Background: an optimization exercise with open tools, aiming at small area. Do not read the settings as production practice.
In this exercise RTL edits were held to simulation tests only and were not proved equivalent to the original.
The series may have gaps, and a smaller design here may also do less where the tests do not look.
Power and IR drop assume default switching activity.

==> design/flow/design.v <==
`timescale 1ns/1ps
module ACT_PRE_PROCESS_UNIT(Input_act_data,mask,Output_act_data);
	parameter DATA_WIDTH = 8;
	parameter BLOCK_NUMBER = 16;
	input [BLOCK_NUMBER*DATA_WIDTH-1:0]Input_act_data;
	input [3:0]mask;
	output reg [DATA_WIDTH-1:0]Output_act_data;
	always @(Input_act_data,mask)
	begin
		case(mask)
		4'b0000:Output_act_data = Input_act_data[DATA_WIDTH*1-1:DATA_WIDTH*0];
		4'b0001:Output_act_data = Input_act_data[DATA_WIDTH*2-1:DATA_WIDTH*1];
		4'b0010:Output_act_data = Input_act_data[DATA_WIDTH*3-1:DATA_WIDTH*2];
		4'b0011:Output_act_data = Input_act_data[DATA_WIDTH*4-1:DATA_WIDTH*3];
		4'b0100:Output_act_data = Input_act_data[DATA_WIDTH*5-1:DATA_WIDTH*4];
		4'b0101:Output_act_data = Input_act_data[DATA_WIDTH*6-1:DATA_WIDTH*5];
		4'b0110:Output_act_data = Input_act_data[DATA_WIDTH*7-1:DATA_WIDTH*6];
		4'b0111:Output_act_data = Input_act_data[DATA_WIDTH*8-1:DATA_WIDTH*7];
		4'b1000:Output_act_data = Input_act_data[DATA_WIDTH*9-1:DATA_WIDTH*8];
		4'b1001:Output_act_data = Input_act_data[DATA_WIDTH*10-1:DATA_WIDTH*9];
		4'b1010:Output_act_data = Input_act_data[DATA_WIDTH*11-1:DATA_WIDTH*10];
		4'b1011:Output_act_data = Input_act_data[DATA_WIDTH*12-1:DATA_WIDTH*11];
		4'b1100:Output_act_data = Input_act_data[DATA_WIDTH*13-1:DATA_WIDTH*12];
		4'b1101:Output_act_data = Input_act_data[DATA_WIDTH*14-1:DATA_WIDTH*13];
		4'b1110:Output_act_data = Input_act_data[DATA_WIDTH*15-1:DATA_WIDTH*14];
		4'b1111:Output_act_data = Input_act_data[DATA_WIDTH*16-1:DATA_WIDTH*15];	
		endcase
	end
endmodule 
`timescale 1ns/1ps
module CONTROL_UNIT(Mask,Direction,Select_signal);
	input [3:0]Mask;
	input Direction;
	output reg [1:0]Select_signal;
	always @(Direction,Mask)
	begin
		if(Direction == 0)
			Select_signal = Mask[3:2];
		else 
		begin
			Select_signal = Mask[1:0];
		end
	end
endmodule 
`timescale 1ns/100ps
module MAC_UNIT(Input_act,Input_weight,Block_control,Select,Clk,Output_0,Output_1,Output_2,Output_3,rst);
	parameter DATA_WIDTH = 8;
	parameter BLOCK_WIDTH = 4;
	parameter SELECT_WIDTH = 2;
	input [DATA_WIDTH-1:0]Input_act;
	input [DATA_WIDTH-1:0]Input_weight;
	input Block_control;
	input [SELECT_WIDTH-1:0] Select;
	input Clk;
	input rst;
	output reg [4*DATA_WIDTH-1:0] Output_0;
	output reg [4*DATA_WIDTH-1:0] Output_1;
	output reg [4*DATA_WIDTH-1:0] Output_2;
	output reg [4*DATA_WIDTH-1:0] Output_3;
	wire Block_control_out;
	wire [4*DATA_WIDTH-1:0]multi_result;
	wire [4*DATA_WIDTH-1:0]add_result;
	reg [4*DATA_WIDTH-1:0]output_mux;
    reg [4*DATA_WIDTH-1:0] Input_mux_0;
	reg [4*DATA_WIDTH-1:0] Input_mux_1;
	reg [4*DATA_WIDTH-1:0] Input_mux_2;
	reg [4*DATA_WIDTH-1:0] Input_mux_3;
	assign multi_result = Input_act*Input_weight;
	assign add_result = multi_result+output_mux;
	always@(posedge Clk)
	begin
		if(!rst)
		begin
			Input_mux_0 <= 0;
			Input_mux_1 <= 0;
			Input_mux_2 <= 0;
			Input_mux_3 <= 0;
		end
		else if(rst == 1)
	    begin
			if(Block_control == 1)
			begin
				if(Select == 0)
				begin
					Input_mux_0 <= add_result;
				end
				else if(Select == 1) 
				begin
					Input_mux_1 <= add_result;
				end
				else if(Select == 2)
				begin
					Input_mux_2 <= add_result;
				end
				else if(Select == 3)
				begin
					Input_mux_3 <= add_result;
				end
			end
			else if(Block_control == 0)
			begin
				Input_mux_0 <= 0;
				Input_mux_1 <= 0;
				Input_mux_2 <= 0;
				Input_mux_3 <= 0;
			end
		end
	end
	always @(*)
	begin
		case(Select)
			2'b00: begin
				   output_mux = Input_mux_0;
				   end
			2'b01: begin
				   output_mux = Input_mux_1;
				   end
			2'b10: begin
				   output_mux = Input_mux_2;
				   end
			2'b11: begin
				   output_mux = Input_mux_3;
				   end
		endcase
	end
	assign Block_control_out = ~Block_control;
	always @(*)
	begin
		if(Block_control_out == 1)
			Output_0 = Input_mux_0;
		else
			Output_0 = 0;
	end
	always @(*)
	begin
		if(Block_control_out == 1)
			Output_1 = Input_mux_1;
		else
			Output_1 = 0;
	end
	always @(*)
	begin
		if(Block_control_out == 1)
			Output_2 = Input_mux_2;
		else
			Output_2 = 0;
	end
	always @(*)
	begin
		if(Block_control_out == 1)
			Output_3= Input_mux_3;
		else
			Output_3 = 0;
	end
endmodule
`timescale 1ns/100ps
module RESULT_PROCESS(Input_data_0,Input_data_1,Input_data_2,Input_data_3,Control,Clk,rst,
				      Output_data_0,Output_data_1,Output_data_2,Output_data_3);
	parameter DATA_WIDTH = 8;
	input [4*DATA_WIDTH-1:0]Input_data_0;
	input [4*DATA_WIDTH-1:0]Input_data_1;
	input [4*DATA_WIDTH-1:0]Input_data_2;
	input [4*DATA_WIDTH-1:0]Input_data_3;
	input Control;
	input Clk;
	input rst;
	output [4*DATA_WIDTH-1:0]Output_data_0;
	output [4*DATA_WIDTH-1:0]Output_data_1;
	output [4*DATA_WIDTH-1:0]Output_data_2;
	output [4*DATA_WIDTH-1:0]Output_data_3;
	RESULT_ACC result_acc_0(.Input_data(Input_data_0),.Control(Control),.Clk(Clk),.rst(rst),.Output_data(Output_data_0));
	RESULT_ACC result_acc_1(.Input_data(Input_data_1),.Control(Control),.Clk(Clk),.rst(rst),.Output_data(Output_data_1));
	RESULT_ACC result_acc_2(.Input_data(Input_data_2),.Control(Control),.Clk(Clk),.rst(rst),.Output_data(Output_data_2));
	RESULT_ACC result_acc_3(.Input_data(Input_data_3),.Control(Control),.Clk(Clk),.rst(rst),.Output_data(Output_data_3));
endmodule
module RESULT_ACC(Input_data,Control,Clk,rst,Output_data);
	parameter DATA_WIDTH = 8;
	input [4*DATA_WIDTH-1:0] Input_data;
	input Control;
	input Clk;
	input rst;
	output reg [4*DATA_WIDTH-1:0]Output_data;
	reg [4*DATA_WIDTH-1:0]ACC_data;	
	wire [4*DATA_WIDTH-1:0]ACC_partial_data;
	reg [4*DATA_WIDTH-1:0]ACC_partial_OutputMUX_data;
	reg [4*DATA_WIDTH-1:0]ACC_partial_InputMUX_data;
	assign ACC_partial_data = ACC_data + Input_data;
	always@(posedge Clk)
	begin
		if(!rst)begin
			ACC_partial_InputMUX_data <= 0;
		end
		else begin
			ACC_partial_InputMUX_data <= ACC_partial_data;
		end
	end
	always @(*)
	begin
		Output_data = ACC_partial_InputMUX_data;
		ACC_partial_OutputMUX_data = ACC_partial_InputMUX_data;
	end
	always @(ACC_partial_OutputMUX_data,Control)
	begin
	   if(Control == 1)
	       ACC_data = ACC_partial_OutputMUX_data;
	   else
	       ACC_data = 0;
	end
endmodule
`timescale 1ns/1ps
module RESULT_SELECT(Result_local_0,Result_local_1,Result_local_2,Result_local_3,
					 ResultIn_0,ResultIn_1,ResultIn_2,ResultIn_3,Clk,ResultCapture,rst,
					 ResultOut_0,ResultOut_1,ResultOut_2,ResultOut_3);
	parameter DATA_WIDTH = 8;
	input [4*DATA_WIDTH-1:0] Result_local_0;
	input [4*DATA_WIDTH-1:0] Result_local_1;
	input [4*DATA_WIDTH-1:0] Result_local_2;
	input [4*DATA_WIDTH-1:0] Result_local_3;
	input [4*DATA_WIDTH-1:0] ResultIn_0;
	input [4*DATA_WIDTH-1:0] ResultIn_1;
	input [4*DATA_WIDTH-1:0] ResultIn_2;
	input [4*DATA_WIDTH-1:0] ResultIn_3;
	input Clk;
	input rst;
	input ResultCapture;
	output reg [4*DATA_WIDTH-1:0] ResultOut_0;
	output reg [4*DATA_WIDTH-1:0] ResultOut_1;
	output reg [4*DATA_WIDTH-1:0] ResultOut_2;
	output reg [4*DATA_WIDTH-1:0] ResultOut_3;
	reg [4*DATA_WIDTH-1:0]ResultOut_mux_0;
	reg [4*DATA_WIDTH-1:0]ResultOut_mux_1;
	reg [4*DATA_WIDTH-1:0]ResultOut_mux_2;
	reg [4*DATA_WIDTH-1:0]ResultOut_mux_3;
	always @(ResultCapture,Result_local_0,ResultIn_0)
	begin
		if(ResultCapture == 0)
			ResultOut_mux_0 = Result_local_0;
		else
			ResultOut_mux_0 = ResultIn_0;
	end
	always @(ResultCapture,Result_local_1,ResultIn_1)
	begin
		if(ResultCapture == 0)
			ResultOut_mux_1 = Result_local_1;
		else
			ResultOut_mux_1 = ResultIn_1;
	end
	always @(ResultCapture,Result_local_2,ResultIn_2)
	begin
		if(ResultCapture == 0)
			ResultOut_mux_2 = Result_local_2;
		else
			ResultOut_mux_2 = ResultIn_2;
	end
	always @(ResultCapture,Result_local_3,ResultIn_3)
	begin
		if(ResultCapture == 0)
			ResultOut_mux_3 = Result_local_3;
		else
			ResultOut_mux_3 = ResultIn_3;
	end
	always @(posedge Clk)
	begin
		if(!rst)begin
			ResultOut_0 <= 0;
			ResultOut_1 <= 0;
			ResultOut_2 <= 0;
			ResultOut_3 <= 0;
		end
		else begin
			ResultOut_0 <= ResultOut_mux_0;
			ResultOut_1 <= ResultOut_mux_1;
			ResultOut_2 <= ResultOut_mux_2;
			ResultOut_3 <= ResultOut_mux_3;	
		end
	end
endmodule
`timescale 1ns/100ps
module CELL_UNIT (Input_act_data,Input_weight,mask,Block_control,Direction,Control,ResultCapture,Clk,rst,
            Cell_Output_data_0,Cell_Output_data_1,Cell_Output_data_2,Cell_Output_data_3,
            ResultIn_0,ResultIn_1,ResultIn_2,ResultIn_3);
	parameter DATA_WIDTH = 8;
	parameter BLOCK_WIDTH = 4;
	parameter SELECT_WIDTH = 2;
    input [BLOCK_WIDTH*BLOCK_WIDTH*DATA_WIDTH-1:0]Input_act_data;
	input [DATA_WIDTH-1:0]Input_weight;
    input [4*DATA_WIDTH-1:0]ResultIn_0;
    input [4*DATA_WIDTH-1:0]ResultIn_1;
    input [4*DATA_WIDTH-1:0]ResultIn_2;
    input [4*DATA_WIDTH-1:0]ResultIn_3;
    input [BLOCK_WIDTH-1:0]mask;
    input Block_control;
    input Direction;
    input Control;
    input ResultCapture;
    input Clk;
	input rst;
    output wire [4*DATA_WIDTH-1:0]Cell_Output_data_0;
    output wire [4*DATA_WIDTH-1:0]Cell_Output_data_1;
    output wire [4*DATA_WIDTH-1:0]Cell_Output_data_2;
    output wire [4*DATA_WIDTH-1:0]Cell_Output_data_3;
    wire [DATA_WIDTH-1:0]Input_act;
    wire [1:0]Select;
    wire [4*DATA_WIDTH-1:0] MAC_Output_0;
    wire [4*DATA_WIDTH-1:0] MAC_Output_1;
    wire [4*DATA_WIDTH-1:0] MAC_Output_2;
    wire [4*DATA_WIDTH-1:0] MAC_Output_3;
    wire [4*DATA_WIDTH-1:0]Result_Process_Output_0;
    wire [4*DATA_WIDTH-1:0]Result_Process_Output_1;
    wire [4*DATA_WIDTH-1:0]Result_Process_Output_2;
    wire [4*DATA_WIDTH-1:0]Result_Process_Output_3;
    ACT_PRE_PROCESS_UNIT act_pre_process_unit(
        .Input_act_data(Input_act_data),
        .mask(mask),
        .Output_act_data(Input_act)
    );
    CONTROL_UNIT control_unit(
        .Mask(mask),
        .Direction(Direction),
        .Select_signal(Select)
    );
    MAC_UNIT mac_unit(
        .Input_act(Input_act),
        .Input_weight(Input_weight),
        .Block_control(Block_control),
        .Select(Select),
        .Clk(Clk),
		.rst(rst),
        .Output_0(MAC_Output_0),
        .Output_1(MAC_Output_1),
        .Output_2(MAC_Output_2),
        .Output_3(MAC_Output_3)
    );
    RESULT_PROCESS result_process(
        .Input_data_0(MAC_Output_0),
        .Input_data_1(MAC_Output_1),
        .Input_data_2(MAC_Output_2),
        .Input_data_3(MAC_Output_3),
        .Control(Control),
        .Clk(Clk),
		.rst(rst),
        .Output_data_0(Result_Process_Output_0),
        .Output_data_1(Result_Process_Output_1),
        .Output_data_2(Result_Process_Output_2),
        .Output_data_3(Result_Process_Output_3)
    );
    RESULT_SELECT result_select(
        .Result_local_0(Result_Process_Output_0),
        .Result_local_1(Result_Process_Output_1),
        .Result_local_2(Result_Process_Output_2),
        .Result_local_3(Result_Process_Output_3),
        .ResultIn_0(ResultIn_0),
        .ResultIn_1(ResultIn_1),
        .ResultIn_2(ResultIn_2),
        .ResultIn_3(ResultIn_3),
        .Clk(Clk),
		.rst(rst),
        .ResultCapture(ResultCapture),
        .ResultOut_0(Cell_Output_data_0),
        .ResultOut_1(Cell_Output_data_1),
        .ResultOut_2(Cell_Output_data_2),
        .ResultOut_3(Cell_Output_data_3)
    );
endmodule
`timescale 1ns/100ps
module Array_44 #(
	parameter DATA_WIDTH = 8,
	parameter BLOCK_SIZE = 4,
	parameter SELECT_WIDTH = 2,
	parameter ARRAY_SIZE = 4
	)(
	input [BLOCK_SIZE*BLOCK_SIZE*DATA_WIDTH-1:0]Input_act0,
	input [BLOCK_SIZE*BLOCK_SIZE*DATA_WIDTH-1:0]Input_act1,
	input [BLOCK_SIZE*BLOCK_SIZE*DATA_WIDTH-1:0]Input_act2,
	input [BLOCK_SIZE*BLOCK_SIZE*DATA_WIDTH-1:0]Input_act3,
	input [DATA_WIDTH-1:0]Input_weight0,
	input [DATA_WIDTH-1:0]Input_weight1,
	input [DATA_WIDTH-1:0]Input_weight2,
	input [DATA_WIDTH-1:0]Input_weight3,
	input [4*DATA_WIDTH-1:0]Resultln0,
	input [4*DATA_WIDTH-1:0]Resultln1,
	input [4*DATA_WIDTH-1:0]Resultln2,
	input [4*DATA_WIDTH-1:0]Resultln3,
	input [4*DATA_WIDTH-1:0]Resultln4,
	input [4*DATA_WIDTH-1:0]Resultln5,
	input [4*DATA_WIDTH-1:0]Resultln6,
	input [4*DATA_WIDTH-1:0]Resultln7,
	input [4*DATA_WIDTH-1:0]Resultln8,
	input [4*DATA_WIDTH-1:0]Resultln9,
	input [4*DATA_WIDTH-1:0]Resultln10,
	input [4*DATA_WIDTH-1:0]Resultln11,
	input [4*DATA_WIDTH-1:0]Resultln12,
	input [4*DATA_WIDTH-1:0]Resultln13,
	input [4*DATA_WIDTH-1:0]Resultln14,
	input [4*DATA_WIDTH-1:0]Resultln15,
	input [3:0]mask0,
	input [3:0]mask1,
	input [3:0]mask2,
	input [3:0]mask3,
	input [3:0]mask4,
	input [3:0]mask5,
	input [3:0]mask6,
	input [3:0]mask7,
	input [3:0]mask8,
	input [3:0]mask9,
	input [3:0]mask10,
	input [3:0]mask11,
	input [3:0]mask12,
	input [3:0]mask13,
	input [3:0]mask14,
	input [3:0]mask15,
	input Block_control,
	input Direction,
	input Control,
	input ResultCapture,
	input Clk,
	input rst,
	output [4*DATA_WIDTH-1:0]Array_Output0,
	output [4*DATA_WIDTH-1:0]Array_Output1,
	output [4*DATA_WIDTH-1:0]Array_Output2,
	output [4*DATA_WIDTH-1:0]Array_Output3,
	output [4*DATA_WIDTH-1:0]Array_Output4,
	output [4*DATA_WIDTH-1:0]Array_Output5,
	output [4*DATA_WIDTH-1:0]Array_Output6,
	output [4*DATA_WIDTH-1:0]Array_Output7,
	output [4*DATA_WIDTH-1:0]Array_Output8,
	output [4*DATA_WIDTH-1:0]Array_Output9,
	output [4*DATA_WIDTH-1:0]Array_Output10,
	output [4*DATA_WIDTH-1:0]Array_Output11,
	output [4*DATA_WIDTH-1:0]Array_Output12,
	output [4*DATA_WIDTH-1:0]Array_Output13,
	output [4*DATA_WIDTH-1:0]Array_Output14,
	output [4*DATA_WIDTH-1:0]Array_Output15	
	);
	wire [4*DATA_WIDTH-1:0]Array_process[4*(BLOCK_SIZE-1)*BLOCK_SIZE-1:0];
	CELL_UNIT
	#(
		.DATA_WIDTH(DATA_WIDTH),
		.BLOCK_WIDTH(BLOCK_SIZE),
		.SELECT_WIDTH(SELECT_WIDTH)
	)
	Cell_unit_00
	(
		.Input_act_data(Input_act0),
		.Input_weight(Input_weight0),
		.mask(mask0),
		.Block_control(Block_control),
		.Direction(Direction),
		.Control(Control),
		.ResultCapture(ResultCapture),
		.Clk(Clk),
		.rst(rst),
		.ResultIn_0(Resultln0),
		.ResultIn_1(Resultln1),
		.ResultIn_2(Resultln2),
		.ResultIn_3(Resultln3),
		.Cell_Output_data_0(Array_process[0]),
		.Cell_Output_data_1(Array_process[1]),
		.Cell_Output_data_2(Array_process[2]),
		.Cell_Output_data_3(Array_process[3])
	);
	CELL_UNIT
	#(
		.DATA_WIDTH(DATA_WIDTH),
		.BLOCK_WIDTH(BLOCK_SIZE),
		.SELECT_WIDTH(SELECT_WIDTH)
	)
	Cell_unit_10
	(
		.Input_act_data(Input_act1),
		.Input_weight(Input_weight0),
		.mask(mask4),
		.Block_control(Block_control),
		.Direction(Direction),
		.Control(Control),
		.ResultCapture(ResultCapture),
		.Clk(Clk),
		.rst(rst),
		.ResultIn_0(Array_process[0]),
		.ResultIn_1(Array_process[1]),
		.ResultIn_2(Array_process[2]),
		.ResultIn_3(Array_process[3]),
		.Cell_Output_data_0(Array_process[16]),
		.Cell_Output_data_1(Array_process[17]),
		.Cell_Output_data_2(Array_process[18]),
		.Cell_Output_data_3(Array_process[19])
	);
	CELL_UNIT
	#(
		.DATA_WIDTH(DATA_WIDTH),
		.BLOCK_WIDTH(BLOCK_SIZE),
		.SELECT_WIDTH(SELECT_WIDTH)
	)
	Cell_unit_20
	(
		.Input_act_data(Input_act2),
		.Input_weight(Input_weight0),
		.mask(mask8),
		.Block_control(Block_control),
		.Direction(Direction),
		.Control(Control),
		.ResultCapture(ResultCapture),
		.Clk(Clk),
		.rst(rst),
		.ResultIn_0(Array_process[16]),
		.ResultIn_1(Array_process[17]),
		.ResultIn_2(Array_process[18]),
		.ResultIn_3(Array_process[19]),
		.Cell_Output_data_0(Array_process[32]),
		.Cell_Output_data_1(Array_process[33]),
		.Cell_Output_data_2(Array_process[34]),
		.Cell_Output_data_3(Array_process[35])
	);
	CELL_UNIT
	#(
		.DATA_WIDTH(DATA_WIDTH),
		.BLOCK_WIDTH(BLOCK_SIZE),
		.SELECT_WIDTH(SELECT_WIDTH)
	)
	Cell_unit_30
	(
		.Input_act_data(Input_act3),
		.Input_weight(Input_weight0),
		.mask(mask12),
		.Block_control(Block_control),
		.Direction(Direction),
		.Control(Control),
		.ResultCapture(ResultCapture),
		.Clk(Clk),
		.rst(rst),
		.ResultIn_0(Array_process[32]),
		.ResultIn_1(Array_process[33]),
		.ResultIn_2(Array_process[34]),
		.ResultIn_3(Array_process[35]),
		.Cell_Output_data_0(Array_Output0),
		.Cell_Output_data_1(Array_Output1),
		.Cell_Output_data_2(Array_Output2),
		.Cell_Output_data_3(Array_Output3)
	);
	CELL_UNIT
	#(
		.DATA_WIDTH(DATA_WIDTH),
		.BLOCK_WIDTH(BLOCK_SIZE),
		.SELECT_WIDTH(SELECT_WIDTH)
	)
	Cell_unit_01
	(
		.Input_act_data(Input_act0),
		.Input_weight(Input_weight1),
		.mask(mask1),
		.Block_control(Block_control),
		.Direction(Direction),
		.Control(Control),
		.ResultCapture(ResultCapture),
		.Clk(Clk),
		.rst(rst),
		.ResultIn_0(Resultln4),
		.ResultIn_1(Resultln5),
		.ResultIn_2(Resultln6),
		.ResultIn_3(Resultln7),
		.Cell_Output_data_0(Array_process[4]),
		.Cell_Output_data_1(Array_process[5]),
		.Cell_Output_data_2(Array_process[6]),
		.Cell_Output_data_3(Array_process[7])
	);
	CELL_UNIT
	#(
		.DATA_WIDTH(DATA_WIDTH),
		.BLOCK_WIDTH(BLOCK_SIZE),
		.SELECT_WIDTH(SELECT_WIDTH)
	)
	Cell_unit_11
	(
		.Input_act_data(Input_act1),
		.Input_weight(Input_weight1),
		.mask(mask5),
		.Block_control(Block_control),
		.Direction(Direction),
		.Control(Control),
		.ResultCapture(ResultCapture),
		.Clk(Clk),
		.rst(rst),
		.ResultIn_0(Array_process[4]),
		.ResultIn_1(Array_process[5]),
		.ResultIn_2(Array_process[6]),
		.ResultIn_3(Array_process[7]),
		.Cell_Output_data_0(Array_process[20]),
		.Cell_Output_data_1(Array_process[21]),
		.Cell_Output_data_2(Array_process[22]),
		.Cell_Output_data_3(Array_process[23])
	);
	CELL_UNIT
	#(
		.DATA_WIDTH(DATA_WIDTH),
		.BLOCK_WIDTH(BLOCK_SIZE),
		.SELECT_WIDTH(SELECT_WIDTH)
	)
	Cell_unit_21
	(
		.Input_act_data(Input_act2),
		.Input_weight(Input_weight1),
		.mask(mask9),
		.Block_control(Block_control),
		.Direction(Direction),
		.Control(Control),
		.ResultCapture(ResultCapture),
		.Clk(Clk),
		.rst(rst),
		.ResultIn_0(Array_process[20]),
		.ResultIn_1(Array_process[21]),
		.ResultIn_2(Array_process[22]),
		.ResultIn_3(Array_process[23]),
		.Cell_Output_data_0(Array_process[36]),
		.Cell_Output_data_1(Array_process[37]),
		.Cell_Output_data_2(Array_process[38]),
		.Cell_Output_data_3(Array_process[39])
	);
	CELL_UNIT
	#(
		.DATA_WIDTH(DATA_WIDTH),
		.BLOCK_WIDTH(BLOCK_SIZE),
		.SELECT_WIDTH(SELECT_WIDTH)
	)
	Cell_unit_31
	(
		.Input_act_data(Input_act3),
		.Input_weight(Input_weight1),
		.mask(mask13),
		.Block_control(Block_control),
		.Direction(Direction),
		.Control(Control),
		.ResultCapture(ResultCapture),
		.Clk(Clk),
		.rst(rst),
		.ResultIn_0(Array_process[36]),
		.ResultIn_1(Array_process[37]),
		.ResultIn_2(Array_process[38]),
		.ResultIn_3(Array_process[39]),
		.Cell_Output_data_0(Array_Output4),
		.Cell_Output_data_1(Array_Output5),
		.Cell_Output_data_2(Array_Output6),
		.Cell_Output_data_3(Array_Output7)
	);
	CELL_UNIT
	#(
		.DATA_WIDTH(DATA_WIDTH),
		.BLOCK_WIDTH(BLOCK_SIZE),
		.SELECT_WIDTH(SELECT_WIDTH)
	)
	Cell_unit_02
	(
		.Input_act_data(Input_act0),
		.Input_weight(Input_weight2),
		.mask(mask2),
		.Block_control(Block_control),
		.Direction(Direction),
		.Control(Control),
		.ResultCapture(ResultCapture),
		.Clk(Clk),
		.rst(rst),
		.ResultIn_0(Resultln8),
		.ResultIn_1(Resultln9),
		.ResultIn_2(Resultln10),
		.ResultIn_3(Resultln11),
		.Cell_Output_data_0(Array_process[8]),
		.Cell_Output_data_1(Array_process[9]),
		.Cell_Output_data_2(Array_process[10]),
		.Cell_Output_data_3(Array_process[11])
	);
	CELL_UNIT
	#(
		.DATA_WIDTH(DATA_WIDTH),
		.BLOCK_WIDTH(BLOCK_SIZE),
		.SELECT_WIDTH(SELECT_WIDTH)
	)
	Cell_unit_12
	(
		.Input_act_data(Input_act1),
		.Input_weight(Input_weight2),
		.mask(mask6),
		.Block_control(Block_control),
		.Direction(Direction),
		.Control(Control),
		.ResultCapture(ResultCapture),
		.Clk(Clk),
		.rst(rst),
		.ResultIn_0(Array_process[8]),
		.ResultIn_1(Array_process[9]),
		.ResultIn_2(Array_process[10]),
		.ResultIn_3(Array_process[11]),
		.Cell_Output_data_0(Array_process[24]),
		.Cell_Output_data_1(Array_process[25]),
		.Cell_Output_data_2(Array_process[26]),
		.Cell_Output_data_3(Array_process[27])
	);
	CELL_UNIT
	#(
		.DATA_WIDTH(DATA_WIDTH),
		.BLOCK_WIDTH(BLOCK_SIZE),
		.SELECT_WIDTH(SELECT_WIDTH)
	)
	Cell_unit_22
	(
		.Input_act_data(Input_act2),
		.Input_weight(Input_weight2),
		.mask(mask10),
		.Block_control(Block_control),
		.Direction(Direction),
		.Control(Control),
		.ResultCapture(ResultCapture),
		.Clk(Clk),
		.rst(rst),
		.ResultIn_0(Array_process[24]),
		.ResultIn_1(Array_process[25]),
		.ResultIn_2(Array_process[26]),
		.ResultIn_3(Array_process[27]),
		.Cell_Output_data_0(Array_process[40]),
		.Cell_Output_data_1(Array_process[41]),
		.Cell_Output_data_2(Array_process[42]),
		.Cell_Output_data_3(Array_process[43])
	);
	CELL_UNIT
	#(
		.DATA_WIDTH(DATA_WIDTH),
		.BLOCK_WIDTH(BLOCK_SIZE),
		.SELECT_WIDTH(SELECT_WIDTH)
	)
	Cell_unit_32
	(
		.Input_act_data(Input_act3),
		.Input_weight(Input_weight2),
		.mask(mask14),
		.Block_control(Block_control),
		.Direction(Direction),
		.Control(Control),
		.ResultCapture(ResultCapture),
		.Clk(Clk),
		.rst(rst),
		.ResultIn_0(Array_process[40]),
		.ResultIn_1(Array_process[41]),
		.ResultIn_2(Array_process[42]),
		.ResultIn_3(Array_process[43]),
		.Cell_Output_data_0(Array_Output8),
		.Cell_Output_data_1(Array_Output9),
		.Cell_Output_data_2(Array_Output10),
		.Cell_Output_data_3(Array_Output11)
	);
	CELL_UNIT
	#(
		.DATA_WIDTH(DATA_WIDTH),
		.BLOCK_WIDTH(BLOCK_SIZE),
		.SELECT_WIDTH(SELECT_WIDTH)
	)
	Cell_unit_03
	(
		.Input_act_data(Input_act0),
		.Input_weight(Input_weight3),
		.mask(mask3),
		.Block_control(Block_control),
		.Direction(Direction),
		.Control(Control),
		.ResultCapture(ResultCapture),
		.Clk(Clk),
		.rst(rst),
		.ResultIn_0(Resultln12),
		.ResultIn_1(Resultln13),
		.ResultIn_2(Resultln14),
		.ResultIn_3(Resultln15),
		.Cell_Output_data_0(Array_process[12]),
		.Cell_Output_data_1(Array_process[13]),
		.Cell_Output_data_2(Array_process[14]),
		.Cell_Output_data_3(Array_process[15])
	);
	CELL_UNIT
	#(
		.DATA_WIDTH(DATA_WIDTH),
		.BLOCK_WIDTH(BLOCK_SIZE),
		.SELECT_WIDTH(SELECT_WIDTH)
	)
	Cell_unit_13
	(
		.Input_act_data(Input_act1),
		.Input_weight(Input_weight3),
		.mask(mask7),
		.Block_control(Block_control),
		.Direction(Direction),
		.Control(Control),
		.ResultCapture(ResultCapture),
		.Clk(Clk),
		.rst(rst),
		.ResultIn_0(Array_process[12]),
		.ResultIn_1(Array_process[13]),
		.ResultIn_2(Array_process[14]),
		.ResultIn_3(Array_process[15]),
		.Cell_Output_data_0(Array_process[28]),
		.Cell_Output_data_1(Array_process[29]),
		.Cell_Output_data_2(Array_process[30]),
		.Cell_Output_data_3(Array_process[31])
	);
	CELL_UNIT
	#(
		.DATA_WIDTH(DATA_WIDTH),
		.BLOCK_WIDTH(BLOCK_SIZE),
		.SELECT_WIDTH(SELECT_WIDTH)
	)
	Cell_unit_23
	(
		.Input_act_data(Input_act2),
		.Input_weight(Input_weight3),
		.mask(mask11),
		.Block_control(Block_control),
		.Direction(Direction),
		.Control(Control),
		.ResultCapture(ResultCapture),
		.Clk(Clk),
		.rst(rst),
		.ResultIn_0(Array_process[28]),
		.ResultIn_1(Array_process[29]),
		.ResultIn_2(Array_process[30]),
		.ResultIn_3(Array_process[31]),
		.Cell_Output_data_0(Array_process[44]),
		.Cell_Output_data_1(Array_process[45]),
		.Cell_Output_data_2(Array_process[46]),
		.Cell_Output_data_3(Array_process[47])
	);
	CELL_UNIT
	#(
		.DATA_WIDTH(DATA_WIDTH),
		.BLOCK_WIDTH(BLOCK_SIZE),
		.SELECT_WIDTH(SELECT_WIDTH)
	)
	Cell_unit_33
	(
		.Input_act_data(Input_act3),
		.Input_weight(Input_weight3),
		.mask(mask15),
		.Block_control(Block_control),
		.Direction(Direction),
		.Control(Control),
		.ResultCapture(ResultCapture),
		.Clk(Clk),
		.rst(rst),
		.ResultIn_0(Array_process[44]),
		.ResultIn_1(Array_process[45]),
		.ResultIn_2(Array_process[46]),
		.ResultIn_3(Array_process[47]),
		.Cell_Output_data_0(Array_Output12),
		.Cell_Output_data_1(Array_Output13),
		.Cell_Output_data_2(Array_Output14),
		.Cell_Output_data_3(Array_Output15)
	);
endmodule 
==> design/flow/run.sh <==
#!/bin/bash
# synth_recipe.tcl (not shown) runs the flow's synth.tcl, then flattens the netlist and writes it again
# the make line also repeats each setting of config.mk as NAME=value (left out here)
make -C /OpenROAD-flow-scripts/flow DESIGN_CONFIG=/design/flow/config.mk WORK_HOME=/design/flow/orfs CLKGATE_MAP_FILE= SYNTH_SCRIPT=/design/flow/synth_recipe.tcl finish
==> design/flow/config.mk <==
export PLATFORM = sky130hd
export DESIGN_NAME = Array_44
export DESIGN_NICKNAME = Array_44
export VERILOG_FILES = /design/flow/design.v
export SDC_FILE = /design/flow/constraint.sdc
export NUM_CORES = 8
export LEC_CHECK = 0
export CAP_MARGIN = 30
export CORE_MARGIN = 2
export CORE_UTILIZATION = 40
export SLEW_MARGIN = 20
==> design/flow/constraint.sdc <==
create_clock -name core_clock -period 9.5 [get_ports {Clk}]
set_input_delay 1.9000 -clock core_clock [delete_from_list [all_inputs] [get_ports {Clk}]]
set_output_delay 1.9000 -clock core_clock [all_outputs]
set_load 0.01 [all_outputs]
==> run_results.csv, run 1 <==
group,metric,value,unit
status,status,"complete, no violations",
timing,period_share,0.976,
flow_run,maxCapViolCount,0,
worst_setup_path,path_max_fanout,11,
route,avgViaCountPerCell,5.73,
route,num_vias,364000,
synth,yosys_warnings,6,
worst_setup_path,crit_path_top_delay_cell,"fa_1",
clock_tree,clkTransAtPathRegs,60,ps
timing,slew_violations,0,
clock_tree,cts_tree,"yes",
die,die_h,990,um
die,io-pin-count,1638,
route,route.detailed.drc,0,
synth,seq_area_frac_synth,0.316,
timing,slew_headroom,0.202,
worst_setup_path,cp.arrival,10220,ps
timing,worst_slew_pin_slew,1200,ps
route,wire_per_inst,29.9,um
power,max-vdd-ir-drop,417,uV
min_path,worst_hold_path_type,"flop to flop",
clock_tree,clk-insertion-delay-late,1130,ps
grt,grt_max_degree,195,
synth,synth_top_area_cell,"dfxtp_1",
worst_setup_path,rr_startpoint,"Cell_unit_10.mac_unit.Input_mux_2[0]$_SDFFE_PN0P_",
die,die_width,990,um
placed_design,io_buffers,1637,
finish,final_util,0.485,
grt,grt_pass1_wl,2620000,um
finish,fin_nets,54400,
grt,grtUsageTotal,0.371,
route,drt_iter0_drc,39700,
finish,fillers,93100,
==> run 1: metrics by stage <==
step                      std cells  instance area (um2)  hold slack [ps]
final                         63600               471000              431
after global placement        62000               444000              449
after CTS                     63300               469000              426
after detailed placement      62000               444000              454
after global routing          63400               471000              464
after floorplan               46300               389000              437
==> run 1: layout make-up <==
type                    instances  area share
diodes                        215     0.00114
clock buffers                 998      0.0441
clock inverters               299     0.00868
inverters                    1708      0.0136
multi-input cells           36100       0.536
flip-flops and latches       6144       0.261
well taps                   12900      0.0343
repair buffers               5165       0.101
==> run 1: final timing paths <==
check	to	slack, ps	depth (start not counted)
worst min register to register	Cell_unit_12.result_select.ResultOut_0[15]$_SDFF_PN0_	430	2
worst max-delay path	Cell_unit_22.mac_unit.Input_mux_0[24]$_SDFFE_PN0N_	230	43
worst max register to register	flop	4350	15
worst min-delay path	Cell_unit_12.result_select.ResultOut_0[15]$_SDFF_PN0_	430	2
==> run 1: cell families after synthesis <==
group                      count (synthesis)  share of synthesized area
buffers and inverters                   4079                     0.0398
AOI/OAI and AO/OA                       9339                      0.151
muxes                                   2968                     0.0928
DFF                                     6144                      0.316
adders and majority gates               3472                      0.124
and+or+nand+nor                        18000                      0.225
xor gates and xnor gates                2291                     0.0516
==> run 1: layer usage <==
| layer | track usage | wire [um] | up-vias | part of all wire |
|---|---|---|---|---|
| li1 | - | - | 167000 | - |
| met1 | 0.489 | 792000 | 178000 | 0.42 |
| met2 | 0.551 | 794000 | 16500 | 0.42 |
| met3 | 0.0755 | 161000 | 3354 | 0.085 |
| met4 | 0.241 | 150000 | 112 | 0.079 |
| met5 | 0 | 761 | - | 0.00040 |
==> run 1: timing repair <==
item | 4_1_cts | 5_1_grt
pin swaps | 11 | 34
resized for setup | 28 | 126
endpoints found under the setup margin | 78 | 458
buffers inserted | 1 | 17
gates cloned | 0 | 0
==> run 1: cell usage in the layout, fill, tap and decap left out, drive strengths merged, types with 738 or more instances in the layout <==
cell type / instances
o21ai: 1798
nor2b: 2437
a21oi: 3298
nor2: 6535
and2: 2846
clkbuf: 1003
dfxtp: 6144
nor3: 738
nand2: 3100
mux2i: 2319
a21o: 1099
xnor2: 1270
xor2: 1021
inv: 1720
ha: 2816
buf: 3585
clkdlybuf4s50: 1564
==> run 1: worst max-delay path: cells and delay by family <==
| kind | cells | cell delay (ps) |
|---|---|---|
| XOR/XNOR | 2 | 400 |
| buffers and inverters | 12 | 1700 |
| AND/OR/NAND/NOR | 8 | 920 |
| AO/OA/AOI/OAI | 15 | 2940 |
| adder cells (fa/ha/maj) | 6 | 2300 |
==> run 1: where the power goes <==
| part | internal (mW) | switching (mW) | total (mW) |
|---|---|---|---|
| Combinational | 20.5 | 27.0 | 47.5 |
| Sequential | 27.1 | 1.26 | 28.4 |
| Clock | 17.4 | 12.2 | 29.6 |
| Total | 65.1 | 40.5 | 106 |
==> run 1: cell usage after synthesis (496+ instances only) <==
| cell | number |
|---|---|
| a21oi_1 | 3296 |
| fa_1 | 656 |
| mux2i_1 | 2311 |
| xor2_1 | 1021 |
| clkbuf_1 | 1965 |
| nor2b_1 | 2436 |
| nor2_1 | 6535 |
| nand2_1 | 3098 |
| nand3_1 | 719 |
| inv_1 | 1696 |
| a211oi_1 | 496 |
| ha_1 | 2816 |
| a21o_1 | 1099 |
| xnor2_1 | 1270 |
| o21ai_0 | 1783 |
| dfxtp_1 | 6144 |
| and2_1 | 2840 |
| nor3_1 | 735 |
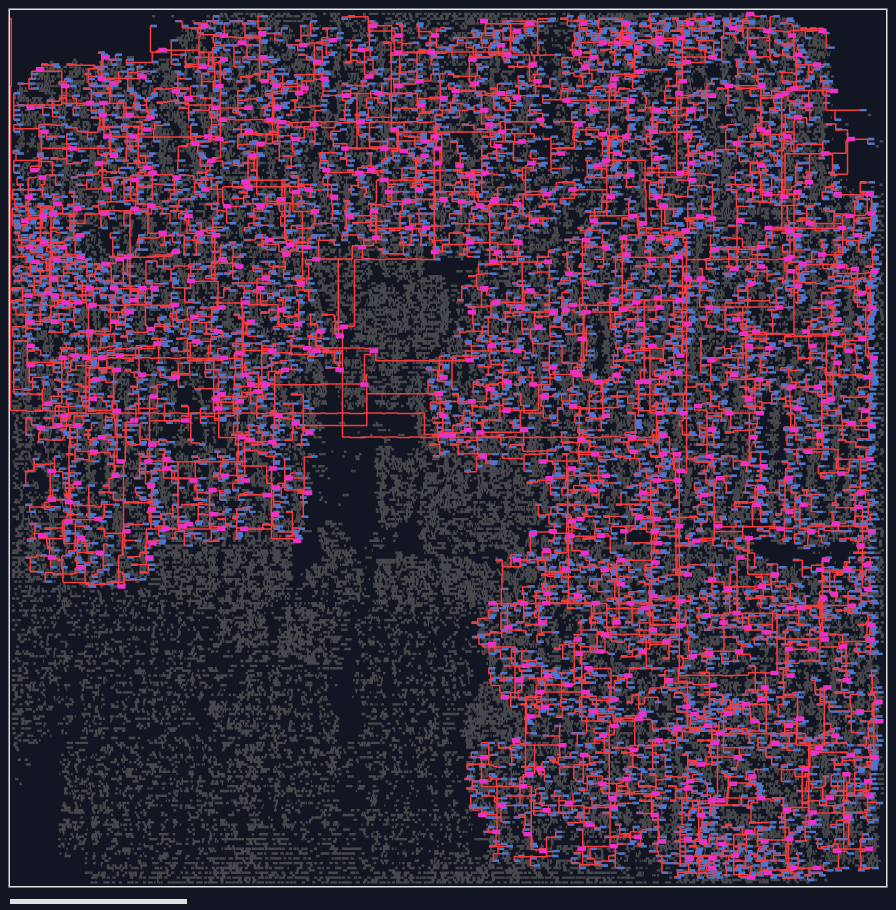
run_1/clock_wires.png
Bar = 200 um.
[flip-flops] blue | count: 6,144
[clock-net drivers] magenta | count: 722
[clock wires] red | length: 88.9 mm
flops lie	widely spread
routed clock nets	723

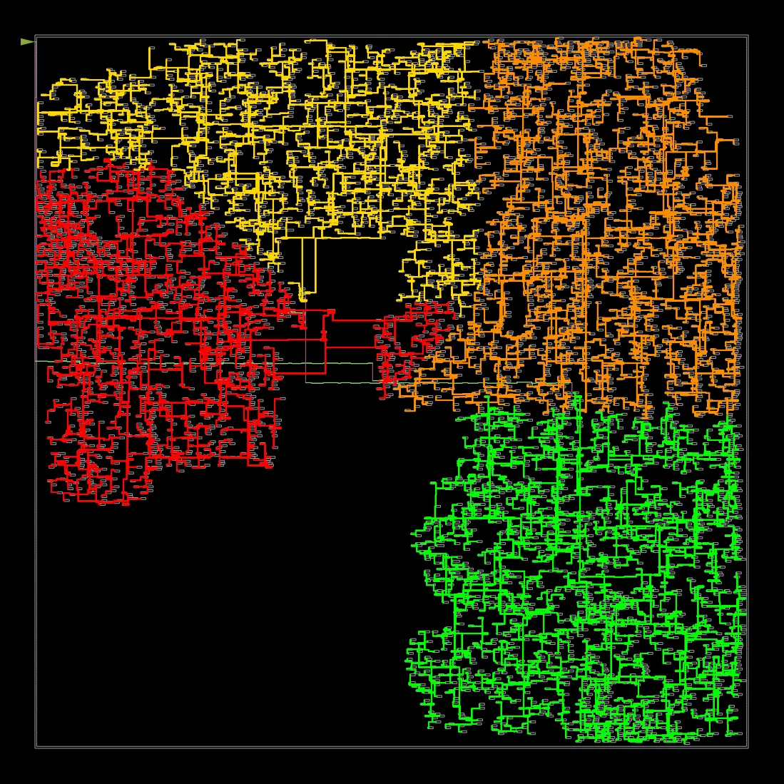
run_1/cts.png
CTS sink cnt: 6,144
CTS Root Cell: clkbuf_16
TritonCTS Buffers: 722
FFs & Latches: 6,144
# H-tree levels: 6

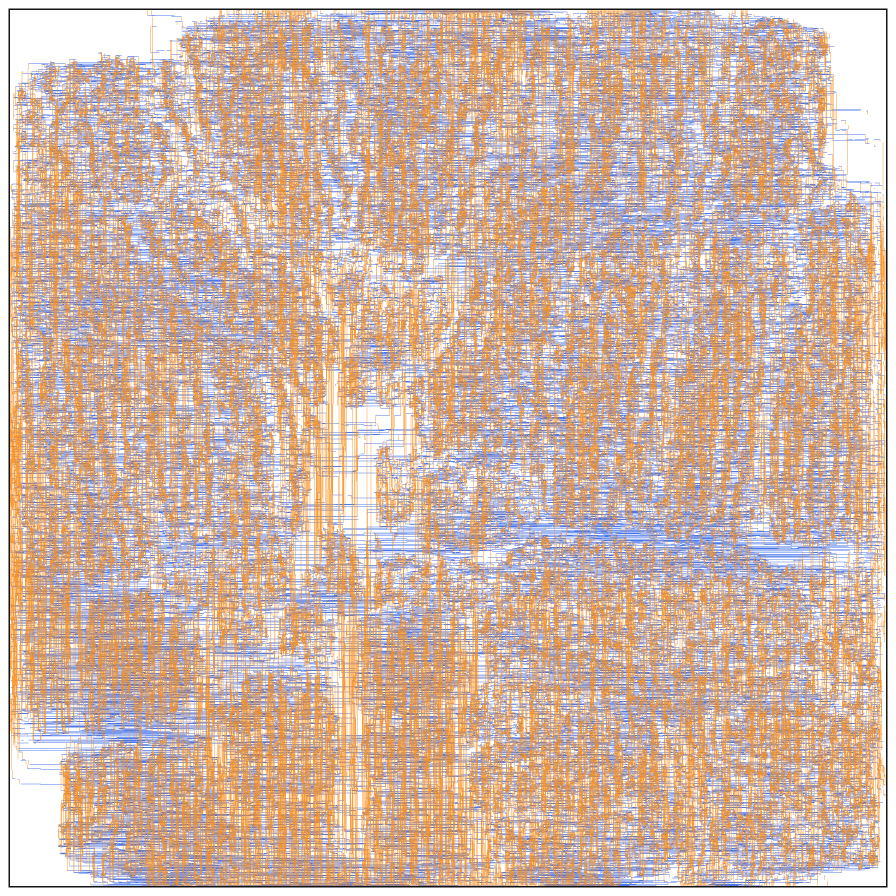
run_1/layers.png
Two of the layers only.
layer	color	wire length
M1	blue	792 mm
M2	orange	794 mm

run_1/floorplan.png
Pins as bars on the die edge.
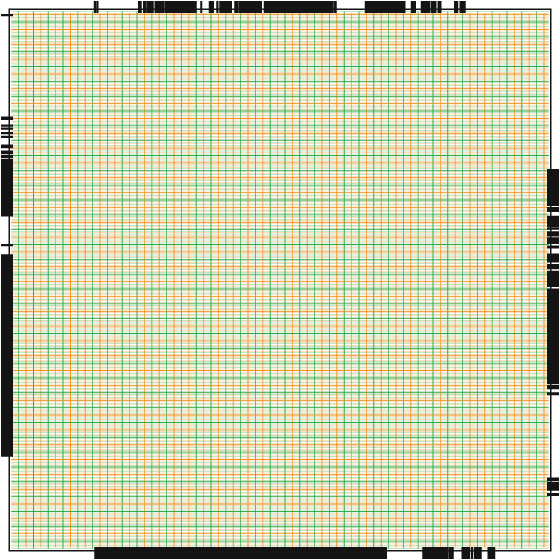

==> run 2: a larger rewrite; changed files in full <==
==> design/flow/design.v <==
`timescale 1ns/1ps
module ACT_PRE_PROCESS_UNIT(Input_act_data, mask, Output_act_data);
	input  [127:0] Input_act_data;
	input  [3:0]   mask;
	output [7:0]   Output_act_data;
	wire [15:0] dec = 16'b1 << mask;
	wire [7:0] term [0:15];
	genvar i;
	generate for (i = 0; i < 16; i = i + 1) begin : g_t
		assign term[i] = Input_act_data[8*i +: 8] & {8{dec[i]}};
	end endgenerate
	assign Output_act_data = ((term[0] | term[1]) | (term[2] | term[3])) |
	                         ((term[4] | term[5]) | (term[6] | term[7])) |
	                         ((term[8] | term[9]) | (term[10] | term[11])) |
	                         ((term[12] | term[13]) | (term[14] | term[15]));
endmodule
`timescale 1ns/1ps
module CONTROL_UNIT(Mask, Direction, Select_onehot);
	input  [3:0] Mask;
	input        Direction;
	output [3:0] Select_onehot;
	wire [1:0] s = Direction ? Mask[1:0] : Mask[3:2];
	assign Select_onehot = 4'b0001 << s;
endmodule
`timescale 1ns/100ps
module MAC_UNIT(Input_act, Input_weight, Input_weight3, Select, P, Sum);
	input  [7:0]   Input_act;
	input  [7:0]   Input_weight;
	input  [9:0]   Input_weight3;   
	input  [3:0]   Select;          
	input  [127:0] P;
	output [31:0]  Sum;
	wire [31:0] psel = ({32{Select[0]}} & P[31:0])  | ({32{Select[1]}} & P[63:32]) |
	                   ({32{Select[2]}} & P[95:64]) | ({32{Select[3]}} & P[127:96]);
	wire [15:0] p = psel[15:0];
	wire [9:0] w1 = {2'b00, Input_weight};
	wire [9:0] w2 = {1'b0, Input_weight, 1'b0};
	wire [9:0] w3 = Input_weight3;
	wire d0_1 = Input_act[0] & ~Input_act[1];
	wire d0_2 = ~Input_act[0] & Input_act[1];
	wire d0_3 = Input_act[0] & Input_act[1];
	wire [9:0] pp0 = ({10{d0_1}} & w1) | ({10{d0_2}} & w2) | ({10{d0_3}} & w3);
	wire d1_1 = Input_act[2] & ~Input_act[3];
	wire d1_2 = ~Input_act[2] & Input_act[3];
	wire d1_3 = Input_act[2] & Input_act[3];
	wire [9:0] pp1 = ({10{d1_1}} & w1) | ({10{d1_2}} & w2) | ({10{d1_3}} & w3);
	wire d2_1 = Input_act[4] & ~Input_act[5];
	wire d2_2 = ~Input_act[4] & Input_act[5];
	wire d2_3 = Input_act[4] & Input_act[5];
	wire [9:0] pp2 = ({10{d2_1}} & w1) | ({10{d2_2}} & w2) | ({10{d2_3}} & w3);
	wire d3_1 = Input_act[6] & ~Input_act[7];
	wire d3_2 = ~Input_act[6] & Input_act[7];
	wire d3_3 = Input_act[6] & Input_act[7];
	wire [9:0] pp3 = ({10{d3_1}} & w1) | ({10{d3_2}} & w2) | ({10{d3_3}} & w3);
	wire ts1 = p[6] ^ pp0[6];
	wire tc2 = p[6] & pp0[6];
	wire ts3 = p[7] ^ pp0[7] ^ pp1[5];
	wire tc4 = (p[7] & pp0[7]) | (p[7] & pp1[5]) | (pp0[7] & pp1[5]);
	wire ts5 = p[8] ^ pp0[8] ^ pp1[6];
	wire tc6 = (p[8] & pp0[8]) | (p[8] & pp1[6]) | (pp0[8] & pp1[6]);
	wire ts7 = p[9] ^ pp0[9] ^ pp1[7];
	wire tc8 = (p[9] & pp0[9]) | (p[9] & pp1[7]) | (pp0[9] & pp1[7]);
	wire ts9 = p[10] ^ pp1[8];
	wire tc10 = p[10] & pp1[8];
	wire ts11 = p[11] ^ pp1[9];
	wire tc12 = p[11] & pp1[9];
	wire ts13 = p[4] ^ pp0[4];
	wire tc14 = p[4] & pp0[4];
	wire ts15 = p[5] ^ pp0[5] ^ pp1[3];
	wire tc16 = (p[5] & pp0[5]) | (p[5] & pp1[3]) | (pp0[5] & pp1[3]);
	wire ts17 = pp1[4] ^ pp2[2] ^ pp3[0];
	wire tc18 = (pp1[4] & pp2[2]) | (pp1[4] & pp3[0]) | (pp2[2] & pp3[0]);
	wire ts19 = pp2[3] ^ pp3[1] ^ tc2;
	wire tc20 = (pp2[3] & pp3[1]) | (pp2[3] & tc2) | (pp3[1] & tc2);
	wire ts21 = pp2[4] ^ pp3[2] ^ tc4;
	wire tc22 = (pp2[4] & pp3[2]) | (pp2[4] & tc4) | (pp3[2] & tc4);
	wire ts23 = pp2[5] ^ pp3[3] ^ tc6;
	wire tc24 = (pp2[5] & pp3[3]) | (pp2[5] & tc6) | (pp3[3] & tc6);
	wire ts25 = pp2[6] ^ pp3[4] ^ ts9;
	wire tc26 = (pp2[6] & pp3[4]) | (pp2[6] & ts9) | (pp3[4] & ts9);
	wire ts27 = pp2[7] ^ pp3[5] ^ tc10;
	wire tc28 = (pp2[7] & pp3[5]) | (pp2[7] & tc10) | (pp3[5] & tc10);
	wire ts29 = p[12] ^ pp2[8] ^ pp3[6];
	wire tc30 = (p[12] & pp2[8]) | (p[12] & pp3[6]) | (pp2[8] & pp3[6]);
	wire ts31 = p[13] ^ pp2[9];
	wire tc32 = p[13] & pp2[9];
	wire ts33 = p[2] ^ pp0[2];
	wire tc34 = p[2] & pp0[2];
	wire ts35 = p[3] ^ pp0[3] ^ pp1[1];
	wire tc36 = (p[3] & pp0[3]) | (p[3] & pp1[1]) | (pp0[3] & pp1[1]);
	wire ts37 = pp1[2] ^ pp2[0] ^ ts13;
	wire tc38 = (pp1[2] & pp2[0]) | (pp1[2] & ts13) | (pp2[0] & ts13);
	wire ts39 = pp2[1] ^ tc14 ^ ts15;
	wire tc40 = (pp2[1] & tc14) | (pp2[1] & ts15) | (tc14 & ts15);
	wire ts41 = ts1 ^ tc16 ^ ts17;
	wire tc42 = (ts1 & tc16) | (ts1 & ts17) | (tc16 & ts17);
	wire ts43 = tc18 ^ ts3 ^ ts19;
	wire tc44 = (tc18 & ts3) | (tc18 & ts19) | (ts3 & ts19);
	wire ts45 = ts5 ^ tc20 ^ ts21;
	wire tc46 = (ts5 & tc20) | (ts5 & ts21) | (tc20 & ts21);
	wire ts47 = ts7 ^ tc22 ^ ts23;
	wire tc48 = (ts7 & tc22) | (ts7 & ts23) | (tc22 & ts23);
	wire ts49 = tc8 ^ ts25 ^ tc24;
	wire tc50 = (tc8 & ts25) | (tc8 & tc24) | (ts25 & tc24);
	wire ts51 = ts11 ^ ts27 ^ tc26;
	wire tc52 = (ts11 & ts27) | (ts11 & tc26) | (ts27 & tc26);
	wire ts53 = tc12 ^ ts29 ^ tc28;
	wire tc54 = (tc12 & ts29) | (tc12 & tc28) | (ts29 & tc28);
	wire ts55 = pp3[7] ^ ts31 ^ tc30;
	wire tc56 = (pp3[7] & ts31) | (pp3[7] & tc30) | (ts31 & tc30);
	wire ts57 = p[14] ^ pp3[8] ^ tc32;
	wire tc58 = (p[14] & pp3[8]) | (p[14] & tc32) | (pp3[8] & tc32);
	wire ts59 = p[15] ^ pp3[9];
	wire tc60 = p[15] & pp3[9];
	wire [15:0] ra = {ts59, ts57, ts55, ts53, ts51, ts49, ts47, ts45, ts43, ts41, ts39, ts37, ts35, pp1[0], p[1], p[0]};
	wire [15:0] rb = {tc58, tc56, tc54, tc52, tc50, tc48, tc46, tc44, tc42, tc40, tc38, tc36, tc34, ts33, pp0[1], pp0[0]};
	wire [15:0] g0 = ra & rb;
	wire [15:0] p0 = ra ^ rb;
	wire bg61 = g0[1] | (p0[1] & g0[0]);
	wire bp62 = p0[1] & p0[0];
	wire bg63 = g0[3] | (p0[3] & g0[2]);
	wire bp64 = p0[3] & p0[2];
	wire bg65 = g0[5] | (p0[5] & g0[4]);
	wire bp66 = p0[5] & p0[4];
	wire bg67 = g0[7] | (p0[7] & g0[6]);
	wire bp68 = p0[7] & p0[6];
	wire bg69 = g0[9] | (p0[9] & g0[8]);
	wire bp70 = p0[9] & p0[8];
	wire bg71 = g0[11] | (p0[11] & g0[10]);
	wire bp72 = p0[11] & p0[10];
	wire bg73 = g0[13] | (p0[13] & g0[12]);
	wire bp74 = p0[13] & p0[12];
	wire bg75 = g0[15] | (p0[15] & g0[14]);
	wire bp76 = p0[15] & p0[14];
	wire bg77 = bg63 | (bp64 & bg61);
	wire bp78 = bp64 & bp62;
	wire bg79 = bg67 | (bp68 & bg65);
	wire bp80 = bp68 & bp66;
	wire bg81 = bg71 | (bp72 & bg69);
	wire bp82 = bp72 & bp70;
	wire bg83 = bg75 | (bp76 & bg73);
	wire bp84 = bp76 & bp74;
	wire bg85 = bg79 | (bp80 & bg77);
	wire bp86 = bp80 & bp78;
	wire bg87 = bg83 | (bp84 & bg81);
	wire bp88 = bp84 & bp82;
	wire bg89 = bg87 | (bp88 & bg85);
	wire bp90 = bp88 & bp86;
	wire bg91 = bg81 | (bp82 & bg85);
	wire bp92 = bp82 & bp86;
	wire bg93 = bg65 | (bp66 & bg77);
	wire bp94 = bp66 & bp78;
	wire bg95 = bg69 | (bp70 & bg85);
	wire bp96 = bp70 & bp86;
	wire bg97 = bg73 | (bp74 & bg91);
	wire bp98 = bp74 & bp92;
	wire bg99 = g0[2] | (p0[2] & bg61);
	wire bp100 = p0[2] & bp62;
	wire bg101 = g0[4] | (p0[4] & bg77);
	wire bp102 = p0[4] & bp78;
	wire bg103 = g0[6] | (p0[6] & bg93);
	wire bp104 = p0[6] & bp94;
	wire bg105 = g0[8] | (p0[8] & bg85);
	wire bp106 = p0[8] & bp86;
	wire bg107 = g0[10] | (p0[10] & bg95);
	wire bp108 = p0[10] & bp96;
	wire bg109 = g0[12] | (p0[12] & bg91);
	wire bp110 = p0[12] & bp92;
	wire bg111 = g0[14] | (p0[14] & bg97);
	wire bp112 = p0[14] & bp98;
	wire [15:0] lo;
	assign lo[0] = p0[0];
	assign lo[1] = p0[1] ^ g0[0];
	assign lo[2] = p0[2] ^ bg61;
	assign lo[3] = p0[3] ^ bg99;
	assign lo[4] = p0[4] ^ bg77;
	assign lo[5] = p0[5] ^ bg101;
	assign lo[6] = p0[6] ^ bg93;
	assign lo[7] = p0[7] ^ bg103;
	assign lo[8] = p0[8] ^ bg85;
	assign lo[9] = p0[9] ^ bg105;
	assign lo[10] = p0[10] ^ bg95;
	assign lo[11] = p0[11] ^ bg107;
	assign lo[12] = p0[12] ^ bg91;
	assign lo[13] = p0[13] ^ bg109;
	assign lo[14] = p0[14] ^ bg97;
	assign lo[15] = p0[15] ^ bg111;
	wire c16 = bg89 | tc60;
	wire [16:0] ones;
	assign ones[0] = 1'b1;
	genvar gi;
	generate for (gi = 0; gi < 16; gi = gi + 1) begin : g_inc
		assign ones[gi+1] = ones[gi] & psel[16+gi];
	end endgenerate
	wire [15:0] hi = psel[31:16] ^ ({16{c16}} & ones[15:0]);
	assign Sum = {hi, lo};
endmodule
`timescale 1ns/100ps
module RESULT_PROCESS(Clk, mac, g_mac, g_keep, g_hold, g_add, g_load, P, A, ca);
	input         Clk;
	input  [31:0] mac;
	input         g_mac, g_keep;           
	input         g_hold, g_add, g_load;   
	output reg [31:0] P;
	output reg [31:0] A;
	output reg        ca;
	wire [32:0] cy;
	wire [31:0] sum;
	assign cy[0] = 1'b0;
	genvar i;
	generate
		for (i = 0; i < 32; i = i + 1) begin : fa
			wire ci = (i == 16) ? ca : cy[i];
			assign sum[i]  = A[i] ^ P[i] ^ ci;
			assign cy[i+1] = (A[i] & P[i]) | (A[i] & ci) | (P[i] & ci);
		end
	endgenerate
	always @(posedge Clk) begin
		P  <= ({32{g_mac}} & mac) | ({32{g_keep}} & P);
		A  <= ({32{g_hold}} & A) | ({32{g_add}} & sum) | ({32{g_load}} & P);
		ca <= (g_hold & ca) | (g_add & cy[16]);
	end
endmodule
`timescale 1ns/1ps
module RESULT_SELECT #(parameter ROW = 0) (Clk, g_in, g_loc, A, ca, S_in, cs_in, S, cs);
	input          Clk;
	input          g_in, g_loc;
	input  [127:0] A;
	input  [3:0]   ca;
	input  [127:0] S_in;
	input  [3:0]   cs_in;     
	output [127:0] S;
	output [3:0]   cs;
	wire [127:0] x  = ({128{g_in}} & S_in)  | ({128{g_loc}} & A);
	wire [3:0]   cx = ({4{g_in}} & ((ROW == 0) ? 4'b0 : cs_in)) | ({4{g_loc}} & ca);
	generate
		if (ROW == 3) begin : resolve
			wire [127:0] y;
			genvar k, i;
			for (k = 0; k < 4; k = k + 1) begin : lane
				wire [16:0] cy;
				assign cy[0] = cx[k];
				for (i = 0; i < 16; i = i + 1) begin : ha
					assign y[32*k+16+i] = x[32*k+16+i] ^ cy[i];
					assign cy[i+1]      = x[32*k+16+i] & cy[i];
				end
				assign y[32*k +: 16] = x[32*k +: 16];
			end
			reg [127:0] Sr;
			always @(posedge Clk) Sr <= y;
			assign S = Sr;
			assign cs = 4'b0;
		end else begin : pass
			reg [127:0] Sr;
			reg [3:0]   csr;
			always @(posedge Clk) begin
				Sr  <= x;
				csr <= cx;
			end
			assign S = Sr;
			assign cs = csr;
		end
	endgenerate
endmodule
`timescale 1ns/100ps
module CELL_UNIT #(parameter ROW = 0) (
	input          Clk,
	input  [127:0] Input_act_data,
	input  [7:0]   Input_weight,
	input  [9:0]   Input_weight3,
	input  [3:0]   mask,
	input          Direction,
	input          g_acc, g_hold, g_add, g_load, g_in, g_loc,
	input  [127:0] S_in,
	input  [3:0]   cs_in,
	output [127:0] S_out,
	output [3:0]   cs_out
);
	wire [7:0]  act;
	wire [3:0]  sel;
	wire [31:0] mac;
	wire [127:0] P, A;
	wire [3:0]  ca;
	ACT_PRE_PROCESS_UNIT act_pre_process_unit (.Input_act_data(Input_act_data), .mask(mask), .Output_act_data(act));
	CONTROL_UNIT control_unit (.Mask(mask), .Direction(Direction), .Select_onehot(sel));
	MAC_UNIT mac_unit (.Input_act(act), .Input_weight(Input_weight), .Input_weight3(Input_weight3), .Select(sel), .P(P), .Sum(mac));
	genvar k;
	generate
		for (k = 0; k < 4; k = k + 1) begin : lane
			RESULT_PROCESS result_process (
				.Clk(Clk), .mac(mac),
				.g_mac(g_acc & sel[k]), .g_keep(g_acc & ~sel[k]),
				.g_hold(g_hold), .g_add(g_add), .g_load(g_load),
				.P(P[32*k +: 32]), .A(A[32*k +: 32]), .ca(ca[k])
			);
		end
	endgenerate
	RESULT_SELECT #(.ROW(ROW)) result_select (
		.Clk(Clk), .g_in(g_in), .g_loc(g_loc),
		.A(A), .ca(ca), .S_in(S_in), .cs_in(cs_in),
		.S(S_out), .cs(cs_out)
	);
endmodule
`timescale 1ns/100ps
module Array_44 #(
	parameter DATA_WIDTH = 8,
	parameter BLOCK_SIZE = 4,
	parameter SELECT_WIDTH = 2,
	parameter ARRAY_SIZE = 4
	)(
	input [BLOCK_SIZE*BLOCK_SIZE*DATA_WIDTH-1:0]Input_act0,
	input [BLOCK_SIZE*BLOCK_SIZE*DATA_WIDTH-1:0]Input_act1,
	input [BLOCK_SIZE*BLOCK_SIZE*DATA_WIDTH-1:0]Input_act2,
	input [BLOCK_SIZE*BLOCK_SIZE*DATA_WIDTH-1:0]Input_act3,
	input [DATA_WIDTH-1:0]Input_weight0,
	input [DATA_WIDTH-1:0]Input_weight1,
	input [DATA_WIDTH-1:0]Input_weight2,
	input [DATA_WIDTH-1:0]Input_weight3,
	input [4*DATA_WIDTH-1:0]Resultln0,
	input [4*DATA_WIDTH-1:0]Resultln1,
	input [4*DATA_WIDTH-1:0]Resultln2,
	input [4*DATA_WIDTH-1:0]Resultln3,
	input [4*DATA_WIDTH-1:0]Resultln4,
	input [4*DATA_WIDTH-1:0]Resultln5,
	input [4*DATA_WIDTH-1:0]Resultln6,
	input [4*DATA_WIDTH-1:0]Resultln7,
	input [4*DATA_WIDTH-1:0]Resultln8,
	input [4*DATA_WIDTH-1:0]Resultln9,
	input [4*DATA_WIDTH-1:0]Resultln10,
	input [4*DATA_WIDTH-1:0]Resultln11,
	input [4*DATA_WIDTH-1:0]Resultln12,
	input [4*DATA_WIDTH-1:0]Resultln13,
	input [4*DATA_WIDTH-1:0]Resultln14,
	input [4*DATA_WIDTH-1:0]Resultln15,
	input [3:0]mask0,
	input [3:0]mask1,
	input [3:0]mask2,
	input [3:0]mask3,
	input [3:0]mask4,
	input [3:0]mask5,
	input [3:0]mask6,
	input [3:0]mask7,
	input [3:0]mask8,
	input [3:0]mask9,
	input [3:0]mask10,
	input [3:0]mask11,
	input [3:0]mask12,
	input [3:0]mask13,
	input [3:0]mask14,
	input [3:0]mask15,
	input Block_control,
	input Direction,
	input Control,
	input ResultCapture,
	input Clk,
	input rst,
	output [4*DATA_WIDTH-1:0]Array_Output0,
	output [4*DATA_WIDTH-1:0]Array_Output1,
	output [4*DATA_WIDTH-1:0]Array_Output2,
	output [4*DATA_WIDTH-1:0]Array_Output3,
	output [4*DATA_WIDTH-1:0]Array_Output4,
	output [4*DATA_WIDTH-1:0]Array_Output5,
	output [4*DATA_WIDTH-1:0]Array_Output6,
	output [4*DATA_WIDTH-1:0]Array_Output7,
	output [4*DATA_WIDTH-1:0]Array_Output8,
	output [4*DATA_WIDTH-1:0]Array_Output9,
	output [4*DATA_WIDTH-1:0]Array_Output10,
	output [4*DATA_WIDTH-1:0]Array_Output11,
	output [4*DATA_WIDTH-1:0]Array_Output12,
	output [4*DATA_WIDTH-1:0]Array_Output13,
	output [4*DATA_WIDTH-1:0]Array_Output14,
	output [4*DATA_WIDTH-1:0]Array_Output15
	);
	wire [127:0] act [0:3];
	assign act[0] = Input_act0;
	assign act[1] = Input_act1;
	assign act[2] = Input_act2;
	assign act[3] = Input_act3;
	wire [7:0] wt [0:3];
	wire [9:0] wt3 [0:3];    
	assign wt[0] = Input_weight0;
	assign wt[1] = Input_weight1;
	assign wt[2] = Input_weight2;
	assign wt[3] = Input_weight3;
	assign wt3[0] = Input_weight0 + {Input_weight0, 1'b0};
	assign wt3[1] = Input_weight1 + {Input_weight1, 1'b0};
	assign wt3[2] = Input_weight2 + {Input_weight2, 1'b0};
	assign wt3[3] = Input_weight3 + {Input_weight3, 1'b0};
	wire [3:0] msk [0:15];
	assign msk[0] = mask0;   assign msk[1] = mask1;   assign msk[2] = mask2;   assign msk[3] = mask3;
	assign msk[4] = mask4;   assign msk[5] = mask5;   assign msk[6] = mask6;   assign msk[7] = mask7;
	assign msk[8] = mask8;   assign msk[9] = mask9;   assign msk[10] = mask10; assign msk[11] = mask11;
	assign msk[12] = mask12; assign msk[13] = mask13; assign msk[14] = mask14; assign msk[15] = mask15;
	wire [127:0] rin [0:3];
	assign rin[0] = {Resultln3,  Resultln2,  Resultln1,  Resultln0};
	assign rin[1] = {Resultln7,  Resultln6,  Resultln5,  Resultln4};
	assign rin[2] = {Resultln11, Resultln10, Resultln9,  Resultln8};
	assign rin[3] = {Resultln15, Resultln14, Resultln13, Resultln12};
	wire g_acc  = rst &  Block_control;                  
	wire g_hold = rst &  Block_control &  Control;       
	wire g_add  = rst & ~Block_control &  Control;       
	wire g_load = rst & ~Block_control & ~Control;       
	wire g_in   = rst &  ResultCapture;                  
	wire g_loc  = rst & ~ResultCapture;                  
	wire [127:0] s_chain [0:4][0:3];
	wire [3:0]   c_chain [0:4][0:3];
	genvar r, c;
	generate
		for (c = 0; c < 4; c = c + 1) begin : col
			assign s_chain[0][c] = rin[c];
			assign c_chain[0][c] = 4'b0;
			for (r = 0; r < 4; r = r + 1) begin : row
				CELL_UNIT #(.ROW(r)) u_cell (
					.Clk(Clk),
					.Input_act_data(act[r]),
					.Input_weight(wt[c]),
					.Input_weight3(wt3[c]),
					.mask(msk[4*r+c]),
					.Direction(Direction),
					.g_acc(g_acc), .g_hold(g_hold), .g_add(g_add), .g_load(g_load),
					.g_in(g_in), .g_loc(g_loc),
					.S_in(s_chain[r][c]), .cs_in(c_chain[r][c]),
					.S_out(s_chain[r+1][c]), .cs_out(c_chain[r+1][c])
				);
			end
		end
	endgenerate
	assign {Array_Output3,  Array_Output2,  Array_Output1,  Array_Output0}  = s_chain[4][0];
	assign {Array_Output7,  Array_Output6,  Array_Output5,  Array_Output4}  = s_chain[4][1];
	assign {Array_Output11, Array_Output10, Array_Output9,  Array_Output8}  = s_chain[4][2];
	assign {Array_Output15, Array_Output14, Array_Output13, Array_Output12} = s_chain[4][3];
endmodule
==> design/flow/config.mk <==
export PLATFORM = sky130hd
export DESIGN_NAME = Array_44
export DESIGN_NICKNAME = Array_44
export VERILOG_FILES = /design/flow/design.v
export SDC_FILE = /design/flow/constraint.sdc
export NUM_CORES = 8
export LEC_CHECK = 0
export ABC_AREA = 1
export CAP_MARGIN = 30
export CORE_MARGIN = 2
export CORE_UTILIZATION = 40
export SLEW_MARGIN = 20
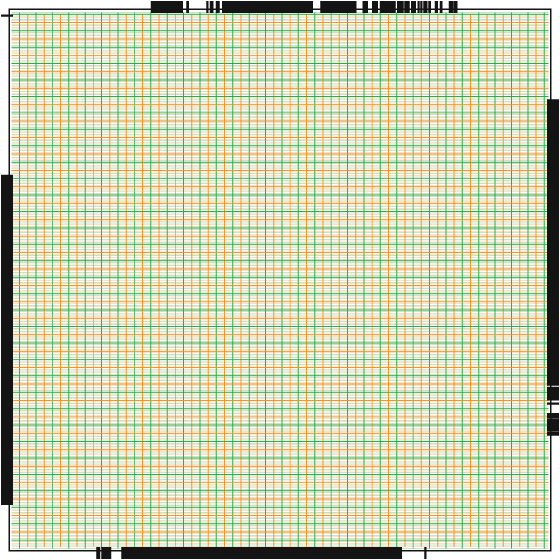
run_2/floorplan.png
Pins as bars on the die edge.
net	color
VSS	green
VDD	orange
met1 rails	327
met5 straps	65

==> run 2 against run 1 <==
  * Count of clock-buffer cells in the layout shrank 40
  * Non-clock buffer count fell by 2377
  * Register-to-register slack worse by 2200 ps
  * Final area is 21% lower
  * Global-route usage grew 6.4 points
  * Total power decreased by 28%
  * Clock skew rose by 31 ps
  * Cell count decreased by 22%
  * Largest cell class unchanged
==> run_results.csv, run 2 <==
group,metric,value,unit
status,status,"complete, no violations",
min_path,hold-path-cell-count,2,
grt,grt_pass1_wl,2420000,um
route,avgViaCountPerCell,6.05,
clock_tree,root_buffer,"clkbuf_16",
synth,synth_top_area_cell,"dfxtp_1",
timing,worst_slew_pin_slew,1270,ps
route,route.detailed.drc,0,
worst_setup_path,crit_path_top_delay_cell,"nor2_1",
clock_tree,post_cts_resized,0,
flow_run,maxCapViolCount,0,
finish,final_util,0.473,
clock_tree,cts_made_buffers,687,
clock_tree,htree_levels,6,
route,wire_per_inst,36.2,um
synth,seq_area_frac_synth,0.395,
route,drt_iter0_drc,43600,
synth,synth_common_cells,"dfxtp_1 (6,256), inv_1 (5,833), o21ai_0 (4,982), nand3_1 (3,599), nand2_1 (3,286)",
finish,fin_nets,42600,
finish,stdcell_count,49800,
clock_tree,clkTransAtPathRegs,60,ps
die,io-pin-count,1638,
timing,period_share,0.918,
finish,layout_common_cells,"dfxtp_1 (6,256), inv_1 (5,828), o21ai_0 (4,940), nand3_1 (3,599), nand2_1 (3,285)",
grt,grtUsageTotal,0.435,
timing,slew_headroom,0.148,
grt,grt_max_degree,214,
clock_tree,postCtsSetupBuffers,0,
worst_setup_path,rr_worst_depth,18,
clock_tree,clock-sinks,6256,
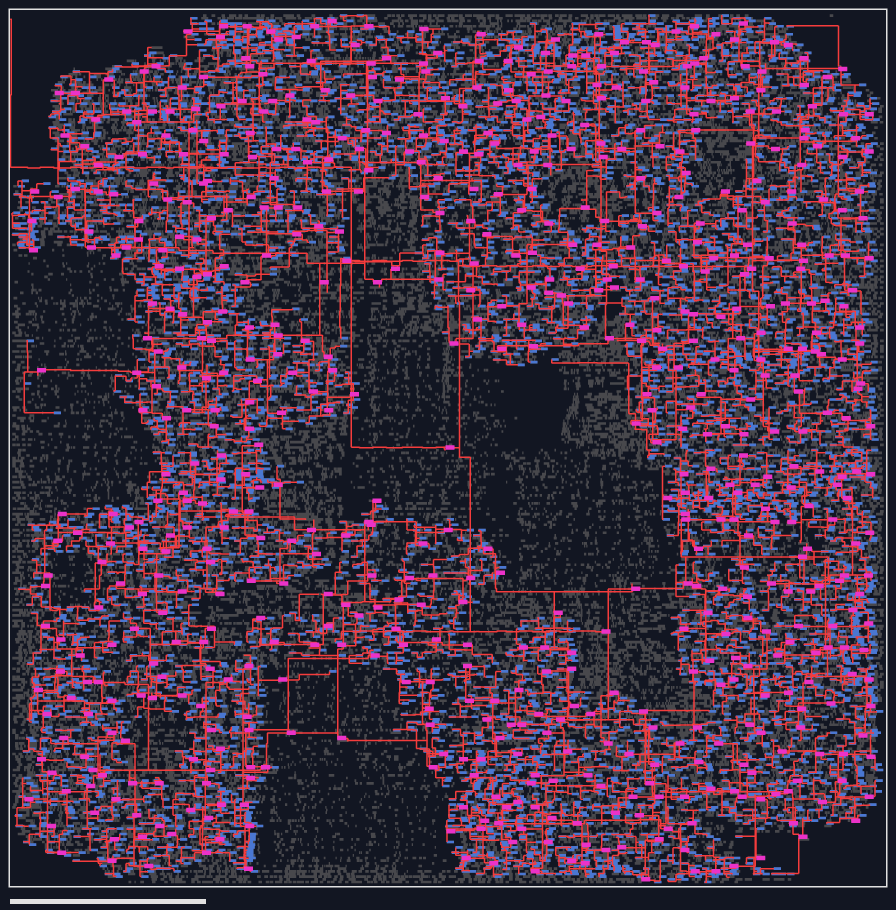
run_2/clock_wires.png
Bar = 200 um.
[clock-net drivers] magenta | count: 687
[flip-flops] blue | count: 6,256
[clock wires] red | length: 83.6 mm
flops lie	widely spread
routed clock nets	688

## run 2: changes by cell type in the layout (fill, tap and decap cells not counted), sizes merged, moves of 2485 or more
cell   before   now
nand3     723  3612
and2     2846    20
inv      1720  5876
nor2     6535  1316
o22ai      82  2567
o21ai    1798  5078
a21oi    3298   418
## run 2: final cells by class
| type | instances | share of cell area |
|---|---|---|
| multi-input cells | 22600 | 0.433 |
| flip-flops and latches | 6256 | 0.336 |
| repair buffers | 2788 | 0.0696 |
| inverters | 5979 | 0.0602 |
| clock buffers | 958 | 0.0530 |
| well taps | 10500 | 0.0352 |
| clock inverters | 292 | 0.0110 |
| diodes | 379 | 0.00254 |
## run 2: worst paths after layout
check / from / end / slack (ps)
min reg2reg: col[0].row[2].u_cell.lane[0].result_process.P[22]$_DFF_P_ / col[0].row[2].u_cell.lane[0].result_process.A[22]$_DFF_P_ / 420
max reg2reg: col[3].row[0].u_cell.lane[0].result_process.A[0]$_DFF_P_ / col[3].row[0].u_cell.lane[0].result_process.A[15]$_DFF_P_ / 2140
max: mask10[2] / col[2].row[2].u_cell.lane[1].result_process.P[17]$_DFF_P_ / 780
min: col[0].row[2].u_cell.lane[0].result_process.P[22]$_DFF_P_ / col[0].row[2].u_cell.lane[0].result_process.A[22]$_DFF_P_ / 420
## run 2: worst reg2reg max path, cell delays in order (launching register included)
cell	delay, ps
dfxtp_1	490
ha_1	210
inv_1	60
fa_1	400
fa_1	440
fa_1	410
fa_1	420
fa_1	400
fa_1	390
fa_1	450
fa_1	450
fa_1	400
fa_1	430
fa_1	410
fa_1	430
fa_1	420
fa_1	440
fa_1	490
o21ai_0	80
## run 2: per-stage QoR
stage               hold WS [ps]  instance area [um2]  total power, mW  worst slack, ps
CTS                          411               372000             75.5              894
floorplan                    421               317000             38.1             2340
detailed placement           434               348000             47.3             -325
global placement             437               347000             47.2             -409
global route                 458               373000             78.3              375
finish                       419               373000             76.1              781
## run 2: cell families after synthesis
group,share of synthesized area
flops,0.395
xor+xnor,0.00827
fa+ha+maj,0.181
buf+inv,0.0964
compound gates,0.198
simple gates,0.121
## run 2: routing by layer
layer | vias to the layer above | global-route usage | share of wire
li1 | 128000 | - | -
met1 | 149000 | 0.528 | 0.36
met2 | 19600 | 0.629 | 0.42
met3 | 4454 | 0.123 | 0.11
met4 | 132 | 0.384 | 0.11
met5 | - | 0.00143 | 0.00061
## run 2: power by group
group / switching (mW) / internal, mW
sequential: 0.550 / 27.1
clock: 12.3 / 16.3
combinational: 13.9 / 5.91
run_2/cts.png
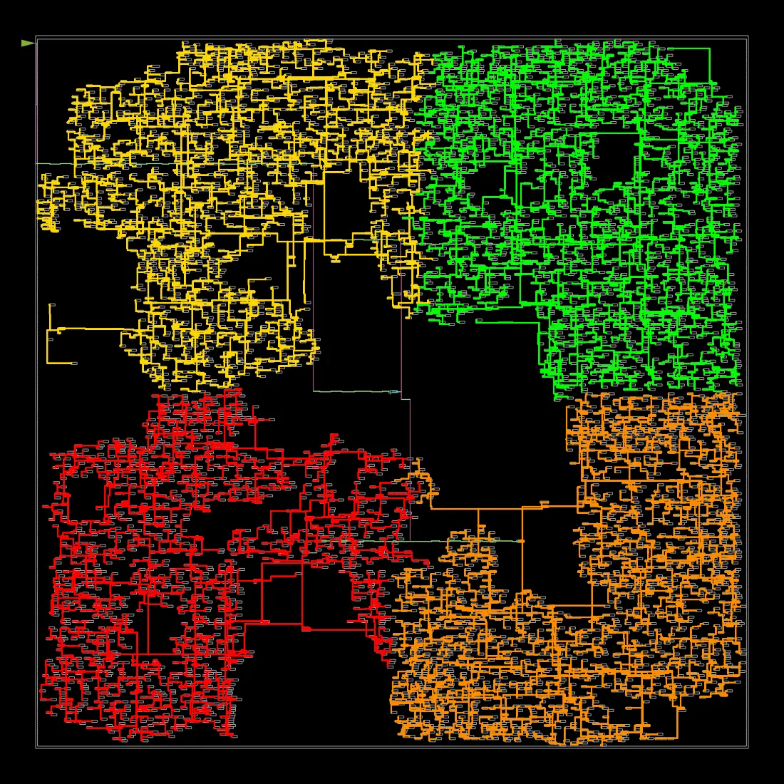

==> run 3: changes to the inputs <==
--- a/design/flow/config.mk
+++ b/design/flow/config.mk
@@ -11,2 +11,3 @@
 export CORE_UTILIZATION = 40
+export CTS_BUF_LIST = sky130_fd_sc_hd__clkbuf_4 sky130_fd_sc_hd__clkbuf_8
 export SLEW_MARGIN = 20
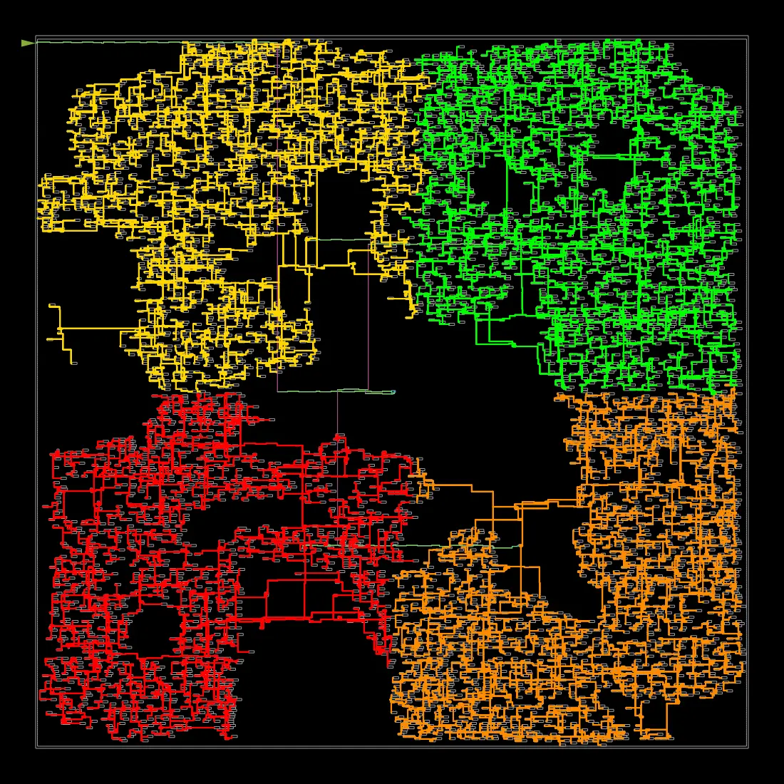
run_3/cts.png
CTS sink cnt: 6,256
CTS Root Cell: clkbuf_8
FFs & Latches: 6,256
# H-tree levels: 7

==> run 3 against run 2 <==
  * Still clean on timing, DRC and antenna
  * Fmax is 5.3% higher
  * Combinational power about the same
  * Clock skew increased by 31 ps
  * Count of clock-buffer cells in the layout rose by 835
  * Via count increased by 1.2%
  * Synthesized cell count is the same
  * Critical endpoint is now col[2].row[2].u_cell.lane[2].result_process.P[17]$_DFF_P_
  * Largest cell class unchanged
==> run_results.csv, run 3 <==
group,metric,value,unit
status,status,"complete, no violations",
die,fp.dieArea,0.799,mm2
worst_setup_path,startpoint_type,"primary input",
route,route.detailed.drc,0,
synth,synth_area_per_cell,8.57,um2
clock_tree,post_cts_resized,0,
grt,grt_max_degree,214,
clock_tree,cts_tree,"yes",
worst_setup_path,cp.arrival,9650,ps
route,top_layer,"met5",
finish,layout_common_cells,"dfxtp_1 (6,256), inv_1 (5,828), o21ai_0 (4,940), nand3_1 (3,599), nand2_1 (3,285)",
route,dr_wl_met3,204000,um
finish,final_common_cell,"dfxtp_1",
clock_tree,clkTransAtPathRegs,60,ps
placed_design,numPlacedInstances,48100,
finish,fin_nets,43100,
min_path,worst_hold_path_type,"flop to flop",
die,die_width,894,um
synth,synth_common_cells,"dfxtp_1 (6,256), inv_1 (5,833), o21ai_0 (4,982), nand3_1 (3,599), nand2_1 (3,286)",
finish,final_util,0.473,
flow_run,maxCapViolCount,0,
placed_design,dp_slack,-325,ps
die,io-pin-count,1638,
route,drt_iter0_drc,43300,
synth,seq_area_frac_synth,0.395,
worst_setup_path,crit_path_top_delay_cell,"nor2_1",
timing,slew_violations,0,
timing,layout_setup_ws,1220,ps
route,wl_met1,660000,um
timing,fin_skew,153,ps
worst_setup_path,path_max_fanout,11,
synth,synth_nets,41200,
synth,synth_top_area_cell,"dfxtp_1",
route,avgViaCountPerCell,6.03,
timing,slew_headroom,0.136,
die,die_h,894,um
placed_design,io_buffers,1637,
clock_tree,cts_made_buffers,1177,
finish,stdcell_count,50500,
synth,yosysMostFrequentCell,"dfxtp_1",
timing,period_share,0.872,
worst_setup_path,crit_buf_inv,5,
power,max-vdd-ir-drop,195,uV
route,dr_wl_met2,758000,um
finish,final_area,0.373,mm2
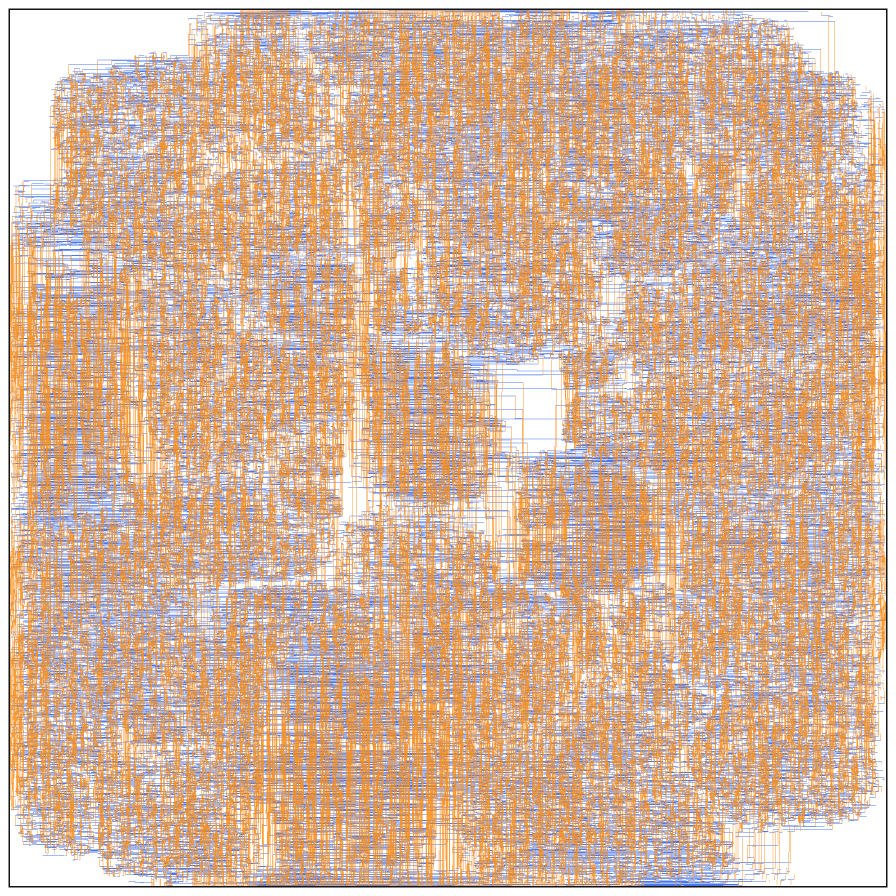
run_3/layers.png
Two of the layers only.
layer	color	wire length
M1	blue	660 mm
M2	orange	758 mm
final wirelength: 1,810,000 um
GRT Resource Usage Total: 0.439
Vias: 305,000
post-DR wirelength/cell: 35.9 um

## run 3: cell counts after synthesis
Identical to the previous run, type by type.
## run 3: cells by family (layout without fill, tap and decap cells)
group	count (synthesis)	after routing	synth area share
AOI/OAI and AO/OA	10600	10600	0.198
and+or+nand+nor	8631	8631	0.121
buffers and inverters	8058	10700	0.0964
DFF	6256	6256	0.395
adders and majority gates	3124	3124	0.181
xor gates and xnor gates	299	299	0.00827
other	0	391	0
## run 3: tightest hold or removal path, stage by stage (launching register included)
cell     delay, ps
dfxtp_1        330
a22oi_1         70
o21ai_0         60
## run 3: cell type report
cell class / instances / area [um2] / share of cell area
multi-input combinational: 22600 / 161000 / 0.432
sequential: 6256 / 125000 / 0.336
timing repair buffer: 2787 / 25900 / 0.0695
clock buffer: 1793 / 22700 / 0.0608
inverter: 5979 / 22500 / 0.0602
tap: 10500 / 13100 / 0.0352
clock inverter: 168 / 1450 / 0.00389
antenna: 391 / 978 / 0.00262
## run 3: metrics by stage
stage / setup TNS, ps / power (mW) / hold WS [ps]
6_report: 0 / 75.4 / 386
2_1_floorplan: 0 / 38.1 / 421
3_3_place_gp: -7220 / 47.2 / 437
4_1_cts: 0 / 74.8 / 373
3_5_place_dp: -3590 / 47.3 / 434
5_1_grt: 0 / 77.8 / 431
## run 3: worst paths after layout
kind,from,to,depth (start not counted),slack (ps)
worst min register to register,col[0].row[2].u_cell.lane[3].result_process.P[20]$_DFF_P_,col[0].row[2].u_cell.lane[3].result_process.A[20]$_DFF_P_,2,390
worst max-delay path,mask10[2],col[2].row[2].u_cell.lane[2].result_process.P[17]$_DFF_P_,25,1220
worst max register to register,col[3].row[0].u_cell.lane[0].result_process.A[0]$_DFF_P_,col[3].row[0].u_cell.lane[0].result_process.A[15]$_DFF_P_,18,2130
worst min-delay path,col[0].row[2].u_cell.lane[3].result_process.P[20]$_DFF_P_,col[0].row[2].u_cell.lane[3].result_process.A[20]$_DFF_P_,2,390
## run 3: power breakdown
group / internal (mW) / switching [mW]
clock: 15.7 / 12.2
sequential: 27.2 / 0.549
combinational: 5.91 / 13.9
total: 48.7 / 26.7
## run 3: metal layers
layer | global-route usage | up-vias
li1 | - | 129000
met1 | 0.525 | 150000
met2 | 0.630 | 20600
met3 | 0.141 | 4793
met4 | 0.393 | 140
met5 | 0.00101 | -

-- separate check: timing with driven ports --
The flow's constraints put no driver on any port. The routed layouts listed below were extracted and timed again, unchanged, in two steps. Step 1 sets driving cells, clkbuf_16 on the clock port and buf_2 on the other inputs (assumed; they add their load-dependent delay and slew). Step 2 also shifts input and output timing later by t, the mid clock arrival at the registers, as if the neighbouring blocks saw the same clock. a / b / c = ideal ports / drivers / drivers and shift; a / b = the first two.
run	shift t [ns]	setup WS [ns]	hold slack, ns	worst setup path at the end
run 1	1.252	0.230 / -0.087 / -1.339	0.431 / 0.431 / 0.431	input to register
run 2	1.342	0.781 / 0.704 / -0.638	0.419 / 0.419 / 0.419	input to register
run 3	1.655	1.216 / 1.134 / -0.521	0.386 / 0.386 / 0.386	input to register
With both steps, setup timing fails in every run listed, where it was met with ideal ports. The setup slack of run 3, which loses most, moves by -0.082 ns with the drivers and by -1.737 ns with both steps.
